This is an optimization exercise on Yosys and OpenROAD, whose aim is small area and a short achievable clock period, not a production implementation.
Only simulation tests tie the RTL to the original design; equivalence was not proved.
Some runs may be left out. An edit can pass the tests and still lose a function that they never use.
No driver is modelled on the clock port, so clocking that relies on it looks cheaper here than on a real chip.
Power and IR drop assume default switching activity.

===== design/flow/design.v =====
`timescale 1ns / 1ps
module ALU(A,B,flag_ex,ans_ex,op_dec
    );
input [31:0] A,B;
input [3:0] op_dec;
output [2:0] flag_ex;
output [31:0] ans_ex;
wire [31:0] ans_temp1,ans_temp2,ans_temp3,ans_temp4,ans_temp5,ans_temp6,ans_temp7,ans_temp8,ans_temp9;
wire [2:0] flag_ex1,flag_ex2,flag_ex3,flag_ex4,flag_ex5,flag_ex6,flag_ex7,flag_ex8,flag_ex9;
wire carry_add_temp;
wire carry_sub_temp;
wire previous_carry_add;
wire previous_carry_sub;
assign {previous_carry_add,ans_temp1[30:0]} =( A[30:0] + B[30:0]);
assign {carry_add_temp,ans_temp1[31]} = (A[31] + B[31] + previous_carry_add);
assign flag_ex1[2] =   previous_carry_add ^ carry_add_temp;
assign flag_ex1[0] =  (flag_ex1[2]&carry_add_temp) + ((~flag_ex1[2])&ans_temp1[31]);
assign flag_ex1[1] =  (ans_temp1 == 32'b0000_0000_0000_0000_0000_0000_0000_0000) ? 1'b1 : 1'b0;
wire [31 : 0] comp_B = (~B) + 1'b1;
assign {previous_carry_sub,ans_temp2[30:0]} =( A[30:0] + comp_B[30:0]);
assign {carry_sub_temp,ans_temp2[31]} = (A[31] + comp_B[31] + previous_carry_sub);
assign flag_ex2[2] = previous_carry_sub ^ carry_sub_temp;
assign flag_ex2[1] =  (ans_temp2 == 32'b0000_0000_0000_0000_0000_0000_0000_0000) ? 1'b1 : 1'b0;
assign flag_ex2[0] =  (flag_ex2[2]&carry_sub_temp) + ((~flag_ex2[2])&ans_temp2[31]);
assign ans_temp3 = (flag_ex2[2]==1'b1)?(32'b0000_0000_0000_0000_0000_0000_0000_0001):(32'b0000_0000_0000_0000_0000_0000_0000_0000);
assign flag_ex3[2] = 1'b0;
assign flag_ex3[1] =  (ans_temp3 == 32'b0000_0000_0000_0000_0000_0000_0000_0000) ? 1'b1 : 1'b0;
assign flag_ex3[0] =  1'b0;
assign ans_temp4 = A & B;
assign flag_ex4[0] = 1'b0;
assign flag_ex4[2] = 1'b0;
assign flag_ex4[1] = (ans_temp4 == 32'b0000_0000_0000_0000_0000_0000_0000_0000) ? 1'b1 : 1'b0;
assign ans_temp5 = A | B;
assign flag_ex5[0] = 1'b0;
assign flag_ex5[2] = 1'b0;
assign flag_ex5[1] = (ans_temp5 == 32'b0000_0000_0000_0000_0000_0000_0000_0000) ? 1'b1 : 1'b0;
assign ans_temp6 = A ^ B;
assign flag_ex6[0] = 1'b0;
assign flag_ex6[2] = 1'b0;
assign flag_ex6[1] = (ans_temp6 == 32'b0000_0000_0000_0000_0000_0000_0000_0000) ? 1'b1 : 1'b0;
assign ans_temp7 = A<<B;
assign flag_ex7[0] = 1'b0;
assign flag_ex7[2] = 1'b0;
assign flag_ex7[1] = (ans_temp7 == 32'b0000_0000_0000_0000_0000_0000_0000_0000) ? 1'b1 : 1'b0;
assign ans_temp8 = A>>B;
assign flag_ex8[0] = 1'b0;
assign flag_ex8[2] = 1'b0;
assign flag_ex8[1] = (ans_temp8 == 32'b0000_0000_0000_0000_0000_0000_0000_0000) ? 1'b1 : 1'b0;
assign ans_temp9 = $signed(A)>>>B;
assign flag_ex9[0] = 1'b0;
assign flag_ex9[2] = 1'b0;
assign flag_ex9[1] = (ans_temp9 == 32'b0000_0000_0000_0000_0000_0000_0000_0000) ? 1'b1 : 1'b0;
assign ans_ex = ((op_dec==4'b0000) ? ans_temp1 : (((op_dec==4'b0001) ? ans_temp2 : (((op_dec==4'b0010) ? ans_temp3 : (((op_dec==4'b0011) ? ans_temp4 : (((op_dec==4'b0100) ? ans_temp5 : (((op_dec==4'b0101) ? ans_temp6 : (((op_dec==4'b0110) ? ans_temp7 : (((op_dec==4'b0111) ? ans_temp8 :  ans_temp9)))))))))))))));
assign flag_ex = ((op_dec==4'b0000) ? flag_ex1 : (((op_dec==4'b0001) ? flag_ex2 : (((op_dec==4'b0010) ? flag_ex3 : (((op_dec==4'b0011) ? flag_ex4 : (((op_dec==4'b0100) ? flag_ex5 : (((op_dec==4'b0101) ? flag_ex6 : (((op_dec==4'b0110) ? flag_ex7 : (((op_dec==4'b0111) ? flag_ex8 :  flag_ex9)))))))))))))));
endmodule
`timescale 1ns / 1ps
module Controlunit(ins,op_dec,imm,immsel,enloadsize,enbranch,seldmresult,selrw,dm_en,dm_rw
    );
input [31:0] ins;
output [3:0] op_dec;
output [11:0] imm;
output immsel;
output [1:0] enloadsize;
output [1:0] enbranch;
output seldmresult;
output selrw;
output dm_en;
output dm_rw;  
assign op_dec = (({ins[31:25],ins[14:12],ins[6:0]} == 17'b00000000000110011) || ({ins[14:12],ins[6:0]} == 10'b0000010011) || (ins[6:0] == 7'b0000011) || (ins[6:0] == 7'b0100011)) ? 4'b0000 : ((({ins[31:25],ins[14:12],ins[6:0]} == 17'b01000000000110011) || ({ins[14:12],ins[6:0]} == 10'b0110010011) || ({ins[14:12],ins[6:0]} == 10'b0001100011) || ({ins[14:12],ins[6:0]} == 10'b0011100011) ) ? 4'b0001 : ((({ins[14:12],ins[6:0]} == 10'b0010110011) || ({ins[14:12],ins[6:0]} == 10'b0010010011)) ? 4'b0110 : ((({ins[31:25],ins[14:12],ins[6:0]} == 17'b00000001010110011) || ({ins[31:25],ins[14:12],ins[6:0]} == 17'b00000001010010011)) ? 4'b0111 : ((({ins[31:25],ins[14:12],ins[6:0]} == 17'b01000001010110011) || ({ins[31:25],ins[14:12],ins[6:0]} == 17'b01000001010010011)) ? 4'b1000 : ((({ins[14:12],ins[6:0]} == 10'b1100110011) || ({ins[14:12],ins[6:0]} == 10'b1100010011)) ? 4'b0011 : ( (({ins[14:12],ins[6:0]} == 10'b1110110011) || ({ins[14:12],ins[6:0]} == 10'b1110010011)) ? 4'b0100 : ((({ins[14:12],ins[6:0]} == 10'b1000110011) || ({ins[14:12],ins[6:0]} == 10'b1000010011)) ? 4'b0101 : 4'b0010 ) ) ) ) ) ) ) ;
assign imm = ((ins[6:0] == 7'b0000011) || (ins[6:0] == 7'b0010011)) ? ins[31:20] : ((ins[6:0] == 7'b0100011) ? ({ins[31:25],ins[11:7]}) : ((ins[6:0] == 7'b1100011) ? ({ins[31],ins[7],ins[30:25],ins[11:8]}) : 12'b000000000000) );
assign immsel = ((ins[6:0] == 7'b0000011) || (ins[6:0] == 7'b0010011) || (ins[6:0] == 7'b0100011) || (ins[6:0] == 7'b1100011)) ? 1'b1 : 1'b0 ;
assign enloadsize = (ins[6:0] == 7'b0100011) ? ins[13:12] : 2'b11 ;
assign enbranch = (ins[6:0] == 7'b1100011) ? {1'b1,ins[12]} : 2'b00 ;
assign seldmresult = (ins[6:0] == 7'b0000011) ? 1'b1 : 1'b0 ;
assign selrw = (ins[6:0] == 7'b0100011) ? 1'b1 : 1'b0 ;
assign dm_en = ((ins[6:0] == 7'b0000011) || (ins[6:0] == 7'b0100011)) ? 1'b1 : 1'b0 ;
assign dm_rw = (ins[6:0] == 7'b0100011) ? 1'b1 : 1'b0 ;
endmodule
`timescale 1ns / 1ps
module Decode_Block(writedata_wb,rw_wb,reset,clk,ins,op_dec,imm,immsel,enloadsize,enbranch,seldmresult,dm_en,dm_rw,pc_in,pc_out,A,B,rw
    );
input [31:0] writedata_wb;
input [4:0] rw_wb;
input reset,clk;
input [31:0] ins,pc_in;
output reg [31:0] pc_out;
output reg [31:0] A,B;
output reg [3:0] op_dec;
output reg [11:0] imm;
output reg immsel;
output reg [1:0] enloadsize;
output reg [1:0] enbranch;
output reg seldmresult;
output reg dm_en;
output reg dm_rw;  
output reg [4:0] rw;
wire selrw;
wire [4:0] rw_temp;
assign rw_temp = (selrw == 1'b1) ? ins[24:20] : ins[11:7] ;
wire [3:0] op_dec_temp;
wire [11:0] imm_temp;
wire immsel_temp;
wire [1:0] enloadsize_temp;
wire [1:0] enbranch_temp;
wire seldmresult_temp;
wire selrw_temp;
wire dm_en_temp;
wire dm_rw_temp;  
Controlunit inst1(ins,op_dec_temp,imm_temp,immsel_temp,enloadsize_temp,enbranch_temp,seldmresult_temp,selrw,dm_en_temp,dm_rw_temp);
reg [31:0] Reg_Bank[0 : 31];
integer k;
wire [31:0] temp , temp1;
assign temp = (reset == 0) ? 32'b0000_0000_0000_0000_0000_0000_0000_0000 : Reg_Bank[ins[19 : 15]];
assign temp1 = (reset == 0) ? 32'b0000_0000_0000_0000_0000_0000_0000_0000 : Reg_Bank[ins[24 : 20]];
always@(posedge clk)
begin
		A <= temp;
		B <= temp1;
		if (reset == 1'b0)
			for (k = 0; k < 32; k = k + 1)
				Reg_Bank[k] <= k;
		else
			Reg_Bank[rw_wb] <= writedata_wb;
		rw <= rw_temp;
		op_dec <= op_dec_temp;
		imm <= imm_temp;
		immsel <= immsel_temp;
		enloadsize <= enloadsize_temp;
		enbranch <= enbranch_temp;
		seldmresult <= seldmresult_temp;
		dm_en <= dm_en_temp;
		dm_rw <= dm_rw_temp;  
		pc_out <= pc_in;
end
endmodule
`timescale 1ns / 1ps
module ExecutionBlock(op_dec,A,B,imm,reset,clk,flag_ex,ans_ex,B_Bypass,pcsrc,immsel,enloadsize,enbranch,bjumppc,pc,seldmresult_in,dm_en_in,dm_rw_in,rw_in,seldmresult_out,dm_en_out,dm_rw_out,rw_out
    );
input [31:0] A,B;
input [3:0] op_dec;
input [11:0] imm;
input reset,clk;
output reg [2:0] flag_ex;
output reg [31:0] ans_ex;
output reg [31:0] B_Bypass;
output pcsrc;
input immsel;
input [1:0] enloadsize;
input [1:0] enbranch;
output [31:0] bjumppc;
input [31:0] pc;
output reg seldmresult_out;
output reg dm_en_out;
output reg dm_rw_out;  
output reg [4:0] rw_out;
input seldmresult_in,dm_en_in,dm_rw_in;
input [4:0] rw_in;
wire [2:0] flag_ex_temp;
wire [31:0] ans_ex_temp;
wire [31:0] ALUBin;
assign ALUBin = (immsel == 1'b1) ? {{20{imm[11]}},imm} : B ;
ALU inst1(A,ALUBin,flag_ex_temp,ans_ex_temp,op_dec);
wire [31:0] B_Bypass_temp;
assign B_Bypass_temp = (enloadsize[1] == 1'b1) ? B :((enloadsize[0] == 1'b1)? {16'b0000000000000000,B[15:0]} : {24'b000000000000000000000000,B[7:0]});
assign pcsrc = enbranch[1]&(enbranch[0]^flag_ex_temp[1]);
assign bjumppc = pc + {imm,1'b0}; 
wire [31:0] B_Bypass_tempr;
wire [2:0] flag_ex_tempr;
wire [31:0] ans_ex_tempr;
assign B_Bypass_tempr = (reset == 1'b0)? 32'b0000_0000_0000_0000_0000_0000_0000_0000 : B_Bypass_temp ;
assign ans_ex_tempr = (reset == 1'b0) ? 32'b0000_0000_0000_0000_0000_0000_0000_0000 : ans_ex_temp;
assign flag_ex_tempr = (reset == 1'b0) ? 3'b000 : flag_ex_temp;
always@(posedge clk)
begin
	ans_ex <= ans_ex_tempr;
	flag_ex <= flag_ex_tempr;
   B_Bypass <= B_Bypass_tempr;	  
	seldmresult_out <= seldmresult_in;
	dm_en_out <= dm_en_in;
	dm_rw_out <= dm_rw_in;  
	rw_out <= rw_in;
end
endmodule
`timescale 1ns / 1ps
module PC_and_IM_Block(bjumppc,pcsrc,reset,clk,ins,current_address_out,imem_addr,imem_rdata
    );
input [31:0] bjumppc;
input pcsrc,clk,reset;
output reg [31:0] ins;
output reg [31:0] current_address_out;
output [31:0] imem_addr;
input [31:0] imem_rdata;
wire [31:0] ins_temp,ins_tempr;
wire [31:0] current_address_temp,current_address,increment_temp,increment_temp_r;
reg [31:0] next_address;
assign current_address =(pcsrc==1'b0)?next_address:bjumppc;
assign increment_temp=current_address+1'b1;
assign imem_addr = current_address_temp;
assign ins_temp = imem_rdata;
assign increment_temp_r = (reset == 1'b0) ? 8'b0000_0000 : increment_temp;
assign current_address_temp = (reset == 1'b0) ? 8'b0000_0000 : current_address;
assign ins_tempr = (reset == 1'b0) ? 32'b0000_0000_0000_0000_0000_0000_0000_0000 : ins_temp;
always@(posedge clk)
begin
   next_address<=increment_temp_r;
	ins <= ins_tempr;
	current_address_out <= 	current_address_temp;
end
endmodule
`timescale 1ns / 1ps
module Data_Memory_Block(ans_ex,B_Bypass,seldmresult,dm_en,dm_rw,rw_in,rw_out,writedata,clk,dmem_en,dmem_we,dmem_addr,dmem_wdata,dmem_rdata
    );
input clk;
input [31:0] ans_ex,B_Bypass;
input seldmresult,dm_en,dm_rw;
output reg [4:0] rw_out;
input [4:0] rw_in;
output reg [31:0] writedata;
output dmem_en,dmem_we;
output [31:0] dmem_addr,dmem_wdata;
input [31:0] dmem_rdata;
wire [31:0] writedata_temp;
wire [31:0] dmout;
assign writedata_temp = (seldmresult == 1'b1) ? dmout : ans_ex ;
assign dmem_en = dm_en;
assign dmem_we = dm_rw;
assign dmem_addr = ans_ex;
assign dmem_wdata = B_Bypass;
assign dmout = dmem_rdata;
always@(posedge clk)
begin
	rw_out <= rw_in;
	writedata <= writedata_temp; 
end
endmodule
`timescale 1ns / 1ps
module Writeback(writedata_in,writedata_out,rw_out,rw_in,clk,reset
    );
input [31:0] writedata_in;
output reg [31:0] writedata_out;
output reg [4:0] rw_out;
input [4:0] rw_in;
input clk,reset;
wire [31:0] writedata_out_temp;
assign writedata_out_temp = (reset == 0) ? 32'b0000_0000_0000_0000_0000_0000_0000_0000 : writedata_in;
always@(posedge clk)
begin
	rw_out <= rw_in;
	writedata_out <= writedata_out_temp; 
end
endmodule
`timescale 1ns / 1ps
module RV32I(clk,reset,imem_addr,imem_rdata,dmem_en,dmem_we,dmem_addr,dmem_wdata,dmem_rdata,wb_rd,wb_data
    );
input clk,reset;
output [7:0] imem_addr;
input [31:0] imem_rdata;
output dmem_en,dmem_we;
output [8:0] dmem_addr;
output [31:0] dmem_wdata;
input [31:0] dmem_rdata;
output [4:0] wb_rd;
output [31:0] wb_data;
wire [31:0] imem_addr_full,dmem_addr_full;
wire [31:0] bjumppc;
wire pcsrc;
wire [31:0] ins;
wire [31:0] pc_in;
wire [31:0] pc_out;
wire [31:0] A,B;
wire [3:0] op_dec;
wire [11:0] imm;
wire immsel;
wire [1:0] enloadsize;
wire [1:0] enbranch;
wire seldmresult;
wire dm_en;
wire dm_rw;  
wire [4:0] rw;
wire [2:0] flag_ex;
wire [31:0] ans_ex;
wire [31:0] B_Bypass;
wire seldmresult_ex;
wire dm_en_ex;
wire dm_rw_ex;  
wire [4:0] rw_ex;
wire [4:0] rw_dm;
wire [4:0] rw_wb;
wire [31:0] writedata;
wire [31:0] writedata_wb;
PC_and_IM_Block inst1(bjumppc,pcsrc,reset,clk,ins,pc_in,imem_addr_full,imem_rdata);
Decode_Block inst2(writedata_wb,rw_wb,reset,clk,ins,op_dec,imm,immsel,enloadsize,enbranch,seldmresult,dm_en,dm_rw,pc_in,pc_out,A,B,rw);
ExecutionBlock inst3(op_dec,A,B,imm,reset,clk,flag_ex,ans_ex,B_Bypass,pcsrc,immsel,enloadsize,enbranch,bjumppc,pc_out,seldmresult,dm_en,dm_rw,rw,seldmresult_ex,dm_en_ex,dm_rw_ex,rw_ex);
Data_Memory_Block inst4(ans_ex,B_Bypass,seldmresult_ex,dm_en_ex,dm_rw_ex,rw_ex,rw_dm,writedata,clk,dmem_en,dmem_we,dmem_addr_full,dmem_wdata,dmem_rdata);
Writeback inst5(writedata,writedata_wb,rw_wb,rw_dm,clk,reset);
assign imem_addr = imem_addr_full[7:0];
assign dmem_addr = dmem_addr_full[8:0];
assign wb_rd = rw_wb;
assign wb_data = writedata_wb;
endmodule

===== design/flow/config.mk =====
export PLATFORM = sky130hd
export DESIGN_NAME = RV32I
export DESIGN_NICKNAME = RV32I
export VERILOG_FILES = /design/flow/design.v
export SDC_FILE = /design/flow/constraint.sdc
export NUM_CORES = 4
export LEC_CHECK = 0
export CAP_MARGIN = 20
export CORE_MARGIN = 2
export CORE_UTILIZATION = 40
export PLACE_DENSITY = 0.6
export SETUP_SLACK_MARGIN = 0.6
export SLEW_MARGIN = 20

===== design/flow/constraint.sdc =====
create_clock -name core_clock -period 12.0 [get_ports {clk}]
set_input_delay 2.4000 -clock core_clock [delete_from_list [all_inputs] [get_ports {clk}]]
set_output_delay 2.4000 -clock core_clock [all_outputs]
set_load 0.01 [all_outputs]

===== design/flow/run.sh =====
#!/bin/bash
# synth_recipe.tcl (not shown) runs the flow's synth.tcl, then flattens the netlist and writes it again
# the make line also repeats each setting of config.mk as NAME=value (left out here)
make -C /OpenROAD-flow-scripts/flow DESIGN_CONFIG=/design/flow/config.mk WORK_HOME=/design/flow/orfs CLKGATE_MAP_FILE= SYNTH_SCRIPT=/design/flow/synth_recipe.tcl finish

==> run_1/power_grid.png <==
Pins as bars on the die edge.
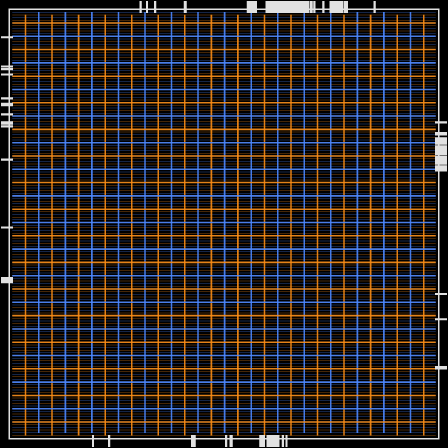
VSS: drawn in orange. VDD: drawn in blue.
31 straps on met5. 154 signal pins sit on the boundary.
die span in y: 437.6 um
Max VDD drop: 0.1253 mV
Core Region: 187200 sq um

==> run_1/placement_by_type.png <==
Fill, decap, tap and diode cells in gray.
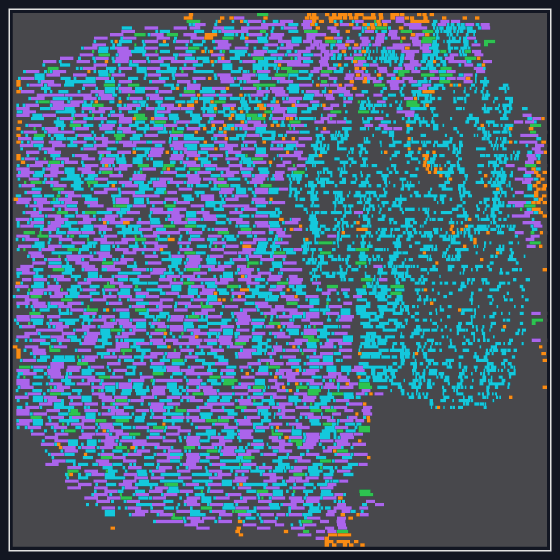
flops: drawn in purple, cells 1319. other buffers and delay cells: drawn in orange, cells 343. clock drivers and dummy loads: drawn in green, cells 278. combinational and other logic: drawn in cyan, cells 3935.
final instance area: 85010 sq um
end-of-flow core utilization: 45.41%

==> run_1/clk_routes.png <==
The bar under the picture is 100 um long.
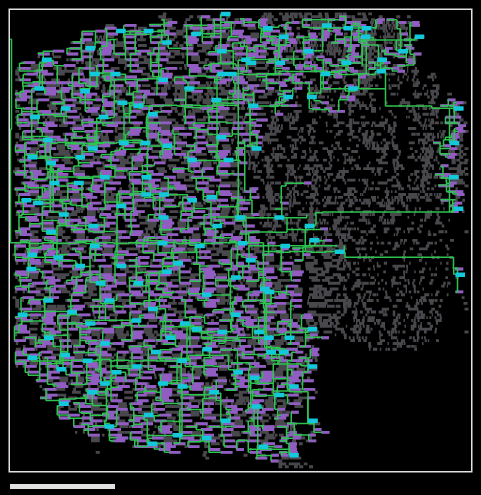
clock wires: drawn in green, length 18000 um. flip-flops: drawn in purple, count 1319. clock drivers: drawn in cyan, count 150.
There are 151 routed clock nets.
Clock Latency Late Sink: 840 ps
Layout Skew: 60.90 ps

==> impl_metrics.py, run 1 <==
metrics = {
    "power_and_ir_drop": {
        "p_per_area_nw_per_um2": 143.0,
        "power.switching_w": 0.003625,
        "p_leak_nw": 29.66,
        "clkPwrFrac_pct": 38.2,
        "sw_frac_of_total_pct": 29.83,
        "p_total_w": 0.01215,
        "p_int_w": 0.008529,
        "pwr-share-comb_pct": 18.6,
        "seqPwrFrac_pct": 43.2,
    },
    "worst_setup_path": {
        "reg2reg_slack_ps": 3590,
        "critPathMaxFanout": 46,
        "worstSetupStartpoint": "inst2.immsel",
        "cp_common_cell": "buf_4",
        "cp.required_ps": 9600,
        "cp_num_buf_inv": 5,
        "crit_path_top_delay_cell": "a2111oi_1",
        "start_kind": "register",
        "cpLargestDelayFamily": "compound AO/OA/AOI/OAI gates",
        "max_stage_delay_ps": 1010,
        "cp_cell_sequence": "buf_4 -> mux2i_4 -> buf_4 -> inv_2 -> ha_1 -> inv_1 -> fa_1 -> nor2b_1 -> o31ai_1 -> a21oi_1 -> o21ai_0 -> xnor2_1 -> a2111oi_1 -> o2111ai_1 -> and4b_1 -> and3_1 -> nor2_1 -> o2111ai_2 -> nand3_1 -> a21oi_2 -> clkdlybuf4s50_1",
        "critical_path_class": "reg -> out",
        "endpoint_kind": "output port",
    },
    "die": {
        "start_util_pct": 40.17,
        "n_tap_cell": 2495,
        "die-area_sq_um": 191500,
        "dieWidth_um": 437.6,
        "rows": 159,
        "io-pin-count": 154,
    },
    "timing": {
        "fin_tns_setup_ps": 0,
        "rsz0062_at_grt": "false",
        "timing.hold.ws_ps": 322.0,
        "fin_ws_ps": 941.6,
        "clock.fmax_ghz": 0.09043,
        "relSlewSlack_pct": 19.37,
        "period_needed_ps": 11060,
        "fin_crit_sh_pct": 92.15,
        "worst_pin_slew_ps": 1207,
        "setup_violations": 0,
    },
    "logic_synthesis": {
        "synth-simple-area-share_pct": 14.63,
        "synthMuxAreaShare_pct": 23.54,
        "synth_top_area_share_pct": 40.89,
        "synth_fp_nets": 5980,
        "synth_top_family_by_area": "multiplexers",
        "postSynthAreaPerCell_sq_um": 12.95,
        "async_reset_ff_share_pct": 0,
        "ys_seq_area_share_pct": 48.75,
        "synth_commonest_cells": "and2_1, edfxtp_1, mux4_2, clkbuf_1, dfxtp_1",
        "synth_area_leader_cell": "edfxtp_1",
        "yosysWarningCount": 5,
        "ys_ff_latch": 1319,
        "ys.flop_type": "edfxtp_1",
        "syn_area_sq_um": 75190,
        "synthTopCellsByArea": "edfxtp_1, mux4_2, and2_1",
        "synth-compound-area-share_pct": 6.985,
        "synthAdderAreaFrac_pct": 1.817,
        "synth_edf_count": 1024,
    },
    "route": {
        "dr.first_iter.drc_count": 7433,
        "wl_per_cell_um": 35.38,
        "highest_layer": "met5",
        "vias": 53470,
        "vias_per_cell": 6.381,
        "dr.pass1.iters": 6,
        "wl_met2_um": 140800,
        "dr_wl_met3_um": 26740,
        "wl_met1_um": 112300,
    },
    "placed_design": {
        "dp_hpwl_um": 194800,
        "dpl.cell_count": 8085,
        "port_buffers": 153,
        "postPlaceCellArea_sq_um": 79800,
        "pre_cts_ws_ps": 480.6,
        "routabilityCongestion": 0.9990,
    },
    "cells_and_area": {
        "antenna_cells": 10,
        "regArea_sq_um": 36700,
        "n_fill_cell": 16610,
        "multi_input_area_sq_um": 36780,
        "nNetsFinal": 5921,
        "clk_share_pct": 5.814,
        "multi_input_area_share_pct": 43.26,
        "biggestCellCategory": "multi-input gates",
        "inv_count": 100,
        "n_sequential_cell": 1319,
        "nMultiInputCombCells": 3835,
        "instances_no_fill": 8380,
        "seq_area_share_pct": 43.18,
        "clkbuf_count": 200,
        "layout_common_cells": "and2_1, edfxtp_1, mux4_2, dfxtp_1, nor2_1",
        "largest_reg_flops": 1024,
        "layout-drive-gt1-share_pct": 22.14,
        "layout_commonest_cell": "and2_1",
        "areaGrowthSynthToFinish_pct": 13.05,
        "buffers": 343,
    },
    "grt": {
        "antenna_found_initial": 19,
        "grt_overflow": 0,
        "busiest_layer": "met2",
        "grt_use_met2_pct": 49.62,
        "grt_max_degree": 126,
        "grt_pass1_vias": 52720,
    },
    "clocking": {
        "clkTransAtPathRegs_ps": 60,
        "hold_buffers": 0,
        "cts.path.max_buffers": 3,
        "post_cts_buffers": 2,
        "cts_tree": "done",
        "cts_sinks": 1319,
        "cts-htree-levels": 4,
    },
    "job": {
        "max_cap_viol_count": 0,
    },
    "hold_path": {
        "min-delay-start": "inst1.current_address_out[3]",
        "hp-class": "reg -> reg",
    },
    "run_status": {
        "status": "finished clean",
    },
}
run 1: power by group through the flow:
| stage | clock network, W | logic (W) | registers [W] |
|---|---|---|---|
| global route | 0.00488 | 0.00234 | 0.00527 |
| detailed placement | 0 | 0.00218 | 0.00534 |
| floorplan | 0 | 0.00135 | 0.00526 |
| finish | 0.00464 | 0.00227 | 0.00525 |
| global placement | 0 | 0.00220 | 0.00533 |
| CTS | 0.00470 | 0.00219 | 0.00525 |
run 1: path summary, 6_finish.rpt:
check | to | depth (start not counted)
setup / recovery | imem_addr[1] | 21
hold / removal | inst2.pc_out[3] | 0
setup reg to reg | inst1.next_address[6] | 32
hold reg to reg | inst2.pc_out[3] | 0
run 1: worst reg2reg max path, delay by kind of cell, from the launching register on:
family                   cells  cell delay, ps
XOR/XNOR                     1             130
multiplexers                 1             260
adder cells (fa/ha/maj)      3            1170
buffers and inverters        4            1260
AND/OR/NAND/NOR             12            2550
flip-flops                   1             490
AO/OA/AOI/OAI               11            2470
==> run_1/clock_tree.png <==
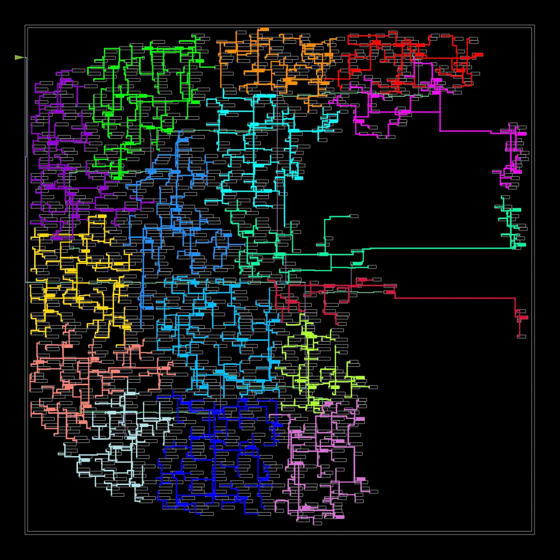

==> run 2: a larger rewrite; changed files in full <==
==> design/flow/design.v <==
module RV32I(clk,reset,imem_addr,imem_rdata,dmem_en,dmem_we,dmem_addr,dmem_wdata,dmem_rdata,wb_rd,wb_data
    );
input clk,reset;
output [7:0] imem_addr;
input [31:0] imem_rdata;
output dmem_en,dmem_we;
output [8:0] dmem_addr;
output [31:0] dmem_wdata;
input [31:0] dmem_rdata;
output [4:0] wb_rd;
output [31:0] wb_data;
integer j;
genvar g;
reg        rst_q;       
reg  [7:0] pc_d;        
reg        br_q;        
reg  [7:0] bt_q;        
reg [31:0] ins;
wire [7:0] seq = pc_d + {7'd0, rst_q};
wire [7:0] cur = br_q ? bt_q : seq;
assign imem_addr = cur & {8{reset}};
always @(posedge clk) begin
  rst_q <= reset;
  pc_d  <= imem_addr;
  ins   <= imem_rdata & {32{reset}};
end
wire [6:0] opc = ins[6:0];
wire [2:0] f3  = ins[14:12];
wire [6:0] f7  = ins[31:25];
wire is_ld = (opc == 7'b0000011);
wire is_im = (opc == 7'b0010011);
wire is_st = (opc == 7'b0100011);
wire is_br = (opc == 7'b1100011);
wire is_rr = (opc == 7'b0110011);
wire is_ri = is_rr | is_im;
wire f7z = (f7 == 7'b0000000);
wire f7s = (f7 == 7'b0100000);
localparam OP_ADD = 4'd0, OP_SUB = 4'd1, OP_SLT = 4'd2, OP_AND = 4'd3,
           OP_OR  = 4'd4, OP_XOR = 4'd5, OP_SLL = 4'd6, OP_SRL = 4'd7,
           OP_SRA = 4'd8;
reg [3:0] op_n;
always @* begin
  if ((is_rr & f7z & (f3 == 3'b000)) | (is_im & (f3 == 3'b000)) | is_ld | is_st)
    op_n = OP_ADD;
  else if ((is_rr & f7s & (f3 == 3'b000)) | (is_im & (f3 == 3'b011)) | (is_br & (f3[2:1] == 2'b00)))
    op_n = OP_SUB;
  else if (is_ri & (f3 == 3'b001))
    op_n = OP_SLL;
  else if (is_ri & f7z & (f3 == 3'b101))
    op_n = OP_SRL;
  else if (is_ri & f7s & (f3 == 3'b101))
    op_n = OP_SRA;
  else if (is_ri & (f3 == 3'b110))
    op_n = OP_AND;
  else if (is_ri & (f3 == 3'b111))
    op_n = OP_OR;
  else if (is_ri & (f3 == 3'b100))
    op_n = OP_XOR;
  else
    op_n = OP_SLT;
end
wire [11:0] bimm = {ins[31], ins[7], ins[30:25], ins[11:8]};
wire [11:0] imm_n = (is_ld | is_im) ? ins[31:20] :
                    is_st ? {ins[31:25], ins[11:7]} :
                    is_br ? bimm : 12'd0;
wire immsel_n = is_ld | is_im | is_st | is_br;
wire [1:0] els_n = is_st ? f3[1:0] : 2'b11;
wire [4:0] rw_n = is_st ? ins[24:20] : ins[11:7];
reg  [4:0] rw_wb;
reg [31:0] wbd;
wire [1023:0] rf;
wire [31:0] wd0 = wbd & {32{reset}};      
wire [4:0]  wd1 = wbd[4:0] | {5{~reset}};  
generate
  for (g = 0; g < 32; g = g + 1) begin : regs
    reg [31:0] r;
    wire we = ~reset | (rw_wb == g);
    wire [4:0] gi = g;
    wire [31:0] d = {wd0[31:5], (wd1 & gi) | (wd0[4:0] & ~gi)};
    always @(posedge clk)
      if (we) r <= d;
    assign rf[g*32 +: 32] = r;
  end
endgenerate
wire [4:0] rs1 = ins[19:15];
wire [4:0] rs2 = ins[24:20];
reg [31:0] ra, rb;
always @* begin
  ra = 32'd0;
  rb = 32'd0;
  for (j = 0; j < 32; j = j + 1) begin
    ra = ra | (rf[j*32 +: 32] & {32{rs1 == j}});
    rb = rb | (rf[j*32 +: 32] & {32{rs2 == j}});
  end
end
wire bs = bimm[11];
wire hi_match = (ra[30:11] == {20{bs}});
wire lo_eq = (ra[10:0] == bimm[10:0]);
wire lo_lt = (ra[10:0] < bimm[10:0]);
wire b_eq  = hi_match & (ra[31] == bs) & lo_eq;         
wire b_ovf = hi_match & (ra[31] != bs) & (lo_lt ^ bs);  
wire b_zero = (f3[2:1] == 2'b00) ? b_eq : ~b_ovf;
wire br_n = is_br & (f3[0] ^ b_zero);
wire [7:0] bt_n = pc_d + {bimm[6:0], 1'b0};
reg [31:0] A, B;
reg [3:0]  op;
reg [11:0] imm;
reg        immsel;
reg [1:0]  els;
reg        sel_d, dmen_d, dmwe_d;
reg [4:0]  rw_d;
always @(posedge clk) begin
  br_q   <= br_n;
  bt_q   <= bt_n;
  A      <= ra;
  B      <= rb;
  op     <= op_n;
  imm    <= imm_n;
  immsel <= immsel_n;
  els    <= els_n;
  sel_d  <= is_ld;
  dmen_d <= is_ld | is_st;
  dmwe_d <= is_st;
  rw_d   <= rw_n;
end
wire [31:0] bv = immsel ? {{20{imm[11]}}, imm} : B;
wire sub = (op == OP_SUB) | (op == OP_SLT);
wire [31:0] bx = bv ^ {32{sub}};
wire [31:0] sum = A + bx + {31'd0, sub};
wire b_min = bv[31] & ~|bv[30:0];
wire ovf = ((A[31] == bx[31]) & (sum[31] != A[31])) ^ b_min;
wire big = |bv[31:5];
wire left = (op == OP_SLL);
wire fill = (op == OP_SRA) & A[31];
reg [31:0] a_rev;
always @* for (j = 0; j < 32; j = j + 1) a_rev[j] = A[31-j];
wire [31:0] sin = left ? a_rev : A;
wire [63:0] sext = {{32{fill}}, sin};
wire [31:0] sr = big ? {32{fill}} : sext[bv[4:0] +: 32];
reg [31:0] sl;
always @* for (j = 0; j < 32; j = j + 1) sl[j] = sr[31-j];
reg [31:0] res;
always @* begin
  case (op)
    OP_ADD, OP_SUB: res = sum;
    OP_AND: res = A & bv;
    OP_OR:  res = A | bv;
    OP_XOR: res = A ^ bv;
    OP_SLL: res = sl;
    OP_SRL, OP_SRA: res = sr;
    default: res = {31'd0, ovf};
  endcase
end
wire [31:0] bb_n = els[1] ? B : els[0] ? {16'd0, B[15:0]} : {24'd0, B[7:0]};
reg [31:0] ans_ex, bb;
reg        sel_e, dmen_e, dmwe_e;
reg [4:0]  rw_e;
always @(posedge clk) begin
  ans_ex <= res;
  bb     <= bb_n;
  sel_e  <= sel_d;
  dmen_e <= dmen_d;
  dmwe_e <= dmwe_d;
  rw_e   <= rw_d;
end
assign dmem_en    = dmen_e;
assign dmem_we    = dmwe_e;
assign dmem_addr  = ans_ex[8:0];
assign dmem_wdata = bb;
reg [31:0] wdm;
reg [4:0]  rw_m;
always @(posedge clk) begin
  wdm  <= sel_e ? dmem_rdata : ans_ex;
  rw_m <= rw_e;
end
always @(posedge clk) begin
  wbd   <= wdm;
  rw_wb <= rw_m;
end
assign wb_rd   = rw_wb;
assign wb_data = wbd;
endmodule
==> run_2/clock_tree.png <==
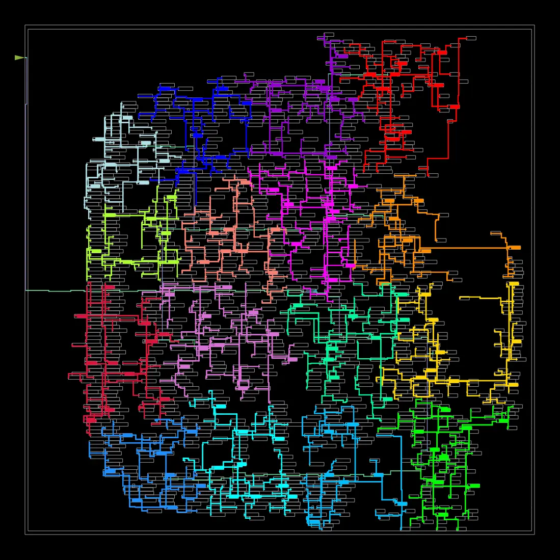
root buffer cell: clkbuf_16
H-Tree Depth: 4

==> run_2/wires.png <==
Only two layers are drawn.
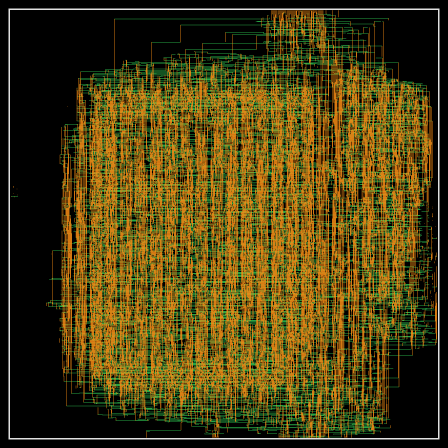
metal 2: drawn in orange, wire length 116 mm. metal 1: drawn in green, wire length 92.7 mm.
Post-Route WL: 283200 um
total track usage: 37.24%

==> impl_metrics.py, run 2 <==
metrics = {
    "run_status": {
        "status": "finished clean",
    },
    "hold_path": {
        "min-delay-start": "rw_m[4]",
        "whs_path_depth": 0,
        "holdPathEnd": "rw_wb[4]",
        "hp-class": "reg -> reg",
    },
    "cells_and_area": {
        "multi_input_area_sq_um": 20530,
        "layout_common_cells": "edfxtp_1, a22oi_1, dfxtp_1, nand2_1, clkdlybuf4s50_1",
        "nMultiInputCombCells": 2699,
        "regArea_sq_um": 36500,
        "clk_share_pct": 6.829,
        "n_sequential_cell": 1311,
        "final_cell_area_sq_um": 67040,
        "biggestCellCategory": "registers",
        "n_fill_cell": 12620,
        "inv_count": 94,
        "layout-drive-gt1-share_pct": 12.38,
        "seq_area_share_pct": 54.44,
        "bufAreaShareNonClock_pct": 3.969,
        "multi_input_area_share_pct": 30.62,
        "areaGrowthSynthToFinish_pct": 16.08,
        "nNetsFinal": 4722,
        "buffers": 298,
        "instances_no_fill": 6574,
        "antenna_cells": 18,
        "clkbuf_count": 170,
        "layout_commonest_cell": "edfxtp_1",
        "largest_reg_flops": 1024,
        "final_util_pct": 46.73,
    },
    "logic_synthesis": {
        "synth_top_family_by_area": "compound AO/OA/AOI/OAI gates",
        "yosysWarningCount": 1,
        "ys.flop_type": "edfxtp_1",
        "async_reset_ff_share_pct": 0,
        "synth-simple-area-share_pct": 9.625,
        "synthMuxAreaShare_pct": 3.018,
        "synthAdderAreaFrac_pct": 2.517,
        "postSynthAreaPerCell_sq_um": 13.08,
        "synth_area_leader_cell": "edfxtp_1",
        "synth_commonest_cells": "edfxtp_1, a22oi_1, dfxtp_1, clkbuf_1, nand2_1",
        "syn_area_sq_um": 57760,
        "synth_top_area_share_pct": 53.24,
        "synth_edf_count": 1024,
        "ys_ff_latch": 1311,
        "ys_seq_area_share_pct": 63.19,
        "synth-compound-area-share_pct": 17.75,
        "synthCells": 4414,
        "synthTopCellsByArea": "edfxtp_1, dfxtp_1, a22oi_1",
        "synth_fp_nets": 4595,
    },
    "clocking": {
        "clock_latency_ps": 810,
        "hold_buffers": 0,
        "cts_sinks": 1311,
        "cts_tree": "done",
        "cts.path.max_buffers": 3,
        "post_cts_buffers": 0,
        "clkTransAtPathRegs_ps": 60,
    },
    "timing": {
        "fin_ws_ps": 5801,
        "worst_pin_slew_ps": 1293,
        "fin_worst_skew_ps": 38.51,
        "fin_crit_sh_pct": 51.66,
        "period_needed_ps": 6199,
        "relSlewSlack_pct": 13.81,
        "timing.hold.ws_ps": 319.7,
        "rsz0062_at_grt": "false",
        "clock.fmax_ghz": 0.1613,
        "setup_violations": 0,
        "fin_tns_setup_ps": 0,
    },
    "power_and_ir_drop": {
        "p_leak_nw": 24.32,
        "p_per_area_nw_per_um2": 170.9,
        "p_total_w": 0.01145,
        "vdd_drop_max_mv": 0.1391,
    },
    "die": {
        "die_y_um": 384.0,
        "rows": 139,
        "coreArea_sq_um": 143500,
        "io-pin-count": 154,
        "n_tap_cell": 1903,
        "dieWidth_um": 384.0,
        "die-area_sq_um": 147400,
        "start_util_pct": 40.25,
    },
    "grt": {
        "grt_overflow": 0,
        "met3_usage_pct": 17.50,
        "gr-usage-met1_pct": 44.15,
        "busiest_layer": "met2",
        "grt_use_met2_pct": 52.72,
        "grt_max_degree": 66,
        "grt_pass1_vias": 45020,
        "antenna_found_initial": 15,
    },
    "worst_setup_path": {
        "cp_cell_sequence": "buf_6 -> nor2b_1 -> clkdlybuf4s50_1",
        "r2r_start": "ins[16]",
        "crit_path_top_delay_cell": "clkdlybuf4s50_1",
        "cp.required_ps": 9600,
        "start_kind": "input pin",
        "critPathMaxFanout": 65,
        "endpoint_kind": "output port",
        "cp_num_buf_inv": 2,
        "cpLargestDelayFamily": "buffers and inverters",
        "max_stage_delay_ps": 570,
        "reg2reg_slack_ps": 6190,
        "critical_path_class": "in -> out",
        "ff2ff_path_depth": 18,
        "r2r-end": "br_q",
    },
    "placed_design": {
        "port_buffers": 153,
        "routabilityCongestion": 1.017,
        "dpl.cell_count": 6305,
        "postPlaceCellArea_sq_um": 62410,
        "pre_cts_ws_ps": 5817,
        "dp_hpwl_um": 161500,
    },
    "route": {
        "vias": 48770,
        "dr.first_iter.drc_count": 11730,
        "ant_nets": 0,
        "wl_per_cell_um": 43.08,
        "dr.pass1.iters": 14,
        "vias_per_cell": 7.419,
    },
    "job": {
        "max_cap_viol_count": 0,
    },
}
-- run 2: cell count changes in the layout (fill, tap and decap cells not counted), sizes merged, moves of 60 or more --
cell / before / now
a21oi: 179 / 93
a221oi: 24 / 124
a22o: 8 / 111
a22oi: 10 / 732
and2: 1039 / 95
and3: 37 / 142
mux2i: 157 / 68
mux4: 693 / 26
nand2: 219 / 159
nand4: 31 / 143
nor2: 289 / 158
o21ai: 199 / 115
or3: 94 / 26
-- run 2: routing by layer --
metal,routed length (um),up-vias
met5,200,-
met4,26670,16
met3,47910,1666
met2,115700,5529
met1,92730,23410
li1,-,18150
-- run 2: report_power, final --
part | internal (W) | switching, W
sequential | 0.00520 | 0.000278
clock | 0.00252 | 0.00188
combinational | 0.000514 | 0.00106
total | 0.00824 | 0.00322
-- run 2: how the worst max path moves through the flow --
stage          start           end  slack (ps)  depth (start not counted)
3_5_place_dp   reset  imem_addr[0]        5820                          3
2_1_floorplan  reset  imem_addr[0]        6440                          3
3_3_place_gp   reset  imem_addr[1]        5860                          3
5_1_grt        reset  imem_addr[0]        5750                          3
4_1_cts        reset  imem_addr[0]        5810                          3
6_report       reset  imem_addr[1]        5800                          3
==> run_2/placement_by_type.png <==
Fill, decap, tap and diode cells in gray.
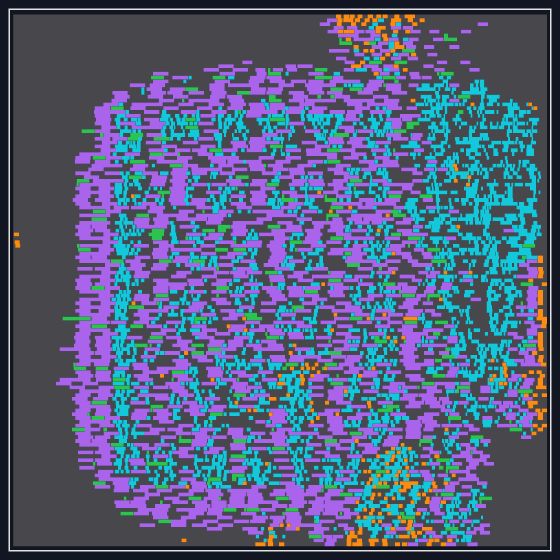

==> run 3, diff against run 2 <==
--- a/design/flow/design.v
+++ b/design/flow/design.v
@@ -15,15 +15,16 @@
 reg  [7:0] pc_d;        
 reg        br_q;        
 reg  [7:0] bt_q;        
-reg [31:0] ins;
+reg [31:0] ins_q;      
 wire [7:0] seq = pc_d + {7'd0, rst_q};
 wire [7:0] cur = br_q ? bt_q : seq;
 assign imem_addr = cur & {8{reset}};
 always @(posedge clk) begin
   rst_q <= reset;
   pc_d  <= imem_addr;
-  ins   <= imem_rdata & {32{reset}};
+  ins_q <= imem_rdata;
 end
+wire [31:0] ins = ins_q & {32{rst_q}};
 wire [6:0] opc = ins[6:0];
 wire [2:0] f3  = ins[14:12];
 wire [6:0] f7  = ins[31:25];
@@ -69,12 +70,12 @@
 reg  [4:0] rw_wb;
 reg [31:0] wbd;
 wire [1023:0] rf;
-wire [31:0] wd0 = wbd & {32{reset}};      
-wire [4:0]  wd1 = wbd[4:0] | {5{~reset}};  
+wire [31:0] wd0 = wbd & {32{rst_q}};      
+wire [4:0]  wd1 = wbd[4:0] | {5{~rst_q}};  
 generate
   for (g = 0; g < 32; g = g + 1) begin : regs
     reg [31:0] r;
-    wire we = ~reset | (rw_wb == g);
+    wire we = ~rst_q | (rw_wb == g);
     wire [4:0] gi = g;
     wire [31:0] d = {wd0[31:5], (wd1 & gi) | (wd0[4:0] & ~gi)};
     always @(posedge clk)
@@ -126,7 +127,24 @@
 wire [31:0] bv = immsel ? {{20{imm[11]}}, imm} : B;
 wire sub = (op == OP_SUB) | (op == OP_SLT);
 wire [31:0] bx = bv ^ {32{sub}};
-wire [31:0] sum = A + bx + {31'd0, sub};
+wire [31:0] xp = A ^ bx;    
+wire [31:0] xg = A & bx;    
+reg [31:0] cg, cp;
+integer l, i;
+always @* begin
+  cg = xg;
+  cp = xp;
+  cg[0] = xg[0] | (xp[0] & sub);
+  for (l = 1; l < 32; l = l * 2)
+    for (i = 2 * l - 1; i < 32; i = i + 2 * l) begin
+      cg[i] = cg[i] | (cp[i] & cg[i - l]);
+      cp[i] = cp[i] & cp[i - l];
+    end
+  for (l = 8; l >= 1; l = l / 2)
+    for (i = 3 * l - 1; i < 32; i = i + 2 * l)
+      cg[i] = cg[i] | (cp[i] & cg[i - l]);
+end
+wire [31:0] sum = xp ^ {cg[30:0], sub};
 wire b_min = bv[31] & ~|bv[30:0];
 wire ovf = ((A[31] == bx[31]) & (sum[31] != A[31])) ^ b_min;
 wire big = |bv[31:5];
@@ -139,18 +157,16 @@
 wire [31:0] sr = big ? {32{fill}} : sext[bv[4:0] +: 32];
 reg [31:0] sl;
 always @* for (j = 0; j < 32; j = j + 1) sl[j] = sr[31-j];
-reg [31:0] res;
-always @* begin
-  case (op)
-    OP_ADD, OP_SUB: res = sum;
-    OP_AND: res = A & bv;
-    OP_OR:  res = A | bv;
-    OP_XOR: res = A ^ bv;
-    OP_SLL: res = sl;
-    OP_SRL, OP_SRA: res = sr;
-    default: res = {31'd0, ovf};
-  endcase
-end
+wire r_sum = (op == OP_ADD) | (op == OP_SUB);
+wire r_and = (op == OP_AND);
+wire r_or  = (op == OP_OR);
+wire r_xor = (op == OP_XOR);
+wire r_sl  = (op == OP_SLL);
+wire r_sr  = (op == OP_SRL) | (op == OP_SRA);
+wire r_slt = ~(r_sum | r_and | r_or | r_xor | r_sl | r_sr);
+wire [31:0] res = ({32{r_sum}} & sum) | ({32{r_and}} & xg) | ({32{r_or}} & (xp | xg)) |
+                  ({32{r_xor}} & xp) | ({32{r_sl}} & sl) | ({32{r_sr}} & sr) |
+                  {31'd0, r_slt & ovf};
 wire [31:0] bb_n = els[1] ? B : els[0] ? {16'd0, B[15:0]} : {24'd0, B[7:0]};
 reg [31:0] ans_ex, bb;
 reg        sel_e, dmen_e, dmwe_e;
==> run_3/placement_by_type.png <==
Fill, decap, tap and diode cells in gray.
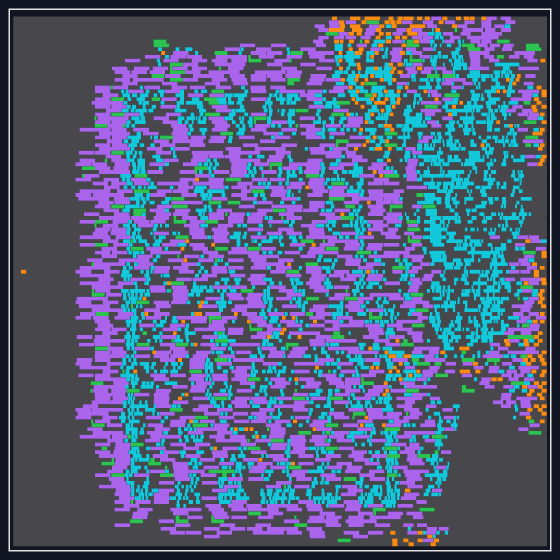
FP Rows: 138
end-of-flow core utilization: 46.73%
final instance area: 66320 sq um
Core Region: 141900 sq um

==> impl_metrics.py, run 3 <==
metrics = {
    "logic_synthesis": {
        "synthMuxAreaShare_pct": 2.966,
        "synth-simple-area-share_pct": 12.00,
        "synthCells": 4489,
        "ys_seq_area_share_pct": 63.61,
        "synthAdderAreaFrac_pct": 2.403,
        "synth_commonest_cells": "edfxtp_1, a22oi_1, nand3_1, dfxtp_1, clkbuf_1",
        "synth_top_family_by_area": "compound AO/OA/AOI/OAI gates",
        "synthTopCellsByArea": "edfxtp_1, dfxtp_1, a22oi_1",
        "ys_ff_latch": 1311,
        "synth_fp_nets": 4655,
        "postSynthAreaPerCell_sq_um": 12.78,
        "ys.flop_type": "edfxtp_1",
        "async_reset_ff_share_pct": 0,
        "synth_top_area_share_pct": 53.60,
        "syn_area_sq_um": 57370,
        "yosysWarningCount": 1,
    },
    "grt": {
        "met3_usage_pct": 15.33,
        "grt_use_met2_pct": 51.00,
        "grt_overflow": 0,
        "grt_max_degree": 58,
        "antenna_found_initial": 17,
        "grt_use_total_pct": 35.62,
        "grt_pass1_vias": 44440,
    },
    "cells_and_area": {
        "layout_commonest_cell": "edfxtp_1",
        "n_fill_cell": 12470,
        "areaGrowthSynthToFinish_pct": 15.60,
        "nNetsFinal": 4745,
        "instances_no_fill": 6583,
        "largest_reg_flops": 1024,
    },
    "hold_path": {
        "hp-class": "reg -> reg",
        "holdPathEnd": "rw_wb[3]",
        "whs_path_depth": 0,
    },
    "clocking": {
        "hold_buffers": 0,
        "clkTransAtPathRegs_ps": 60,
        "root_buffer": "clkbuf_16",
        "cts-htree-levels": 4,
        "cts_tree": "done",
        "cts.path.max_buffers": 3,
        "post_cts_buffers": 0,
    },
    "timing": {
        "worst_pin_slew_ps": 1200,
        "fin_tns_setup_ps": 0,
        "fin_crit_sh_pct": 53.18,
        "period_needed_ps": 6382,
        "timing.hold.ws_ps": 319.4,
        "fin_ws_ps": 5618,
        "fin_worst_skew_ps": 27.03,
        "clock.fmax_ghz": 0.1567,
    },
    "route": {
        "wl_per_cell_um": 40.95,
        "vias_per_cell": 7.331,
        "highest_layer": "met5",
        "ant_nets": 0,
        "dr.pass1.iters": 14,
        "vias": 48260,
        "dr_wl_met3_um": 45940,
    },
    "worst_setup_path": {
        "endpoint_kind": "output port",
        "r2r-end": "br_q",
        "cp_cell_sequence": "clkdlybuf4s50_1 -> nor2b_1 -> clkdlybuf4s50_1",
        "max_stage_delay_ps": 770,
        "crit_path_top_delay_cell": "clkdlybuf4s50_1",
        "r2r_start": "rst_q",
        "ff2ff_path_depth": 20,
        "critPathMaxFanout": 9,
    },
    "power_and_ir_drop": {
        "p_leak_nw": 23.82,
        "seqPwrFrac_pct": 49.8,
        "sw_frac_of_total_pct": 28.37,
        "p_int_w": 0.008494,
        "power.switching_w": 0.003365,
        "clkPwrFrac_pct": 36.8,
        "vdd_drop_max_mv": 0.1444,
    },
    "die": {
        "dieWidth_um": 382.7,
        "io-pin-count": 154,
        "die_y_um": 382.7,
        "die-area_sq_um": 146500,
    },
    "placed_design": {
        "port_buffers": 153,
        "postPlaceCellArea_sq_um": 61750,
        "dpl.cell_count": 6329,
        "routabilityCongestion": 0.9539,
    },
    "job": {
        "max_cap_viol_count": 0,
    },
    "run_status": {
        "status": "finished clean",
    },
}
==> run_3/clock_tree.png <==
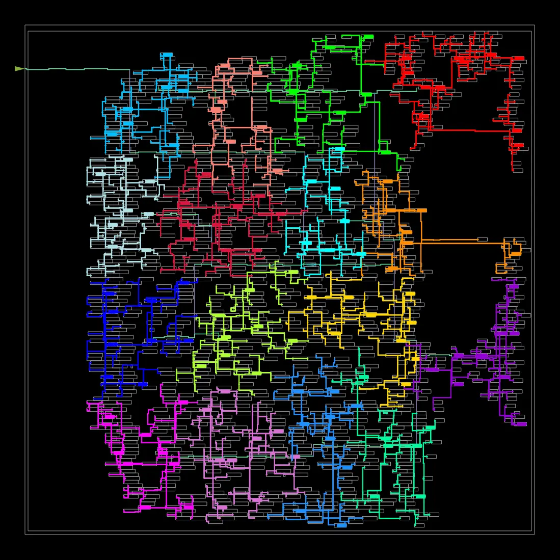
sequential cell count: 1311
CTS sink cnt: 1311
CTS Buf Count: 137

## run 3: power by group through the flow
stage               combinational (W)  sequential [W]  clock (W)
floorplan                    0.000827         0.00579          0
CTS                           0.00151         0.00589    0.00436
global route                  0.00164         0.00594    0.00453
finish                        0.00158         0.00591    0.00436
global placement              0.00149         0.00598          0
detailed placement            0.00151         0.00598          0
## run 3: cell type report
type                    instances  area [sq um]  area share [%]
diodes                          7         17.52         0.02641
clock buffers                 175          3766           5.679
clock inverters                71         760.7           1.147
inverters                      87         326.6          0.4924
multi-input cells            2743         19950           30.09
flip-flops and latches       1311         36500           55.04
well taps                    1890          2365           3.566
repair buffers                299          2631           3.968
## run 3: worst max path at each step
stage	start	endpoint	slack (ps)	cells past startpoint
floorplan	reset	imem_addr[0]	6980	1
global placement	reset	imem_addr[0]	5650	3
detailed placement	reset	imem_addr[0]	5630	3
CTS	reset	imem_addr[0]	5610	3
global route	reset	imem_addr[0]	5560	3
finish	reset	imem_addr[0]	5620	3
## run 3: critical path: cells and delay by family
family | cells | cell delay [ps]
AND/OR/NAND/NOR | 1 | 240
buffers and inverters | 2 | 1340
==> run_3/congestion.png <==
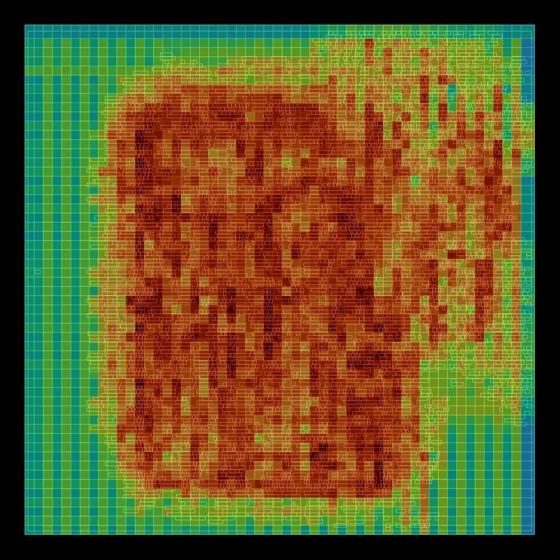

==> run 4, diff against run 3 <==
==> design/flow/flow/run.sh (new file) <==
#!/bin/bash
# Layout flow: the standard ORFS flow (standard.sh, unchanged synthesis),
# with three layout choices made differently:
#  * ports are buffered with buf_2 cells instead of the default delay-buffer cell;
#  * clock tree: smaller clock buffers, no dummy loads;
#  * after CTS, one extra setup repair pass aimed at the achieved period.
# Each tool's output goes to its own log under orfs/logs (ORFS) and to
# make.log in the work folder.
set -euo pipefail
W=$(pwd)
bash standard.sh \
  "BUFFER_PORTS_ARGS=-buffer_cell sky130_fd_sc_hd__buf_2" \
  "CTS_ARGS=-sink_clustering_enable -repair_clock_nets -dont_use_dummy_load" \
  "POST_CTS_TCL=$W/flow/post_cts.tcl" \
  finish > "$W/make.log" 2>&1
==> design/flow/flow/post_cts.tcl (new file) <==
# Extra setup repair after CTS, toward the period the design can reach
# (the clock stays at the design's period; only the repair's margin changes).
estimate_parasitics -placement
repair_timing -setup -setup_margin 6.4 -repair_tns 0 -skip_last_gasp -verbose
detailed_placement
check_placement -verbose
report_checks -path_delay max -format end -group_path_count 5
==> design/flow/standard.sh (new file) <==
#!/bin/bash
# synth_recipe.tcl (not shown) runs the flow's synth.tcl, then flattens the netlist and writes it again
# the make line also repeats each setting of config.mk as NAME=value (left out here)
make -C /OpenROAD-flow-scripts/flow DESIGN_CONFIG=/design/flow/config.mk WORK_HOME=/design/flow/orfs CLKGATE_MAP_FILE= SYNTH_SCRIPT=/design/flow/synth_recipe.tcl "${@:-finish}"
removed: design/flow/run.sh
==> run_4/congestion.png <==
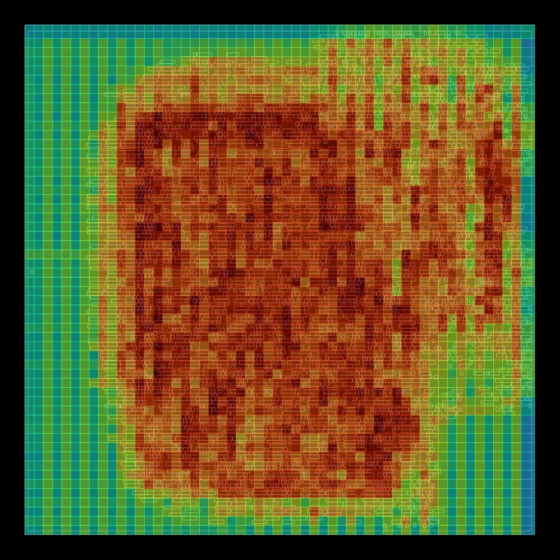
drt wl/cell: 41.84 um
met2 GRT Util: 51.35%
total track usage: 35.95%
end-of-flow core utilization: 45.53%
met1 Resource Use GR: 43.57%

==> run_4/wires.png <==
Only two layers are drawn.
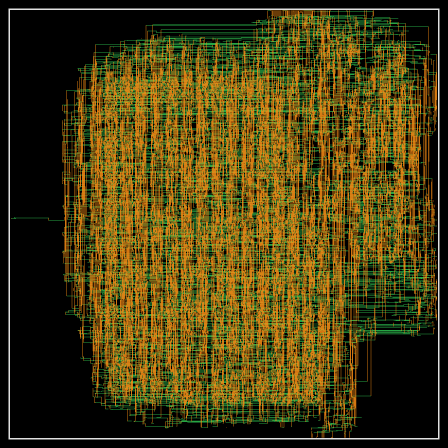
Post-Route WL: 271900 um
vias: 48520

==> impl_metrics.py, run 4 <==
metrics = {
    "logic_synthesis": {
        "synth_top_family_by_area": "compound AO/OA/AOI/OAI gates",
        "synth_fp_nets": 4655,
        "synth_top_area_share_pct": 53.60,
        "synth.most_common_cell": "edfxtp_1",
        "synthDistinctLibCells": 77,
        "synth_area_leader_cell": "edfxtp_1",
        "synth_xor_area_share_pct": 0.7481,
        "ys.flop_type": "edfxtp_1",
        "syn_area_sq_um": 57370,
        "synthAdderAreaFrac_pct": 2.403,
        "synth-compound-area-share_pct": 15.31,
        "synth_commonest_cells": "edfxtp_1, a22oi_1, nand3_1, dfxtp_1, clkbuf_1",
        "async_reset_ff_share_pct": 0,
        "ys_seq_area_share_pct": 63.61,
        "yosysWarningCount": 1,
        "synthTopCellsByArea": "edfxtp_1, dfxtp_1, a22oi_1",
        "ys_ff_latch": 1311,
        "synthMuxAreaShare_pct": 2.966,
        "postSynthAreaPerCell_sq_um": 12.78,
        "synth-simple-area-share_pct": 12.00,
        "synth_edf_count": 1024,
        "synthCells": 4489,
    },
    "worst_setup_path": {
        "crit_path_top_delay_cell": "dfxtp_1",
        "max_stage_delay_ps": 610,
        "cpLargestDelayFamily": "simple AND/OR/NAND/NOR gates",
        "cp_common_cell": "buf_4",
        "crit_arrival_ps": 6690,
        "endpoint_kind": "register",
        "cp_cell_sequence": "nor4bb_4 -> buf_4 -> buf_4 -> and2_1 -> buf_4 -> a22oi_1 -> nand2_1 -> a2111oi_0 -> and3_1 -> ha_1 -> nor2b_1 -> o21a_1 -> o21ai_0 -> a211o_1 -> o211a_1 -> o311ai_1 -> o311ai_0 -> or3_1 -> a21o_1 -> nand3_1",
        "cp_num_buf_inv": 3,
        "start_kind": "register",
        "critical_path_class": "reg -> reg",
        "cp.required_ps": 12720,
        "reg2reg_slack_ps": 6040,
        "critPathMaxFanout": 35,
    },
    "placed_design": {
        "routabilityCongestion": 0.9692,
        "pre_cts_ws_ps": 6262,
        "dp_hpwl_um": 153400,
        "dpl.cell_count": 6338,
        "port_buffers": 153,
        "postPlaceCellArea_sq_um": 61100,
    },
    "die": {
        "die-area_sq_um": 146500,
        "dieWidth_um": 382.7,
        "die_y_um": 382.7,
        "io-pin-count": 154,
        "rows": 138,
        "coreArea_sq_um": 141900,
        "start_util_pct": 40.42,
    },
    "route": {
        "vias_per_cell": 7.465,
        "dr.pass1.iters": 15,
        "dr.first_iter.drc_count": 11740,
        "drc_errors": 0,
        "ant_nets": 0,
    },
    "timing": {
        "fin_worst_skew_ps": 53.62,
        "period_needed_ps": 5963,
        "relSlewSlack_pct": 20.19,
        "setup_violations": 0,
        "hold_violations": 0,
        "fin_tns_setup_ps": 0,
        "slew_violations": 0,
        "worst_pin_slew_ps": 1197,
        "fin_ws_ps": 6037,
        "rsz0062_at_grt": "false",
        "clock.fmax_ghz": 0.1677,
        "fin_crit_sh_pct": 49.69,
        "timing.hold.ws_ps": 306.9,
    },
    "cells_and_area": {
        "nNetsFinal": 4754,
        "areaGrowthSynthToFinish_pct": 12.63,
        "layout_common_cells": "edfxtp_1, a22oi_1, nand3_1, dfxtp_1, nand4_1",
        "instances_no_fill": 6499,
        "layout_commonest_cell": "edfxtp_1",
        "final_cell_area_sq_um": 64620,
        "n_fill_cell": 12680,
        "largest_reg_flops": 1024,
        "layout-drive-gt1-share_pct": 13.89,
        "top_register": "regs.r",
    },
    "clocking": {
        "clkTransAtPathRegs_ps": 60,
        "clock_latency_ps": 810,
        "cts_tree": "done",
        "cts_sinks": 1311,
    },
    "power_and_ir_drop": {
        "pg_comb_w": 0.00154,
        "clkPwrFrac_pct": 32.9,
        "seqPwrFrac_pct": 53.3,
        "pwr-share-comb_pct": 13.8,
        "maxPowerGroup": "sequential cells",
        "power.switching_w": 0.003173,
        "vdd_drop_max_mv": 0.1308,
        "seq-power_w": 0.00593,
        "p_total_w": 0.01113,
        "p_leak_nw": 23.49,
        "p_per_area_nw_per_um2": 172.2,
        "clock_net_power_w": 0.00366,
        "sw_frac_of_total_pct": 28.51,
        "p_int_w": 0.007956,
    },
    "grt": {
        "grt_pass1_vias": 44880,
        "grt_max_degree": 57,
        "antenna_found_initial": 17,
        "grt_overflow": 0,
        "grt_pass1_wl_um": 365900,
    },
    "run_status": {
        "status": "finished clean",
    },
    "hold_path": {
        "hp-class": "reg -> reg",
    },
    "job": {
        "max_cap_viol_count": 0,
    },
}
-- run 4: final timing paths --
check        cells after the start      end  startpoint
max                             20     br_q   ins_q[16]
min reg2reg                      0  wbd[31]     wdm[31]
max reg2reg                     20     br_q   ins_q[16]
min                              0  wbd[31]     wdm[31]
-- run 4: layer usage --
layer | global-route usage (%) | vias up | share of wire, %
met4 | 24.06 | 6 | 8.9
met1 | 43.57 | 23130 | 33
met5 | 0.3968 | - | 0.015
met2 | 51.35 | 5559 | 41
met3 | 16.04 | 1661 | 17
li1 | - | 18160 | -
-- run 4: area by class of cell --
| cell class | count | area, sq um | share of cell area (%) |
|---|---|---|---|
| flip-flops and latches | 1311 | 36500 | 56.49 |
| diodes | 23 | 57.56 | 0.08907 |
| repair buffers | 308 | 1984 | 3.071 |
| clock buffers | 137 | 3428 | 5.306 |
| inverters | 87 | 326.6 | 0.5054 |
| well taps | 1890 | 2365 | 3.660 |
| multi-input cells | 2743 | 19960 | 30.88 |
-- run 4: cells by family after synthesis --
logic type,after synthesis
flip-flops,1311
AND/OR/NAND/NOR,1290
AO/OA/AOI/OAI,1173
buffers and inverters,435
multiplexers,131
adder cells (fa/ha/maj),100
XOR/XNOR,49
==> run_4/placement_by_type.png <==
Fill, decap, tap and diode cells in gray.
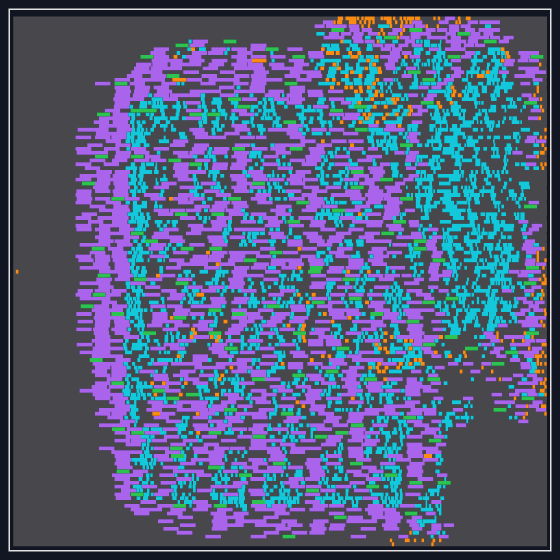

## Run 5: files that changed since run 4, shown whole
removed: design/flow/flow/post_cts.tcl
==> design/flow/design.v <==
module RV32I(clk,reset,imem_addr,imem_rdata,dmem_en,dmem_we,dmem_addr,dmem_wdata,dmem_rdata,wb_rd,wb_data
    );
input clk,reset;
output [7:0] imem_addr;
input [31:0] imem_rdata;
output dmem_en,dmem_we;
output [8:0] dmem_addr;
output [31:0] dmem_wdata;
input [31:0] dmem_rdata;
output [4:0] wb_rd;
output [31:0] wb_data;
integer j;
genvar g;
reg        rst_q;       
reg  [7:0] pc_d;        
reg  [7:0] cur_q;
reg [31:0] ins_q;       
assign imem_addr = cur_q & {8{reset}};
wire       br_n;        
wire [7:0] bt_n;        
wire [7:0] seq_n = imem_addr + {7'd0, reset};
always @(posedge clk) begin
  rst_q <= reset;
  pc_d  <= imem_addr;
  cur_q <= br_n ? bt_n : seq_n;
  ins_q <= imem_rdata;
end
wire [31:0] ins = ins_q;
wire [6:0] opc = ins[6:0] & {7{rst_q}};
wire [2:0] f3  = ins[14:12];
wire [6:0] f7  = ins[31:25];
wire is_ld = (opc == 7'b0000011);
wire is_im = (opc == 7'b0010011);
wire is_st = (opc == 7'b0100011);
wire is_br = (opc == 7'b1100011);
wire is_rr = (opc == 7'b0110011);
wire is_ri = is_rr | is_im;
wire f7z = (f7 == 7'b0000000);
wire f7s = (f7 == 7'b0100000);
localparam OP_ADD = 4'd0, OP_SUB = 4'd1, OP_SLT = 4'd2, OP_AND = 4'd3,
           OP_OR  = 4'd4, OP_XOR = 4'd5, OP_SLL = 4'd6, OP_SRL = 4'd7,
           OP_SRA = 4'd8;
reg [3:0] op_n;
always @* begin
  if ((is_rr & f7z & (f3 == 3'b000)) | (is_im & (f3 == 3'b000)) | is_ld | is_st)
    op_n = OP_ADD;
  else if ((is_rr & f7s & (f3 == 3'b000)) | (is_im & (f3 == 3'b011)) | (is_br & (f3[2:1] == 2'b00)))
    op_n = OP_SUB;
  else if (is_ri & (f3 == 3'b001))
    op_n = OP_SLL;
  else if (is_ri & f7z & (f3 == 3'b101))
    op_n = OP_SRL;
  else if (is_ri & f7s & (f3 == 3'b101))
    op_n = OP_SRA;
  else if (is_ri & (f3 == 3'b110))
    op_n = OP_AND;
  else if (is_ri & (f3 == 3'b111))
    op_n = OP_OR;
  else if (is_ri & (f3 == 3'b100))
    op_n = OP_XOR;
  else
    op_n = OP_SLT;
end
wire [11:0] bimm = {ins[31], ins[7], ins[30:25], ins[11:8]};
wire [11:0] imm_n = (is_ld | is_im) ? ins[31:20] :
                    is_st ? {ins[31:25], ins[11:7]} :
                    is_br ? bimm : 12'd0;
wire immsel_n = is_ld | is_im | is_st | is_br;
wire [1:0] els_n = is_st ? f3[1:0] : 2'b11;
wire [4:0] rw_n = (is_st ? ins[24:20] : ins[11:7]) & {5{rst_q}};
reg  [4:0] rw_wb;
reg [31:0] wbd;
reg  [4:0] rw_wb_n;
reg        rst_q_n;
wire [1023:0] rf;
wire [31:0] wd0 = wbd & {32{rst_q}};      
wire [4:0]  wd1 = wbd[4:0] | {5{~rst_q}};  
generate
  for (g = 0; g < 32; g = g + 1) begin : regs
    reg [31:0] r;
    wire [4:0] gi = g;
    wire ld = ~rst_q | (rw_wb == gi);           
    wire hd = ~rst_q_n & (rw_wb_n != ~gi);      
    wire [31:0] d = {wd0[31:5], (wd1 & gi) | (wd0[4:0] & ~gi)};
    always @(posedge clk)
      r <= ({32{ld}} & d) | ({32{hd}} & r);
    assign rf[g*32 +: 32] = r;
  end
endgenerate
reg [3:0] h1, h2;
reg [7:0] l1, l2;
reg [31:0] s1, s2;
always @* begin
  for (j = 0; j < 4; j = j + 1) begin
    h1[j] = rst_q & (ins[19:18] == j);
    h2[j] = rst_q & (ins[24:23] == j);
  end
  for (j = 0; j < 8; j = j + 1) begin
    l1[j] = (ins[17:15] == j);
    l2[j] = (ins[22:20] == j);
  end
  for (j = 0; j < 32; j = j + 1) begin
    s1[j] = h1[j / 8] & l1[j % 8];
    s2[j] = h2[j / 8] & l2[j % 8];
  end
end
reg [31:0] ra, rb;
always @* begin
  ra = 32'd0;
  rb = 32'd0;
  for (j = 0; j < 32; j = j + 1) begin
    ra = ra | (rf[j*32 +: 32] & {32{s1[j]}});
    rb = rb | (rf[j*32 +: 32] & {32{s2[j]}});
  end
end
wire bs = bimm[11];
wire hi_match = (ra[30:11] == {20{bs}});
wire lo_eq = (ra[10:0] == bimm[10:0]);
wire lo_lt = (ra[10:0] < bimm[10:0]);
wire b_eq  = hi_match & (ra[31] == bs) & lo_eq;         
wire b_ovf = hi_match & (ra[31] != bs) & (lo_lt ^ bs);  
wire b_zero = (f3[2:1] == 2'b00) ? b_eq : ~b_ovf;
assign br_n = is_br & (f3[0] ^ b_zero);
assign bt_n = pc_d + {bimm[6:0], 1'b0};
reg [31:0] A, B;
reg [3:0]  op;
reg [11:0] imm;
reg        immsel;
reg [1:0]  els;
reg        sel_d, dmen_d, dmwe_d;
reg [4:0]  rw_d;
always @(posedge clk) begin
  A      <= ra;
  B      <= rb;
  op     <= op_n;
  imm    <= imm_n;
  immsel <= immsel_n;
  els    <= els_n;
  sel_d  <= is_ld;
  dmen_d <= is_ld | is_st;
  dmwe_d <= is_st;
  rw_d   <= rw_n;
end
wire [31:0] bv = immsel ? {{20{imm[11]}}, imm} : B;
wire sub = (op == OP_SUB) | (op == OP_SLT);
wire [31:0] bx = bv ^ {32{sub}};
wire [31:0] xp = A ^ bx;    
wire [31:0] xg = A & bx;    
reg [31:0] cg, cp;
integer l, i;
always @* begin
  cg = xg;
  cp = xp;
  cg[0] = xg[0] | (xp[0] & sub);
  for (l = 1; l < 32; l = l * 2)
    for (i = 2 * l - 1; i < 32; i = i + 2 * l) begin
      cg[i] = cg[i] | (cp[i] & cg[i - l]);
      cp[i] = cp[i] & cp[i - l];
    end
  for (l = 8; l >= 1; l = l / 2)
    for (i = 3 * l - 1; i < 32; i = i + 2 * l)
      cg[i] = cg[i] | (cp[i] & cg[i - l]);
end
wire [31:0] sum = xp ^ {cg[30:0], sub};
wire b_min = bv[31] & ~|bv[30:0];
wire ovf = ((A[31] == bx[31]) & (sum[31] != A[31])) ^ b_min;
wire big  = |bv[31:5];
wire left = (op == OP_SLL);
wire sra  = (op == OP_SRA);
wire fill = sra & A[31];
integer k;
reg [31:0] x, xr;
always @* begin
  for (i = 0; i < 32; i = i + 1) x[i] = left ? A[31-i] : A[i];
  for (k = 0; k < 5; k = k + 1)
    for (i = 0; i < 32; i = i + 1)
      if (bv[k]) x[i] = (i + (1 << k) < 32) ? x[i + (1 << k)] : fill;
  for (i = 0; i < 32; i = i + 1) xr[i] = x[31-i];
end
wire c_sum  = (op == OP_ADD) | (op == OP_SUB);
wire c_and  = (op == OP_AND);
wire c_or   = (op == OP_OR);
wire c_xor  = (op == OP_XOR);
wire c_sr   = ((op == OP_SRL) | sra) & ~big;
wire c_sl   = left & ~big;
wire c_fill = sra & big & A[31];
wire c_slt  = ~(c_sum | c_and | c_or | c_xor | left | (op == OP_SRL) | sra);
wire [31:0] res = ({32{c_sum}} & sum) | ({32{c_and | c_or}} & xg) | ({32{c_xor | c_or}} & xp) |
                  ({32{c_sr}} & x) | ({32{c_sl}} & xr) | {32{c_fill}} | {31'd0, c_slt & ovf};
wire [31:0] bb_n = els[1] ? B : els[0] ? {16'd0, B[15:0]} : {24'd0, B[7:0]};
reg [31:0] ans_ex, bb;
reg        sel_e, dmen_e, dmwe_e;
reg [4:0]  rw_e;
always @(posedge clk) begin
  ans_ex <= res;
  bb     <= bb_n;
  sel_e  <= sel_d;
  dmen_e <= dmen_d;
  dmwe_e <= dmwe_d;
  rw_e   <= rw_d;
end
assign dmem_en    = dmen_e;
assign dmem_we    = dmwe_e;
assign dmem_addr  = ans_ex[8:0];
assign dmem_wdata = bb;
reg [31:0] wdm;
reg [4:0]  rw_m;
always @(posedge clk) begin
  wdm  <= sel_e ? dmem_rdata : ans_ex;
  rw_m <= rw_e;
end
always @(posedge clk) begin
  wbd     <= wdm;
  rw_wb   <= rw_m;
  rw_wb_n <= ~rw_m;
  rst_q_n <= ~reset;
end
assign wb_rd   = rw_wb;
assign wb_data = wbd;
endmodule
==> design/flow/flow/run.sh <==
#!/bin/bash
# Layout flow: the standard ORFS flow (standard.sh, with its unchanged
# synthesis), with these layout choices made differently:
#  * ports are buffered with buf_2 cells instead of the default delay-buffer cell;
#  * clock tree: clkbuf_16 buffers in clusters of up to 25 sinks within 70 um,
#    no dummy loads;
set -euo pipefail
W=$(pwd)
bash standard.sh \
  "BUFFER_PORTS_ARGS=-buffer_cell sky130_fd_sc_hd__buf_2" \
  "CTS_ARGS=-sink_clustering_enable -repair_clock_nets -dont_use_dummy_load -buf_list sky130_fd_sc_hd__clkbuf_16 -sink_clustering_size 25 -sink_clustering_max_diameter 70" \
  "SETUP_SLACK_MARGIN=6.8" \
  finish > "$W/make.log" 2>&1
==> run_5/placement_by_type.png <==
Fill, decap, tap and diode cells in gray.
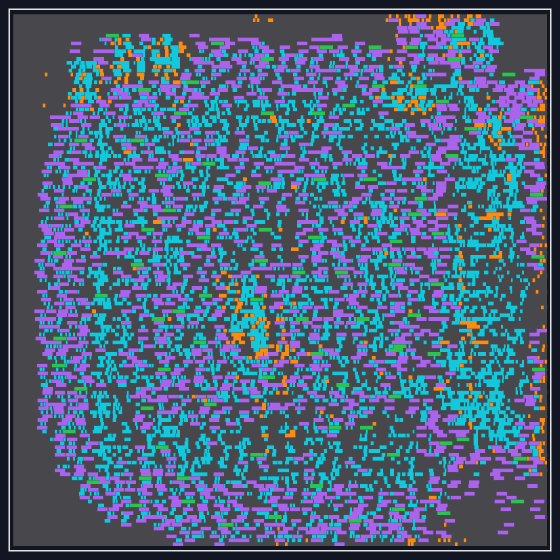
clock drivers: drawn in green, cells 92. combinational and other logic: drawn in cyan, cells 4640. flops: drawn in purple, cells 1316. other buffers and delay cells: drawn in orange, cells 398.
sequential share of cell area: 42.03%
end-of-flow core utilization: 45.04%
FP Rows: 137

==> impl_metrics.py, run 5 <==
metrics = {
    "run_status": {
        "status": "finished clean",
    },
    "power_and_ir_drop": {
        "vdd_drop_max_mv": 0.1147,
        "p_leak_nw": 22.62,
        "maxPowerGroup": "sequential cells",
        "clock_net_power_w": 0.00294,
        "p_total_w": 0.008178,
        "clkPwrFrac_pct": 36.0,
        "p_int_w": 0.005948,
        "p_per_area_nw_per_um2": 130.3,
        "pwr-share-comb_pct": 9.3,
    },
    "timing": {
        "setup_violations": 0,
        "timing.hold.ws_ps": 310.4,
        "fin_worst_skew_ps": 72.33,
        "fin_ws_ps": 6630,
        "relSlewSlack_pct": 9.672,
        "period_needed_ps": 5370,
        "rsz0062_at_grt": "true",
        "clock.fmax_ghz": 0.1862,
        "slew_violations": 0,
    },
    "grt": {
        "busiest_layer": "met2",
        "grt_pass1_vias": 55680,
        "grt_use_total_pct": 47.63,
        "met3_usage_pct": 25.50,
        "gr-usage-met1_pct": 54.74,
        "grt_max_degree": 71,
    },
    "cells_and_area": {
        "biggestCellCategory": "multi-input gates",
        "clkbuf_count": 92,
        "layout-drive-gt1-share_pct": 11.51,
        "largest_reg_flops": 1024,
        "layout_commonest_cell": "dfxtp_1",
        "antenna_cells": 50,
        "inv_count": 62,
        "n_fill_cell": 13640,
        "nNetsFinal": 6581,
        "bufAreaShareNonClock_pct": 4.771,
        "clk_share_pct": 3.668,
    },
    "worst_setup_path": {
        "critical_path_class": "reg -> reg",
        "crit_arrival_ps": 6000,
        "ff2ff_path_depth": 18,
        "reg2reg_slack_ps": 6630,
        "worstSetupStartpoint": "rst_q",
        "endpoint_kind": "register",
        "crit_path_end": "cur_q[1]",
    },
    "route": {
        "dr.pass1.iters": 15,
        "dr_wl_met3_um": 60280,
        "ant_nets": 0,
        "drc_errors": 0,
        "drt-total-wl_um": 354500,
    },
    "hold_path": {
        "hp-class": "reg -> reg",
        "whs_path_depth": 0,
    },
    "logic_synthesis": {
        "ys.flop_type": "dfxtp_1",
        "synth.most_common_cell": "dfxtp_1",
        "synth_top_area_share_pct": 46.99,
        "async_reset_ff_share_pct": 0,
        "yosysWarningCount": 1,
        "synthTopCellsByArea": "dfxtp_1, a22oi_1, o21ai_0",
        "postSynthAreaPerCell_sq_um": 8.560,
        "synthCells": 6550,
        "synth_edf_count": 0,
        "ys_ff_latch": 1316,
        "synth_commonest_cells": "dfxtp_1, nand2_1, o21ai_0, a22oi_1, clkbuf_1",
    },
    "die": {
        "start_util_pct": 40.23,
        "die_y_um": 378.4,
        "die-area_sq_um": 143200,
        "n_tap_cell": 1876,
        "io-pin-count": 154,
    },
    "placed_design": {
        "routabilityCongestion": 1.030,
    },
    "job": {
        "max_cap_viol_count": 0,
    },
    "clocking": {
        "cts_sinks": 1316,
    },
}
==> run_5/clock_tree.png <==
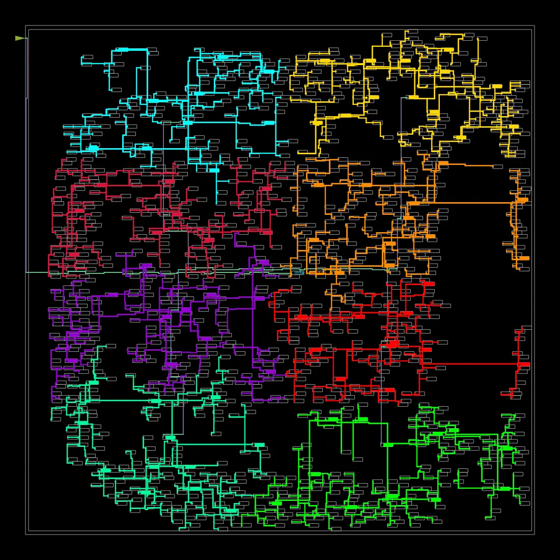
CTS Buf Count: 92
H-Tree Depth: 3
sequential cell count: 1316

[run 5: changes by cell type in the layout (fill, tap and decap cells not counted), sizes merged, moves of 52 or more]
cell    previous run  this run
a22oi            609       771
and2              95        35
buf              308       390
dfxtp            287      1316
edfxtp          1024         0
nand2            161      1238
nand3            374        99
nand4            218       166
o211ai            17        92
o21ai             88       994
[run 5: worst max-delay path, cell delays in order, from the launching register on]
cell	delay, ps
dfxtp_4	570
nor4b_2	320
buf_6	280
and2_4	360
clkbuf_8	450
a22oi_1	120
nand4_1	150
nor2_1	60
nand2_1	420
ha_1	290
nand3b_1	110
o21ai_0	80
a31oi_1	340
mux2_2	430
a31o_2	260
and3_4	200
nor3_4	190
buf_4	190
mux2_4	290
[run 5: kinds of logic (layout without fill, tap and decap cells)]
kind of cell	Yosys count	after routing	share of synthesized area [%]
muxes	157	157	2.941
other	0	50	0
buffers and inverters	656	552	4.606
and+or+nand+nor	1978	1978	15.98
adders and majority gates	67	67	1.723
xor gates and xnor gates	63	63	0.9842
DFF	1316	1316	46.99
AOI/OAI and AO/OA	2313	2313	26.77
==> run_5/congestion.png <==
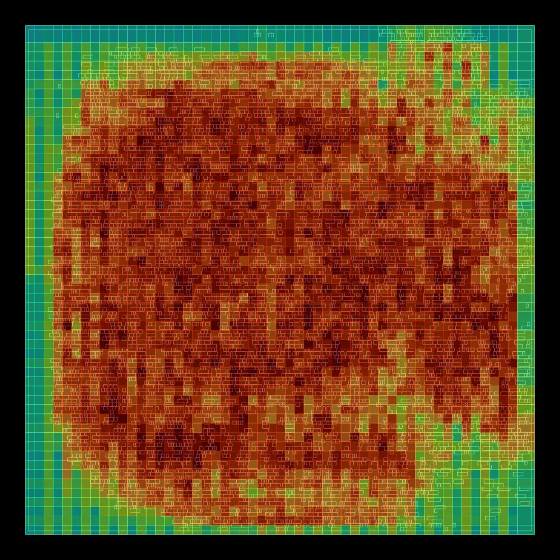

==> run 6, diff against run 5 <==
==> design/flow/flow/run.sh (replaced) <==
#!/bin/bash
# Layout flow: the standard ORFS flow (standard.sh, with its unchanged
# synthesis), with these layout choices made differently:
#  * ports are buffered with buf_2 cells instead of the default delay-buffer cell;
#  * clock tree: clkbuf_16 buffers in clusters of up to 24 sinks within 90 um,
#    no dummy loads;
set -euo pipefail
W=$(pwd)
bash standard.sh \
  "BUFFER_PORTS_ARGS=-buffer_cell sky130_fd_sc_hd__buf_2" \
  "CTS_ARGS=-sink_clustering_enable -repair_clock_nets -dont_use_dummy_load -buf_list sky130_fd_sc_hd__clkbuf_16 -sink_clustering_size 24 -sink_clustering_max_diameter 90" \
  "SETUP_SLACK_MARGIN=6.8" \
  finish > "$W/make.log" 2>&1
==> run_6/congestion.png <==
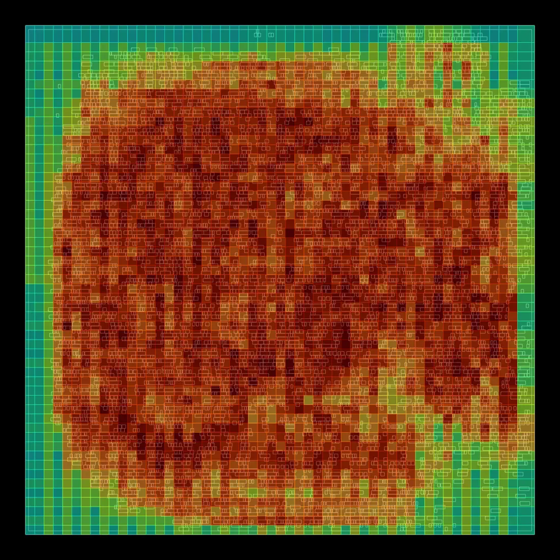
busiest grt layer: met2
total track usage: 47.61%
met3 usage: 25.19%
met2 GRT Util: 64.28%
drt wl/cell: 42.49 um

==> run_6/clock_tree.png <==
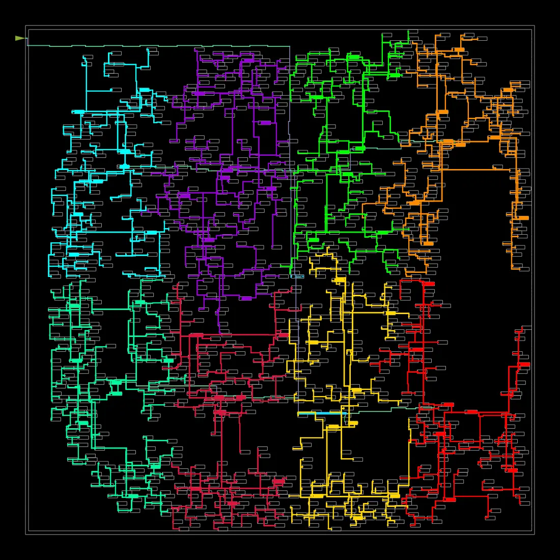
CTS Buf Count: 69
CTS sink cnt: 1316

==> impl_metrics.py, run 6 <==
metrics = {
    "run_status": {
        "status": "finished clean",
    },
    "logic_synthesis": {
        "synth_commonest_cells": "dfxtp_1, nand2_1, o21ai_0, a22oi_1, clkbuf_1",
        "synth_fp_nets": 6683,
        "synthCells": 6550,
        "ys_seq_area_share_pct": 46.99,
        "async_reset_ff_share_pct": 0,
        "syn_area_sq_um": 56070,
        "synth_area_leader_cell": "dfxtp_1",
        "postSynthAreaPerCell_sq_um": 8.560,
        "ys.flop_type": "dfxtp_1",
        "synthDistinctLibCells": 78,
        "synth_top_area_share_pct": 46.99,
        "synthTopCellsByArea": "dfxtp_1, a22oi_1, o21ai_0",
        "yosysWarningCount": 1,
        "synth.most_common_cell": "dfxtp_1",
        "synth_edf_count": 0,
        "ys_ff_latch": 1316,
    },
    "timing": {
        "fin_tns_setup_ps": 0,
        "period_needed_ps": 5315,
        "slew_violations": 0,
        "fin_worst_skew_ps": 66.20,
        "fin_crit_sh_pct": 44.29,
        "timing.hold.ws_ps": 326.7,
        "worst_pin_slew_ps": 1288,
        "relSlewSlack_pct": 14.11,
        "rsz0062_at_grt": "true",
        "setup_violations": 0,
        "clock.fmax_ghz": 0.1882,
    },
    "clocking": {
        "cts.path.max_buffers": 3,
        "hold_buffers": 0,
        "post_cts_resized": 74,
        "cts-htree-levels": 3,
        "root_buffer": "clkbuf_16",
        "cts_tree": "done",
        "clkTransAtPathRegs_ps": 100,
        "clock_latency_ps": 730,
    },
    "cells_and_area": {
        "antenna_cells": 44,
        "layout_common_cells": "dfxtp_1, nand2_1, o21ai_0, a22oi_1, buf_4",
        "layout_commonest_cell": "dfxtp_1",
        "instances_no_fill": 8340,
        "final_cell_area_sq_um": 62130,
        "regArea_sq_um": 26390,
        "clk_share_pct": 2.779,
        "n_fill_cell": 13700,
        "final_util_pct": 44.58,
        "layout-drive-gt1-share_pct": 11.23,
        "biggestCellCategory": "multi-input gates",
        "seq_area_share_pct": 42.47,
        "inv_count": 62,
        "clkbuf_count": 69,
        "multi_input_area_sq_um": 28380,
        "bufAreaShareNonClock_pct": 4.727,
        "multi_input_area_share_pct": 45.68,
        "n_sequential_cell": 1316,
        "largest_reg_flops": 1024,
        "buffers": 395,
        "nNetsFinal": 6555,
        "areaGrowthSynthToFinish_pct": 10.81,
        "top_register": "regs.r",
    },
    "hold_path": {
        "hp-class": "reg -> reg",
    },
    "worst_setup_path": {
        "cp_cell_sequence": "nor4b_2 -> buf_6 -> and2_4 -> buf_6 -> a22oi_1 -> nand4_1 -> nor2_1 -> nand2_1 -> ha_1 -> nand3b_1 -> o21ai_0 -> a31oi_1 -> mux2_2 -> a31o_2 -> and3_4 -> nor3_4 -> buf_4 -> mux2_4",
        "crit_arrival_ps": 5920,
        "max_stage_delay_ps": 580,
        "start_kind": "register",
        "critical_path_class": "reg -> reg",
        "crit_path_top_delay_cell": "dfxtp_4",
        "cp.required_ps": 12600,
        "cp_num_buf_inv": 3,
        "worstSetupStartpoint": "rst_q",
        "reg2reg_slack_ps": 6690,
        "r2r_start": "rst_q",
        "critPathMaxFanout": 20,
        "cp_common_cell": "buf_6",
        "endpoint_kind": "register",
        "cpLargestDelayFamily": "simple AND/OR/NAND/NOR gates",
    },
    "grt": {
        "antenna_found_initial": 44,
        "grt_pass1_wl_um": 469300,
        "grt_max_degree": 71,
        "grt_overflow": 0,
        "gr-usage-met1_pct": 55.08,
        "grt_pass1_vias": 55340,
    },
    "power_and_ir_drop": {
        "clkPwrFrac_pct": 32.8,
        "p_int_w": 0.005630,
        "seqPwrFrac_pct": 57.4,
        "pwr-share-comb_pct": 9.8,
        "clock_net_power_w": 0.00255,
        "pg_comb_w": 0.000763,
        "vdd_drop_max_mv": 0.1119,
        "maxPowerGroup": "sequential cells",
        "p_per_area_nw_per_um2": 125.3,
        "p_leak_nw": 22.31,
        "seq-power_w": 0.00447,
    },
    "die": {
        "n_tap_cell": 1876,
        "dieWidth_um": 378.4,
        "start_util_pct": 40.23,
        "rows": 137,
        "die-area_sq_um": 143200,
        "coreArea_sq_um": 139400,
        "die_y_um": 378.4,
        "io-pin-count": 154,
    },
    "route": {
        "ant_nets": 0,
        "vias_per_cell": 7.452,
        "dr.first_iter.drc_count": 13910,
        "drc_errors": 0,
        "drt-total-wl_um": 354300,
        "dr.pass1.iters": 13,
    },
    "placed_design": {
        "dp_hpwl_um": 202300,
        "postPlaceCellArea_sq_um": 59090,
        "port_buffers": 153,
        "dpl.cell_count": 8147,
        "routabilityCongestion": 1.030,
    },
    "job": {
        "max_cap_viol_count": 0,
    },
}
==> run 6: cell count changes in the layout (fill, tap and decap cells not counted), sizes merged <==
cell,delta
clkbuf,-25
diode,-6
buf,-1
==> run 6: worst paths after layout <==
path                            endpoint  cells past startpoint
worst min register to register   wbd[29]                      0
worst min-delay path             wbd[29]                      0
worst max-delay path            cur_q[1]                     18
worst max register to register  cur_q[1]                     18
==> run 6: cell families after synthesis <==
group	after synthesis	synth area share, %
adders and majority gates	67	1.723
buffers and inverters	656	4.606
and+or+nand+nor	1978	15.98
muxes	157	2.941
AOI/OAI and AO/OA	2313	26.77
xor gates and xnor gates	63	0.9842
DFF	1316	46.99
==> run 6: through the flow <==
stage | worst slack, ps | power (W)
floorplan | 6823 | 0.004868
global placement | 5627 | 0.005233
detailed placement | 5508 | 0.005233
CTS | 6800 | 0.007687
global route | 6795 | 0.007898
finish | 6685 | 0.007785
==> run 6: metal layers <==
layer	vias to the layer above	wire length, um
li1	23610	-
met1	29220	120200
met3	2443	59980
met4	41	39190
met2	6838	134300
met5	-	752
==> run_6/clk_routes.png <==
The bar under the picture is 100 um long.
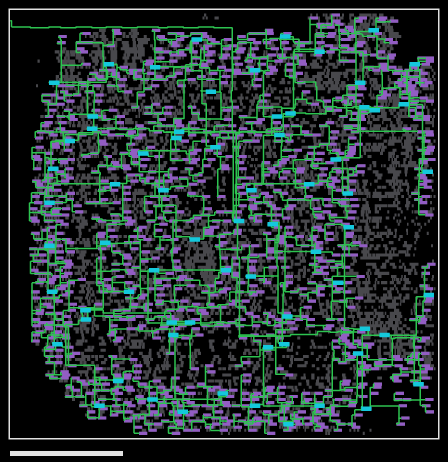

==> run 7, diff against run 6 <==
--- a/design/flow/design.v
+++ b/design/flow/design.v
@@ -92,8 +92,8 @@
 reg [31:0] s1, s2;
 always @* begin
   for (j = 0; j < 4; j = j + 1) begin
-    h1[j] = rst_q & (ins[19:18] == j);
-    h2[j] = rst_q & (ins[24:23] == j);
+    h1[j] = (ins[19:18] == j);
+    h2[j] = (ins[24:23] == j);
   end
   for (j = 0; j < 8; j = j + 1) begin
     l1[j] = (ins[17:15] == j);
@@ -104,23 +104,22 @@
     s2[j] = h2[j / 8] & l2[j % 8];
   end
 end
-reg [31:0] ra, rb;
-always @* begin
-  ra = 32'd0;
-  rb = 32'd0;
-  for (j = 0; j < 32; j = j + 1) begin
-    ra = ra | (rf[j*32 +: 32] & {32{s1[j]}});
-    rb = rb | (rf[j*32 +: 32] & {32{s2[j]}});
-  end
-end
+wire [31:0] ra, rb;
+rf_read read_a (.rf(rf), .sel(s1), .q(ra));
+rf_read read_b (.rf(rf), .sel(s2), .q(rb));
 wire bs = bimm[11];
-wire hi_match = (ra[30:11] == {20{bs}});
+wire hi1 = &ra[30:11];
+wire hi0 = ~|ra[30:11];
+wire hi_match = bs ? hi1 : hi0;                          
 wire lo_eq = (ra[10:0] == bimm[10:0]);
 wire lo_lt = (ra[10:0] < bimm[10:0]);
 wire b_eq  = hi_match & (ra[31] == bs) & lo_eq;         
 wire b_ovf = hi_match & (ra[31] != bs) & (lo_lt ^ bs);  
-wire b_zero = (f3[2:1] == 2'b00) ? b_eq : ~b_ovf;
-assign br_n = is_br & (f3[0] ^ b_zero);
+wire t_eq  = is_br & (f3[2:1] == 2'b00) & ~f3[0];
+wire t_ne  = is_br & (f3[2:1] == 2'b00) &  f3[0];
+wire t_nov = is_br & (f3[2:1] != 2'b00) & ~f3[0];
+wire t_ov  = is_br & (f3[2:1] != 2'b00) &  f3[0];
+assign br_n = (t_eq & b_eq) | (t_ne & ~b_eq) | (t_nov & ~b_ovf) | (t_ov & b_ovf);
 assign bt_n = pc_d + {bimm[6:0], 1'b0};
 reg [31:0] A, B;
 reg [3:0]  op;
@@ -218,3 +217,14 @@
 assign wb_rd   = rw_wb;
 assign wb_data = wbd;
 endmodule
+module rf_read(rf, sel, q);
+input [1023:0] rf;
+input [31:0] sel;
+output reg [31:0] q;
+integer j;
+always @* begin
+  q = 32'd0;
+  for (j = 0; j < 32; j = j + 1)
+    q = q | (rf[j*32 +: 32] & {32{sel[j]}});
+end
+endmodule
==> design/flow/flow/run.sh (replaced) <==
#!/bin/bash
set -euo pipefail
W=$(pwd)
bash standard.sh \
  "BUFFER_PORTS_ARGS=-buffer_cell sky130_fd_sc_hd__buf_2" \
  "CTS_ARGS=-sink_clustering_enable -repair_clock_nets -dont_use_dummy_load -buf_list sky130_fd_sc_hd__clkbuf_16 -sink_clustering_size 24 -sink_clustering_max_diameter 90" \
  "SETUP_SLACK_MARGIN=6.8" \
  finish > "$W/make.log" 2>&1
--- a/design/flow/config.mk
+++ b/design/flow/config.mk
@@ -11,3 +11,4 @@
 export PLACE_DENSITY = 0.6
 export SETUP_SLACK_MARGIN = 0.6
 export SLEW_MARGIN = 20
+export SYNTH_HIERARCHICAL = 1
==> run_7/clk_routes.png <==
The bar under the picture is 100 um long.
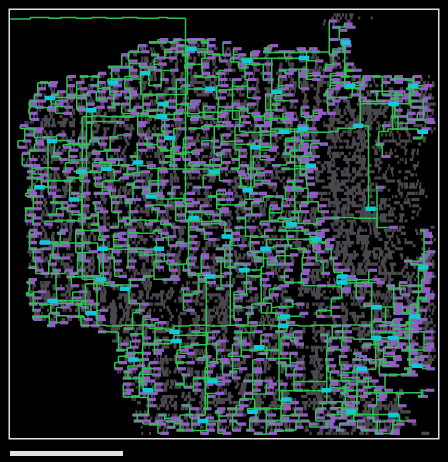
Clock Latency Late Sink: 740 ps
Layout Skew: 96.45 ps
clock power share: 32.6%

==> impl_metrics.py, run 7 <==
metrics = {
    "worst_setup_path": {
        "crit_path_top_delay_cell": "and2_4",
        "endpoint_kind": "output port",
        "cpLargestDelayFamily": "buffers and inverters",
        "cp_num_buf_inv": 2,
        "critical_path_class": "in -> out",
        "start_kind": "input pin",
        "ff2ff_path_depth": 14,
        "max_stage_delay_ps": 140,
        "cp.required_ps": 9600,
        "critPathMaxFanout": 6,
        "crit_arrival_ps": 2790,
        "reg2reg_slack_ps": 6950,
        "r2r_start": "ins_q[19]",
        "cp_cell_sequence": "clkbuf_16 -> and2_4 -> buf_6",
        "r2r-end": "cur_q[0]",
    },
    "die": {
        "coreArea_sq_um": 139400,
        "start_util_pct": 40.22,
        "dieWidth_um": 378.3,
        "die-area_sq_um": 143100,
        "die_y_um": 378.3,
        "rows": 137,
        "n_tap_cell": 1876,
    },
    "timing": {
        "rsz0062_at_grt": "true",
        "slew_violations": 0,
        "fin_tns_setup_ps": 0,
        "worst_pin_slew_ps": 1264,
        "timing.hold.ws_ps": 265.9,
        "period_needed_ps": 5188,
        "fin_crit_sh_pct": 43.24,
        "setup_violations": 0,
        "relSlewSlack_pct": 15.52,
        "clock.fmax_ghz": 0.1927,
        "fin_ws_ps": 6812,
    },
    "placed_design": {
        "pre_cts_ws_ps": 6077,
        "dpl.cell_count": 8035,
        "port_buffers": 153,
        "routabilityCongestion": 1.046,
        "postPlaceCellArea_sq_um": 58490,
        "dp_hpwl_um": 166600,
    },
    "cells_and_area": {
        "layout_common_cells": "dfxtp_1, nand2_1, a22oi_1, o21ai_0, nand4_1",
        "bufAreaShareNonClock_pct": 3.499,
        "top_register": "regs.r",
        "layout-drive-gt1-share_pct": 9.968,
        "multi_input_area_sq_um": 27810,
        "clkbuf_count": 69,
        "clk_share_pct": 2.852,
        "instances_no_fill": 8140,
        "n_sequential_cell": 1316,
        "buffers": 316,
        "nNetsFinal": 6375,
        "areaGrowthSynthToFinish_pct": 8.037,
        "layout_commonest_cell": "dfxtp_1",
        "n_fill_cell": 13850,
        "final_cell_area_sq_um": 60550,
        "multi_input_area_share_pct": 45.92,
        "inv_count": 34,
        "largest_reg_flops": 1024,
        "biggestCellCategory": "multi-input gates",
        "seq_area_share_pct": 43.53,
        "antenna_cells": 24,
        "regArea_sq_um": 26360,
    },
    "logic_synthesis": {
        "synth_top_family_by_area": "compound AO/OA/AOI/OAI gates",
        "synth_top_area_share_pct": 47.01,
        "ys_seq_area_share_pct": 47.01,
        "yosysWarningCount": 8,
        "ys.flop_type": "dfxtp_1",
        "synthAdderAreaFrac_pct": 1.724,
        "synth_edf_count": 0,
        "synth_commonest_cells": "dfxtp_1, nand2_1, a22oi_1, o21ai_0, clkbuf_1",
        "synthTopCellsByArea": "dfxtp_1, a22oi_1, o21ai_0",
        "postSynthAreaPerCell_sq_um": 8.702,
        "synth_fp_nets": 6573,
        "synthMuxAreaShare_pct": 3.606,
        "synth-compound-area-share_pct": 27.17,
        "synth.most_common_cell": "dfxtp_1",
        "synth-simple-area-share_pct": 14.76,
        "async_reset_ff_share_pct": 0,
        "synth_xor_area_share_pct": 0.9689,
        "synthDistinctLibCells": 69,
        "ys_ff_latch": 1316,
        "synthCells": 6440,
        "synth_area_leader_cell": "dfxtp_1",
        "syn_area_sq_um": 56040,
    },
    "grt": {
        "grt_use_total_pct": 34.52,
        "busiest_layer": "met2",
        "grt_pass1_vias": 48810,
        "grt_max_degree": 65,
        "grt_overflow": 0,
        "grt_pass1_wl_um": 360700,
        "grt_use_met2_pct": 50.41,
        "antenna_found_initial": 39,
        "gr-usage-met1_pct": 44.51,
    },
    "power_and_ir_drop": {
        "p_per_area_nw_per_um2": 126.5,
        "clock_net_power_w": 0.00250,
        "seq-power_w": 0.00447,
        "p_int_w": 0.005647,
        "maxPowerGroup": "sequential cells",
        "vdd_drop_max_mv": 0.09931,
        "pg_comb_w": 0.000693,
        "pwr-share-comb_pct": 9.0,
        "p_total_w": 0.007662,
        "seqPwrFrac_pct": 58.4,
        "p_leak_nw": 20.70,
    },
    "hold_path": {
        "whs_path_depth": 0,
        "hp-class": "reg -> reg",
        "holdPathEnd": "wbd[20]",
    },
    "job": {
        "max_cap_viol_count": 0,
    },
    "clocking": {
        "cts-htree-levels": 3,
        "cts_made_buffers": 69,
        "cts_sinks": 1316,
        "root_buffer": "clkbuf_16",
        "cts.path.max_buffers": 3,
        "clkTransAtPathRegs_ps": 80,
        "cts_tree": "done",
        "hold_buffers": 0,
    },
    "route": {
        "dr.first_iter.drc_count": 8321,
        "vias_per_cell": 6.607,
        "dr.pass1.iters": 7,
        "drt-total-wl_um": 256000,
        "ant_nets": 0,
        "drc_errors": 0,
    },
    "run_status": {
        "status": "finished clean",
    },
}
==> run_7/congestion.png <==
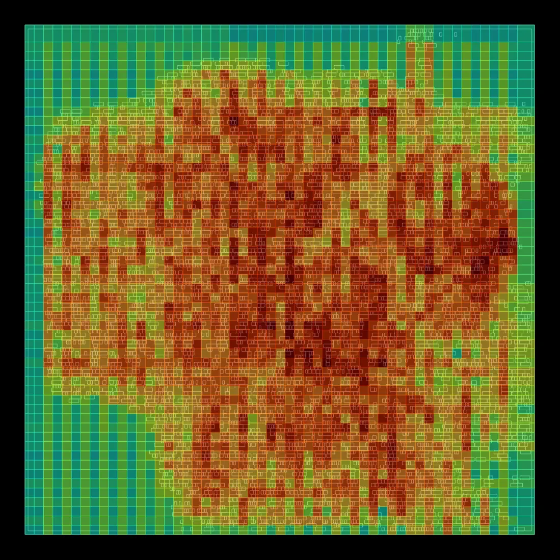
end-of-flow core utilization: 43.45%
drt wl/cell: 31.45 um
met3 usage: 10.85%

run 7: cell count changes after synthesis, sizes merged, moves of 31 or more:
cell    change
a22oi     +267
nand4     +104
and3      -100
a221oi     -86
a22o       -85
nand3      -73
clkbuf     -62
nand2      -57
buf        +54
or4        +31
run 7: worst register-to-register path: cells and delay by family, from the launching register on:
family                 cells  cell delay [ps]
buffers and inverters      2              510
and+or+nand+nor            8             2850
AOI/OAI and AO/OA          3              870
muxes                      1              350
DFF                        1              370
run 7: worst max path at each step:
stage	start	end	slack [ps]	cells after the start
after floorplan	reset	imem_addr[5]	6820	3
after global placement	ins_q[19]	cur_q[1]	6160	13
after detailed placement	ins_q[19]	cur_q[1]	6080	13
after CTS	reset	imem_addr[2]	6740	3
after global routing	immsel	ans_ex[31]	6650	21
final	reset	imem_addr[3]	6810	3
run 7: what timing repair did:
action | CTS | global route
gates resized for setup | 11 | 24
gates cloned | 1 | 1
pin swaps | 4 | 1
buffers inserted | 7 | 1
endpoints found under the setup margin | 28 | 24
run 7: metal layers:
metal / vias to the layer above / wire, um
met3: 718 / 33210
met5: - / 189
met2: 3794 / 106500
met1: 26030 / 98590
li1: 23210 / -
met4: 26 / 17470
==> run_7/clock_tree.png <==
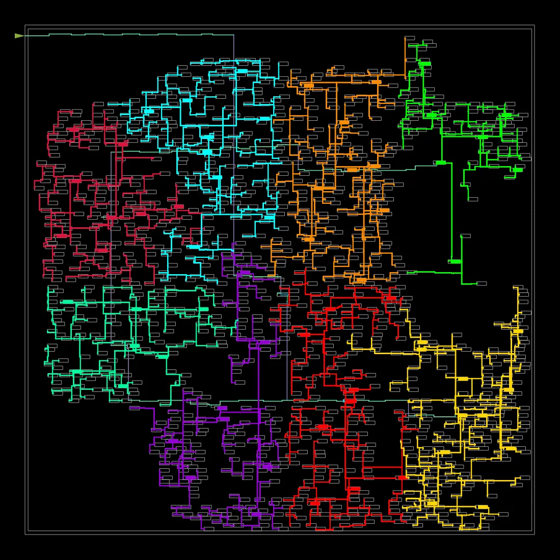

==> run 8, diff against run 7 <==
==> design/flow/flow/run.sh (replaced) <==
#!/bin/bash
set -euo pipefail
W=$(pwd)
bash standard.sh \
  "BUFFER_PORTS_ARGS=-buffer_cell sky130_fd_sc_hd__buf_2" \
  "CTS_ARGS=-sink_clustering_enable -repair_clock_nets -dont_use_dummy_load -buf_list sky130_fd_sc_hd__clkbuf_16 -sink_clustering_size 24 -sink_clustering_max_diameter 90" \
  "SETUP_SLACK_MARGIN=7.0" \
  finish > "$W/make.log" 2>&1
==> run_8/clock_tree.png <==
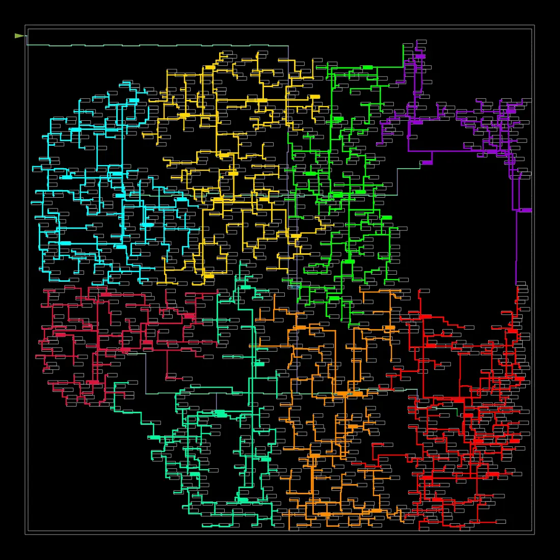
CTS Buf Count: 67

==> impl_metrics.py, run 8 <==
metrics = {
    "grt": {
        "antenna_found_initial": 40,
        "grt_pass1_wl_um": 362200,
        "grt_use_met2_pct": 49.93,
        "gr-usage-met1_pct": 44.96,
        "met3_usage_pct": 11.11,
        "grt_overflow": 0,
        "busiest_layer": "met2",
    },
    "placed_design": {
        "postPlaceCellArea_sq_um": 58630,
        "dp_hpwl_um": 166500,
        "dpl.cell_count": 8032,
        "pre_cts_ws_ps": 6455,
    },
    "worst_setup_path": {
        "crit_path_end": "imem_addr[1]",
        "worstSetupStartpoint": "reset",
        "critical_path_class": "in -> out",
        "crit_path_top_delay_cell": "and2_4",
        "cp.required_ps": 9600,
        "reg2reg_slack_ps": 7110,
        "cp.depth": 3,
        "ff2ff_path_depth": 17,
        "endpoint_kind": "output port",
        "cp_num_buf_inv": 2,
        "max_stage_delay_ps": 160,
        "r2r-end": "ans_ex[26]",
        "crit_arrival_ps": 2790,
        "cpLargestDelayFamily": "buffers and inverters",
        "cp_cell_sequence": "buf_12 -> and2_4 -> buf_6",
    },
    "cells_and_area": {
        "largest_reg_flops": 1024,
        "layout-drive-gt1-share_pct": 10.30,
        "layout_common_cells": "dfxtp_1, nand2_1, a22oi_1, o21ai_0, nand4_1",
        "top_register": "regs.r",
        "instances_no_fill": 8142,
        "nNetsFinal": 6377,
        "layout_commonest_cell": "dfxtp_1",
        "areaGrowthSynthToFinish_pct": 8.528,
        "n_fill_cell": 13710,
        "final_cell_area_sq_um": 60820,
    },
    "clocking": {
        "post_cts_buffers": 10,
        "cts.path.max_buffers": 3,
        "hold_buffers": 0,
        "cts_tree": "done",
        "post_cts_resized": 36,
        "cts_sinks": 1316,
        "cts-htree-levels": 3,
        "root_buffer": "clkbuf_16",
    },
    "logic_synthesis": {
        "synth_top_area_share_pct": 47.01,
        "synthDistinctLibCells": 69,
        "synth_commonest_cells": "dfxtp_1, nand2_1, a22oi_1, o21ai_0, clkbuf_1",
        "synth_area_leader_cell": "dfxtp_1",
        "async_reset_ff_share_pct": 0,
        "synth_edf_count": 0,
        "postSynthAreaPerCell_sq_um": 8.702,
        "ys_seq_area_share_pct": 47.01,
        "ys_ff_latch": 1316,
        "synth.most_common_cell": "dfxtp_1",
        "synthTopCellsByArea": "dfxtp_1, a22oi_1, o21ai_0",
    },
    "timing": {
        "slew_violations": 0,
        "worst_pin_slew_ps": 1296,
        "setup_violations": 0,
        "clock.fmax_ghz": 0.1928,
        "rsz0062_at_grt": "true",
        "fin_tns_setup_ps": 0,
        "period_needed_ps": 5186,
        "timing.hold.ws_ps": 331.5,
        "relSlewSlack_pct": 13.37,
    },
    "die": {
        "die_y_um": 378.3,
        "die-area_sq_um": 143100,
        "start_util_pct": 40.22,
    },
    "route": {
        "dr.pass1.iters": 10,
        "dr_wl_met3_um": 33720,
        "wl_met2_um": 106400,
        "drc_errors": 0,
        "highest_layer": "met5",
        "wl_per_cell_um": 31.70,
        "ant_nets": 0,
        "dr.first_iter.drc_count": 8431,
        "wl_met1_um": 99150,
        "vias_per_cell": 6.598,
    },
    "power_and_ir_drop": {
        "p_total_w": 0.007643,
        "p_int_w": 0.005629,
        "vdd_drop_max_mv": 0.1044,
    },
    "hold_path": {
        "hp-class": "reg -> reg",
        "whs_path_depth": 0,
    },
    "run_status": {
        "status": "finished clean",
    },
}
==> run_8/clk_routes.png <==
The bar under the picture is 100 um long.
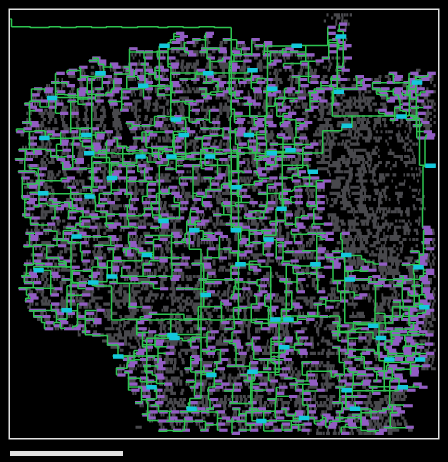
clock drivers: drawn in cyan, count 67. clock wires: drawn in green, length 14800 um. flip-flops: drawn in purple, count 1316.
Position of the flops: all over the die.
Clock Latency Late Sink: 730 ps
Layout Skew: 112.5 ps
Clock net power: 0.00246 W

run 8: cell type report:
| type | instances | area [sq um] | area share (%) |
|---|---|---|---|
| Antenna cell | 24 | 60.06 | 0.09874 |
| Clock buffer | 67 | 1677 | 2.757 |
| Inverter | 34 | 138.9 | 0.2283 |
| Multi-Input combinational cell | 4504 | 27880 | 45.83 |
| Sequential cell | 1316 | 26370 | 43.35 |
| Tap cell | 1876 | 2347 | 3.859 |
| Timing Repair Buffer | 320 | 2354 | 3.869 |
| Timing Repair inverter | 1 | 5.005 | 0.008228 |
run 8: power by group through the flow:
stage,registers (W),logic (W),clock network (W)
after floorplan,0.00454,0.000405,0
after global placement,0.00458,0.000649,0
after detailed placement,0.00458,0.000660,0
after CTS,0.00448,0.000672,0.00248
after global routing,0.00449,0.000732,0.00263
final,0.00448,0.000703,0.00246
run 8: cell families after synthesis:
family | after synthesis | synth area share, %
adder cells (fa/ha/maj) | 67 | 1.724
AO/OA/AOI/OAI | 2376 | 27.17
XOR/XNOR | 62 | 0.9689
flip-flops | 1316 | 47.01
buffers and inverters | 620 | 4.755
AND/OR/NAND/NOR | 1832 | 14.76
multiplexers | 167 | 3.606
==> run_8/wires.png <==
Only two layers are drawn.
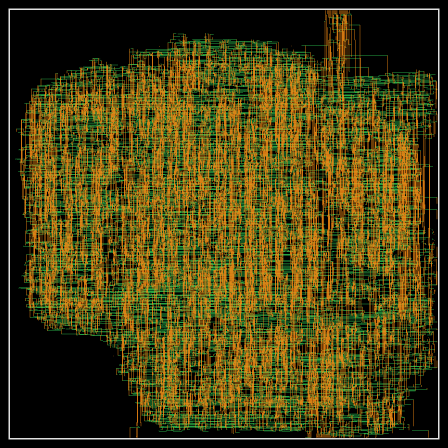

==> run 9, diff against run 8 <==
--- a/design/flow/design.v
+++ b/design/flow/design.v
@@ -93,7 +93,7 @@
 always @* begin
   for (j = 0; j < 4; j = j + 1) begin
     h1[j] = (ins[19:18] == j);
-    h2[j] = (ins[24:23] == j);
+    h2[j] = rst_q & (ins[24:23] == j);
   end
   for (j = 0; j < 8; j = j + 1) begin
     l1[j] = (ins[17:15] == j);
==> design/flow/flow/run.sh (replaced) <==
#!/bin/bash
set -euo pipefail
W=$(pwd)
bash standard.sh \
  "BUFFER_PORTS_ARGS=-buffer_cell sky130_fd_sc_hd__buf_2" \
  "CTS_ARGS=-sink_clustering_enable -repair_clock_nets -dont_use_dummy_load -buf_list sky130_fd_sc_hd__clkbuf_16 -sink_clustering_size 24 -sink_clustering_max_diameter 90" \
  "SETUP_SLACK_MARGIN=6.8" \
  finish > "$W/make.log" 2>&1
==> run_9/wires.png <==
Only two layers are drawn.
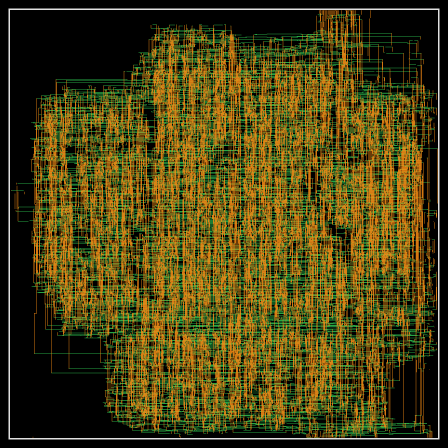
metal 1: drawn in green, wire length 98.9 mm. metal 2: drawn in orange, wire length 109 mm.
drt wl/cell: 31.97 um
total track usage: 35.20%
Post-Route WL: 261600 um
vias: 54230

==> impl_metrics.py, run 9 <==
metrics = {
    "logic_synthesis": {
        "synth_area_leader_cell": "dfxtp_1",
        "yosysWarningCount": 8,
        "synth_edf_count": 0,
        "syn_area_sq_um": 56270,
        "synthCells": 6490,
        "ys_ff_latch": 1316,
        "synthTopCellsByArea": "dfxtp_1, a22oi_1, o21ai_0",
        "synthDistinctLibCells": 74,
        "synth_fp_nets": 6623,
        "ys.flop_type": "dfxtp_1",
        "synth.most_common_cell": "dfxtp_1",
        "synth_top_area_share_pct": 46.82,
        "async_reset_ff_share_pct": 0,
        "postSynthAreaPerCell_sq_um": 8.670,
        "ys_seq_area_share_pct": 46.82,
        "synth_commonest_cells": "dfxtp_1, nand2_1, a22oi_1, o21ai_0, clkbuf_1",
    },
    "timing": {
        "worst_pin_slew_ps": 1328,
        "fin_ws_ps": 6741,
        "rsz0062_at_grt": "true",
        "clock.fmax_ghz": 0.1901,
        "fin_tns_setup_ps": 0,
        "hold_violations": 0,
        "slew_violations": 0,
        "timing.hold.ws_ps": 293.0,
        "fin_crit_sh_pct": 43.83,
        "fin_worst_skew_ps": 92.40,
        "setup_violations": 0,
        "period_needed_ps": 5259,
        "relSlewSlack_pct": 11.26,
    },
    "cells_and_area": {
        "n_sequential_cell": 1316,
        "instances_no_fill": 8180,
        "multi_input_area_share_pct": 46.18,
        "clk_share_pct": 2.804,
        "layout_commonest_cell": "dfxtp_1",
        "nMultiInputCombCells": 4554,
        "regArea_sq_um": 26360,
        "antenna_cells": 22,
        "n_fill_cell": 13880,
        "top_register": "regs.r",
        "buffers": 310,
        "layout_common_cells": "dfxtp_1, nand2_1, a22oi_1, o21ai_0, nand4_1",
        "multi_input_area_sq_um": 28020,
        "biggestCellCategory": "multi-input gates",
        "layout-drive-gt1-share_pct": 9.885,
        "seq_area_share_pct": 43.44,
        "final_util_pct": 43.49,
        "bufAreaShareNonClock_pct": 3.408,
        "nNetsFinal": 6417,
        "inv_count": 34,
        "largest_reg_flops": 1024,
        "final_cell_area_sq_um": 60680,
        "clkbuf_count": 68,
        "areaGrowthSynthToFinish_pct": 7.843,
    },
    "clocking": {
        "cts_sinks": 1316,
        "cts-htree-levels": 3,
        "root_buffer": "clkbuf_16",
        "cts.path.max_buffers": 3,
        "clkTransAtPathRegs_ps": 50,
        "cts_made_buffers": 68,
        "post_cts_resized": 12,
        "hold_buffers": 0,
        "clock_latency_ps": 720,
        "post_cts_buffers": 1,
        "cts_tree": "done",
    },
    "worst_setup_path": {
        "cp.depth": 3,
        "crit_arrival_ps": 2860,
        "endpoint_kind": "output port",
        "cp_num_buf_inv": 2,
        "ff2ff_path_depth": 16,
        "cp_cell_sequence": "buf_12 -> and2_1 -> buf_2",
        "critical_path_class": "in -> out",
        "max_stage_delay_ps": 190,
        "crit_path_top_delay_cell": "and2_1",
        "cpLargestDelayFamily": "buffers and inverters",
        "worstSetupStartpoint": "reset",
        "start_kind": "input pin",
        "r2r_start": "ins_q[19]",
        "critPathMaxFanout": 12,
        "cp.required_ps": 9600,
    },
    "grt": {
        "grt_pass1_wl_um": 368600,
        "antenna_found_initial": 37,
        "grt_max_degree": 51,
        "grt_pass1_vias": 49360,
        "grt_overflow": 0,
    },
    "placed_design": {
        "routabilityCongestion": 1.015,
        "postPlaceCellArea_sq_um": 58670,
        "pre_cts_ws_ps": 6488,
        "port_buffers": 153,
        "dp_hpwl_um": 168000,
        "dpl.cell_count": 8076,
    },
    "hold_path": {
        "min-delay-start": "wdm[12]",
        "hp-class": "reg -> reg",
        "whs_path_depth": 0,
    },
    "die": {
        "die-area_sq_um": 143700,
        "start_util_pct": 40.33,
        "io-pin-count": 154,
        "rows": 137,
        "n_tap_cell": 1876,
    },
    "power_and_ir_drop": {
        "p_leak_nw": 20.77,
        "pwr-share-comb_pct": 8.4,
        "maxPowerGroup": "sequential cells",
        "seq-power_w": 0.00448,
        "p_int_w": 0.005616,
        "clkPwrFrac_pct": 32.8,
        "seqPwrFrac_pct": 58.9,
        "sw_frac_of_total_pct": 26.18,
        "p_per_area_nw_per_um2": 125.4,
        "p_total_w": 0.007608,
        "power.switching_w": 0.001991,
        "clock_net_power_w": 0.00249,
        "pg_comb_w": 0.000636,
    },
    "run_status": {
        "status": "finished clean",
    },
    "route": {
        "ant_nets": 0,
        "dr.first_iter.drc_count": 8568,
        "dr.pass1.iters": 6,
        "vias_per_cell": 6.630,
        "drc_errors": 0,
    },
    "job": {
        "max_cap_viol_count": 0,
    },
}
==> run_9/power_grid.png <==
Pins as bars on the die edge.
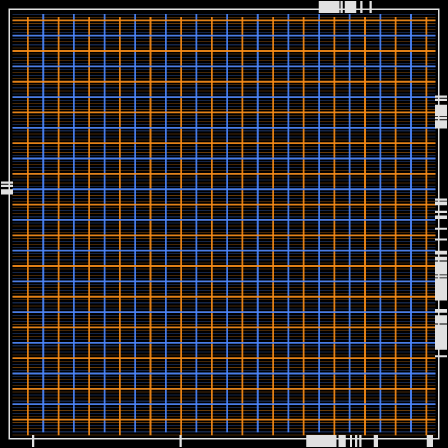
VDD: drawn in blue. VSS: drawn in orange.
138 met1 rails follow the rows. The core has 137 rows.
die span in y: 379.1 um
Max VDD drop: 0.1062 mV
Core Region: 139500 sq um
Die X: 379.1 um

## run 9: changes by cell type in the layout (fill, tap and decap cells not counted), sizes merged, moves of 7 or more
| cell | delta |
|---|---|
| nor2 | +10 |
| buf | -8 |
| nand2 | +28 |
| a221o | -11 |
| mux2i | +7 |
| mux4 | -9 |
## run 9: kinds of logic after synthesis
logic type / share of synthesized area, %
compound gates: 27.13
simple gates: 15.01
fa+ha+maj: 1.717
buf+inv: 4.828
xor+xnor: 0.9651
flops: 46.82
mux: 3.525
## run 9: worst paths after layout
check                 endpoint  slack (ps)
setup / recovery  imem_addr[1]        6740
hold / removal         wbd[12]         290
setup reg to reg      cur_q[1]        6970
hold reg to reg        wbd[12]         290
## run 9: Yosys stat by module, one instance, submodules excluded
module	copies in the design	cells	flops+latches
rf_read	2	768	0
RV32I	1	4954	1316
## run 9: layer usage
| layer | track usage, % | wire (um) | up-vias |
|---|---|---|---|
| met4 | 22.70 | 20190 | 22 |
| met2 | 51.55 | 108800 | 3775 |
| met1 | 44.72 | 98860 | 26340 |
| met5 | 0 | 145 | - |
| met3 | 10.72 | 33530 | 746 |
| li1 | - | - | 23350 |
==> run_9/congestion.png <==
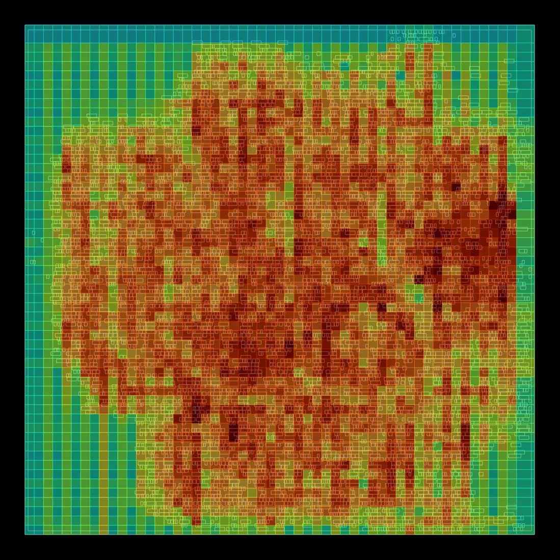

==> run 10, diff against run 9 <==
==> design/flow/flow/run.sh (replaced) <==
#!/bin/bash
set -euo pipefail
W=$(pwd)
bash standard.sh \
  "BUFFER_PORTS_ARGS=-buffer_cell sky130_fd_sc_hd__buf_2" \
  "CTS_ARGS=-sink_clustering_enable -repair_clock_nets -dont_use_dummy_load -buf_list sky130_fd_sc_hd__clkbuf_16 -sink_clustering_size 26 -sink_clustering_max_diameter 100" \
  "SETUP_SLACK_MARGIN=6.8" \
  finish > "$W/make.log" 2>&1
==> run_10/congestion.png <==
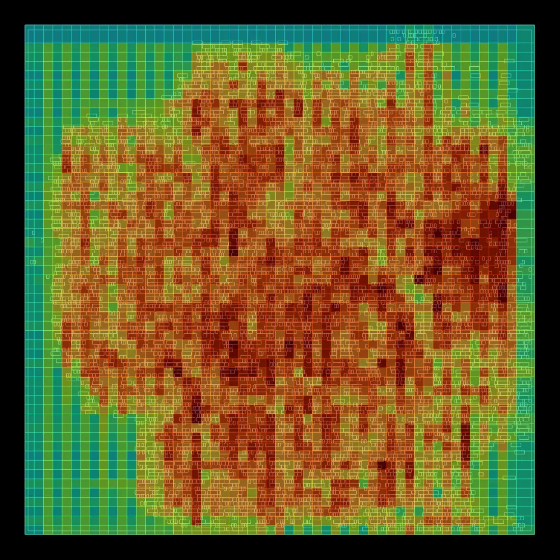
drt wl/cell: 31.97 um
met3 usage: 10.24%

==> run_10/wires.png <==
Only two layers are drawn.
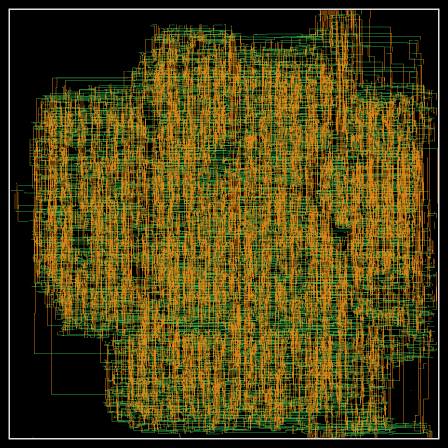
total track usage: 35.08%
Post-Route WL: 261200 um
vias: 54340

==> impl_metrics.py, run 10 <==
metrics = {
    "clocking": {
        "cts_sinks": 1316,
        "post_cts_buffers": 1,
        "cts_tree": "done",
        "post_cts_resized": 11,
        "cts_made_buffers": 59,
        "root_buffer": "clkbuf_16",
        "cts-htree-levels": 2,
        "clkTransAtPathRegs_ps": 100,
    },
    "cells_and_area": {
        "layout_common_cells": "dfxtp_1, nand2_1, a22oi_1, o21ai_0, nand4_1",
        "areaGrowthSynthToFinish_pct": 7.527,
        "top_register": "regs.r",
        "nNetsFinal": 6413,
        "layout-drive-gt1-share_pct": 9.924,
        "final_cell_area_sq_um": 60500,
        "n_fill_cell": 13920,
        "instances_no_fill": 8171,
        "final_util_pct": 43.36,
    },
    "logic_synthesis": {
        "synth_commonest_cells": "dfxtp_1, nand2_1, a22oi_1, o21ai_0, clkbuf_1",
        "ys.flop_type": "dfxtp_1",
        "synthDistinctLibCells": 74,
        "synth_edf_count": 0,
        "synth_area_leader_cell": "dfxtp_1",
        "synth_fp_nets": 6623,
        "yosysWarningCount": 8,
        "synth.most_common_cell": "dfxtp_1",
        "syn_area_sq_um": 56270,
        "async_reset_ff_share_pct": 0,
        "postSynthAreaPerCell_sq_um": 8.670,
        "synth_top_area_share_pct": 46.82,
        "ys_seq_area_share_pct": 46.82,
        "ys_ff_latch": 1316,
        "synthCells": 6490,
    },
    "worst_setup_path": {
        "crit_path_top_delay_cell": "and2_4",
        "cp.depth": 3,
        "r2r-end": "cur_q[1]",
        "critPathMaxFanout": 12,
        "start_kind": "input pin",
        "crit_path_end": "imem_addr[0]",
        "crit_arrival_ps": 2790,
        "max_stage_delay_ps": 140,
        "cpLargestDelayFamily": "buffers and inverters",
        "endpoint_kind": "output port",
        "cp.required_ps": 9600,
        "r2r_start": "ins_q[19]",
        "reg2reg_slack_ps": 6890,
        "cp_cell_sequence": "buf_12 -> and2_4 -> buf_2",
        "cp_num_buf_inv": 2,
        "critical_path_class": "in -> out",
        "ff2ff_path_depth": 14,
    },
    "power_and_ir_drop": {
        "sw_frac_of_total_pct": 26.34,
        "vdd_drop_max_mv": 0.1264,
        "pg_comb_w": 0.000638,
        "p_leak_nw": 20.69,
        "seq-power_w": 0.00448,
        "p_int_w": 0.005477,
        "maxPowerGroup": "sequential cells",
        "p_per_area_nw_per_um2": 122.9,
        "power.switching_w": 0.001959,
        "clock_net_power_w": 0.00232,
        "clkPwrFrac_pct": 31.2,
        "pwr-share-comb_pct": 8.6,
        "seqPwrFrac_pct": 60.2,
    },
    "placed_design": {
        "postPlaceCellArea_sq_um": 58670,
        "pre_cts_ws_ps": 6488,
        "dpl.cell_count": 8076,
        "dp_hpwl_um": 168000,
        "port_buffers": 153,
    },
    "route": {
        "drc_errors": 0,
        "vias_per_cell": 6.650,
        "dr.first_iter.drc_count": 8523,
        "highest_layer": "met5",
        "dr.pass1.iters": 8,
        "dr_wl_met3_um": 33540,
        "wl_met1_um": 98770,
        "ant_nets": 0,
        "wl_met2_um": 109500,
    },
    "timing": {
        "fin_tns_setup_ps": 0,
        "period_needed_ps": 5193,
        "fin_ws_ps": 6807,
        "hold_violations": 0,
        "fin_crit_sh_pct": 43.27,
        "slew_violations": 0,
        "relSlewSlack_pct": 12.33,
        "timing.hold.ws_ps": 263.7,
        "worst_pin_slew_ps": 1312,
        "setup_violations": 0,
    },
    "die": {
        "dieWidth_um": 379.1,
        "start_util_pct": 40.33,
        "io-pin-count": 154,
        "rows": 137,
    },
    "grt": {
        "busiest_layer": "met2",
        "antenna_found_initial": 44,
        "grt_max_degree": 51,
        "grt_pass1_wl_um": 368300,
        "grt_use_met2_pct": 51.32,
        "grt_overflow": 0,
        "gr-usage-met1_pct": 44.85,
    },
    "job": {
        "max_cap_viol_count": 0,
    },
    "hold_path": {
        "hp-class": "reg -> reg",
    },
    "run_status": {
        "status": "finished clean",
    },
}
run 10: cell counts after synthesis:
Identical to the previous run, type by type.
run 10: logic make-up after synthesis:
kind of cell / after synthesis / share of synthesized area [%]
compound gates: 2379 / 27.13
simple gates: 1877 / 15.01
buf+inv: 621 / 4.828
xor+xnor: 62 / 0.9651
mux: 168 / 3.525
flops: 1316 / 46.82
fa+ha+maj: 67 / 1.717
run 10: area by class of cell:
| cell class | instances | area, sq um | share of cell area [%] |
|---|---|---|---|
| multi-input combinational | 4554 | 28030 | 46.33 |
| tap | 1876 | 2347 | 3.880 |
| antenna | 17 | 42.54 | 0.07031 |
| timing repair buffer | 315 | 2117 | 3.499 |
| sequential | 1316 | 26360 | 43.56 |
| clock buffer | 59 | 1476 | 2.440 |
| inverter | 34 | 130.1 | 0.2151 |
run 10: worst min path at each step:
stage	from	end	slack, ps	depth (start not counted)
floorplan	dmen_d	dmen_e	310	0
detailed placement	rw_d[0]	rw_e[0]	310	0
CTS	wdm[12]	wbd[12]	260	0
global placement	wdm[25]	wbd[25]	310	0
finish	wdm[12]	wbd[12]	260	0
global route	wdm[12]	wbd[12]	260	0
==> run_10/clock_tree.png <==
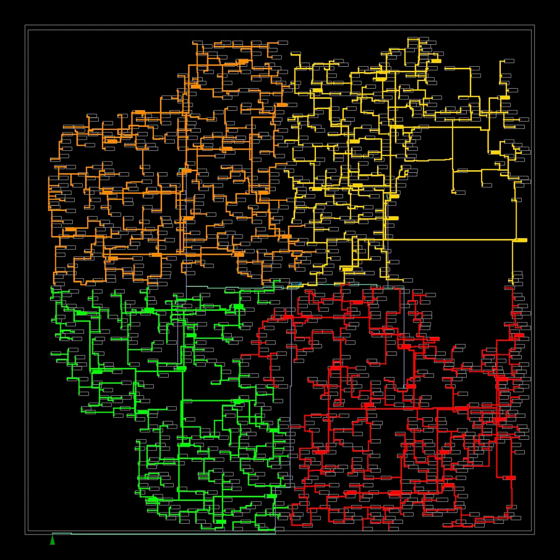

==> run 11, diff against run 10 <==
--- a/design/flow/config.mk
+++ b/design/flow/config.mk
@@ -8,7 +8,7 @@
 export CAP_MARGIN = 20
 export CORE_MARGIN = 2
 export CORE_UTILIZATION = 40
-export PLACE_DENSITY = 0.6
+export PLACE_DENSITY = 0.8
 export SETUP_SLACK_MARGIN = 0.6
 export SLEW_MARGIN = 20
 export SYNTH_HIERARCHICAL = 1
==> run_11/clock_tree.png <==
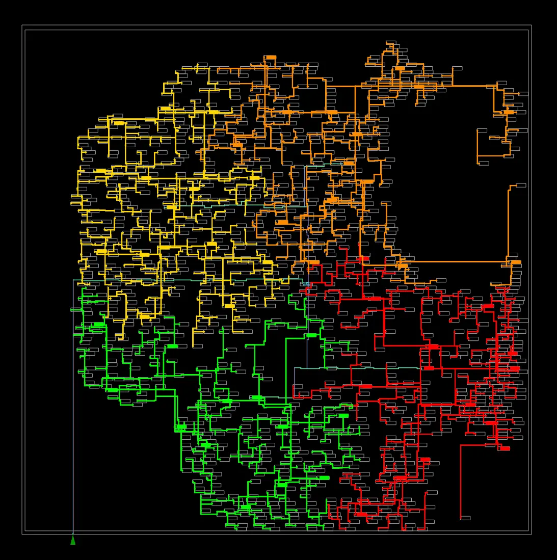
CTS Buf Count: 58
H-Tree Depth: 2

==> impl_metrics.py, run 11 <==
metrics = {
    "power_and_ir_drop": {
        "sw_frac_of_total_pct": 26.13,
        "p_per_area_nw_per_um2": 122.7,
        "clkPwrFrac_pct": 30.8,
        "vdd_drop_max_mv": 0.1220,
        "p_int_w": 0.005462,
        "power.switching_w": 0.001933,
        "p_leak_nw": 20.66,
    },
    "placed_design": {
        "port_buffers": 153,
        "dp_hpwl_um": 166800,
        "pre_cts_ws_ps": 6259,
        "postPlaceCellArea_sq_um": 58490,
    },
    "timing": {
        "fin_tns_setup_ps": 0,
        "worst_pin_slew_ps": 1183,
        "slew_violations": 0,
        "relSlewSlack_pct": 21.03,
        "fin_crit_sh_pct": 43.39,
        "period_needed_ps": 5206,
        "setup_violations": 0,
        "fin_ws_ps": 6794,
    },
    "worst_setup_path": {
        "ff2ff_path_depth": 13,
        "cp_cell_sequence": "buf_12 -> and2_4 -> buf_6",
        "crit_path_top_delay_cell": "and2_4",
        "crit_arrival_ps": 2810,
        "crit_path_end": "imem_addr[7]",
        "r2r_start": "ins_q[15]",
        "critical_path_class": "in -> out",
        "endpoint_kind": "output port",
        "reg2reg_slack_ps": 6960,
    },
    "logic_synthesis": {
        "ys_ff_latch": 1316,
        "synth_xor_area_share_pct": 0.9651,
        "yosysWarningCount": 8,
        "synth_area_leader_cell": "dfxtp_1",
        "synthDistinctLibCells": 74,
        "synth_fp_nets": 6623,
        "ys.flop_type": "dfxtp_1",
        "synth.most_common_cell": "dfxtp_1",
        "syn_area_sq_um": 56270,
        "synthAdderAreaFrac_pct": 1.717,
        "synth_top_area_share_pct": 46.82,
        "synth_top_family_by_area": "compound AO/OA/AOI/OAI gates",
        "synth-compound-area-share_pct": 27.13,
    },
    "clocking": {
        "post_cts_resized": 19,
        "root_buffer": "clkbuf_16",
        "post_cts_buffers": 2,
        "clkTransAtPathRegs_ps": 90,
        "cts_tree": "done",
        "cts_sinks": 1316,
    },
    "grt": {
        "antenna_found_initial": 44,
        "met3_usage_pct": 12.89,
        "grt_overflow": 0,
        "grt_use_met2_pct": 49.95,
        "busiest_layer": "met2",
        "grt_max_degree": 69,
        "grt_pass1_wl_um": 365300,
    },
    "cells_and_area": {
        "layout_common_cells": "dfxtp_1, nand2_1, a22oi_1, o21ai_0, nand4_1",
        "nNetsFinal": 6413,
        "final_cell_area_sq_um": 60270,
        "instances_no_fill": 8169,
        "top_register": "regs.r",
        "layout-drive-gt1-share_pct": 9.908,
    },
    "die": {
        "io-pin-count": 154,
        "dieWidth_um": 379.1,
        "rows": 137,
        "start_util_pct": 40.33,
    },
    "hold_path": {
        "whs_path_depth": 0,
        "holdPathEnd": "wbd[8]",
        "min-delay-start": "wdm[8]",
    },
    "route": {
        "ant_nets": 0,
        "dr.pass1.iters": 9,
        "vias_per_cell": 6.818,
        "dr.first_iter.drc_count": 11230,
    },
    "run_status": {
        "status": "finished clean",
    },
    "job": {
        "max_cap_viol_count": 0,
    },
}
==> run_11/wires.png <==
Only two layers are drawn.
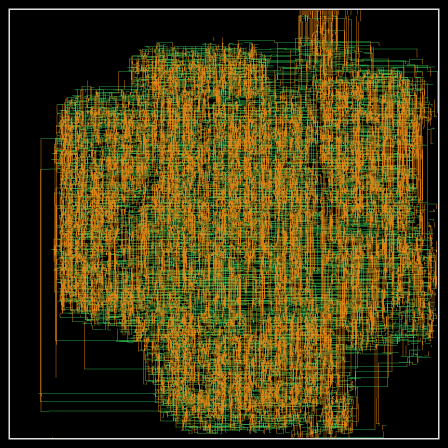
total track usage: 34.58%
vias: 55700
drt wl/cell: 31.68 um
Post-Route WL: 258800 um

run 11: layout make-up:
type,count,area (sq um),share of cell area [%]
inverter,34,127.6,0.2118
timing repair buffer,316,2071,3.436
multi-input combinational,4554,27880,46.26
clock buffer,58,1451,2.408
tap,1876,2347,3.895
sequential,1316,26350,43.73
antenna,15,37.54,0.06228
run 11: per-layer routing:
metal,vias to the layer above,routed length (um)
met2,4766,104700
met5,-,259
met1,26490,93100
met3,1104,38870
li1,23320,-
met4,26,21850
run 11: power by group through the flow:
stage / logic, W / registers [W] / clock network, W
final: 0.000641 / 0.00448 / 0.00228
after global routing: 0.000663 / 0.00448 / 0.00242
after CTS: 0.000606 / 0.00447 / 0.00227
after detailed placement: 0.000602 / 0.00457 / 0
after global placement: 0.000593 / 0.00457 / 0
after floorplan: 0.000377 / 0.00454 / 0
run 11: critical path, delay by kind of cell:
kind | cells | cell delay (ps)
simple gates | 1 | 170
buf+inv | 2 | 230
run 11: through the flow:
step	hold slack [ps]	util [%]
finish	283.8	43.19
global route	281.0	43.17
CTS	290.8	43.02
detailed placement	312.1	41.92
global placement	310.1	41.92
floorplan	309.6	-

-- what the ideal ports hide --
The results above use ideal ports. As a check the final layouts listed here were re-extracted and re-timed, cells and wires unchanged. Step 1 (the two cells are an assumption about what drives the block):
set clk [get_ports {clk}]
set_driving_cell -lib_cell sky130_fd_sc_hd__clkbuf_16 $clk
set_driving_cell -lib_cell sky130_fd_sc_hd__buf_2 [delete_from_list [all_inputs] $clk]
Step 2, shift: input delay + t, output delay - t, t = (earliest + latest rising clock arrival at the registers) / 2. This alone moves slack from input paths to output paths. a / b / c = ideal ports / drivers / drivers and shift; a / b = the first two.
| run | t (ns) | setup WS [ns] | worst setup path after step 2 | worst slew at a driven data input, ns | cell pins on the clock port's net |
|---|---|---|---|---|---|
| run 1 | 0.893 | 0.942 / 0.857 / 1.750 | register to output | 0.06 | 1 |
| run 2 | 0.876 | 5.801 / 5.760 / 5.760 | input to output | 0.09 | 1 |
| run 3 | 0.885 | 5.618 / 5.596 / 5.596 | input to output | 0.10 | 1 |
| run 4 | 0.851 | 6.037 / 6.037 / 6.037 | register to register | 0.08 | 1 |
| run 5 | 0.817 | 6.630 / 6.630 / 6.630 | register to register | 0.12 | 1 |
| run 6 | 0.780 | 6.685 / 6.685 / 6.685 | register to register | 0.11 | 1 |
| run 7 | 0.777 | 6.812 / 6.699 / 6.699 | input to output | 0.12 | 1 |
| run 8 | 0.755 | 6.814 / 6.710 / 6.710 | input to output | 0.15 | 1 |
| run 9 | 0.759 | 6.741 / 6.692 / 6.692 | input to output | 0.08 | 1 |
| run 10 | 0.793 | 6.807 / 6.751 / 6.751 | input to output | 0.07 | 1 |
| run 11 | 0.796 | 6.794 / 6.692 / 6.692 | input to output | 0.11 | 1 |
After both steps setup and hold are still met in every run listed. The setup slack of run 7, which loses most, moves by -0.113 ns with the drivers and by -0.113 ns with both steps.
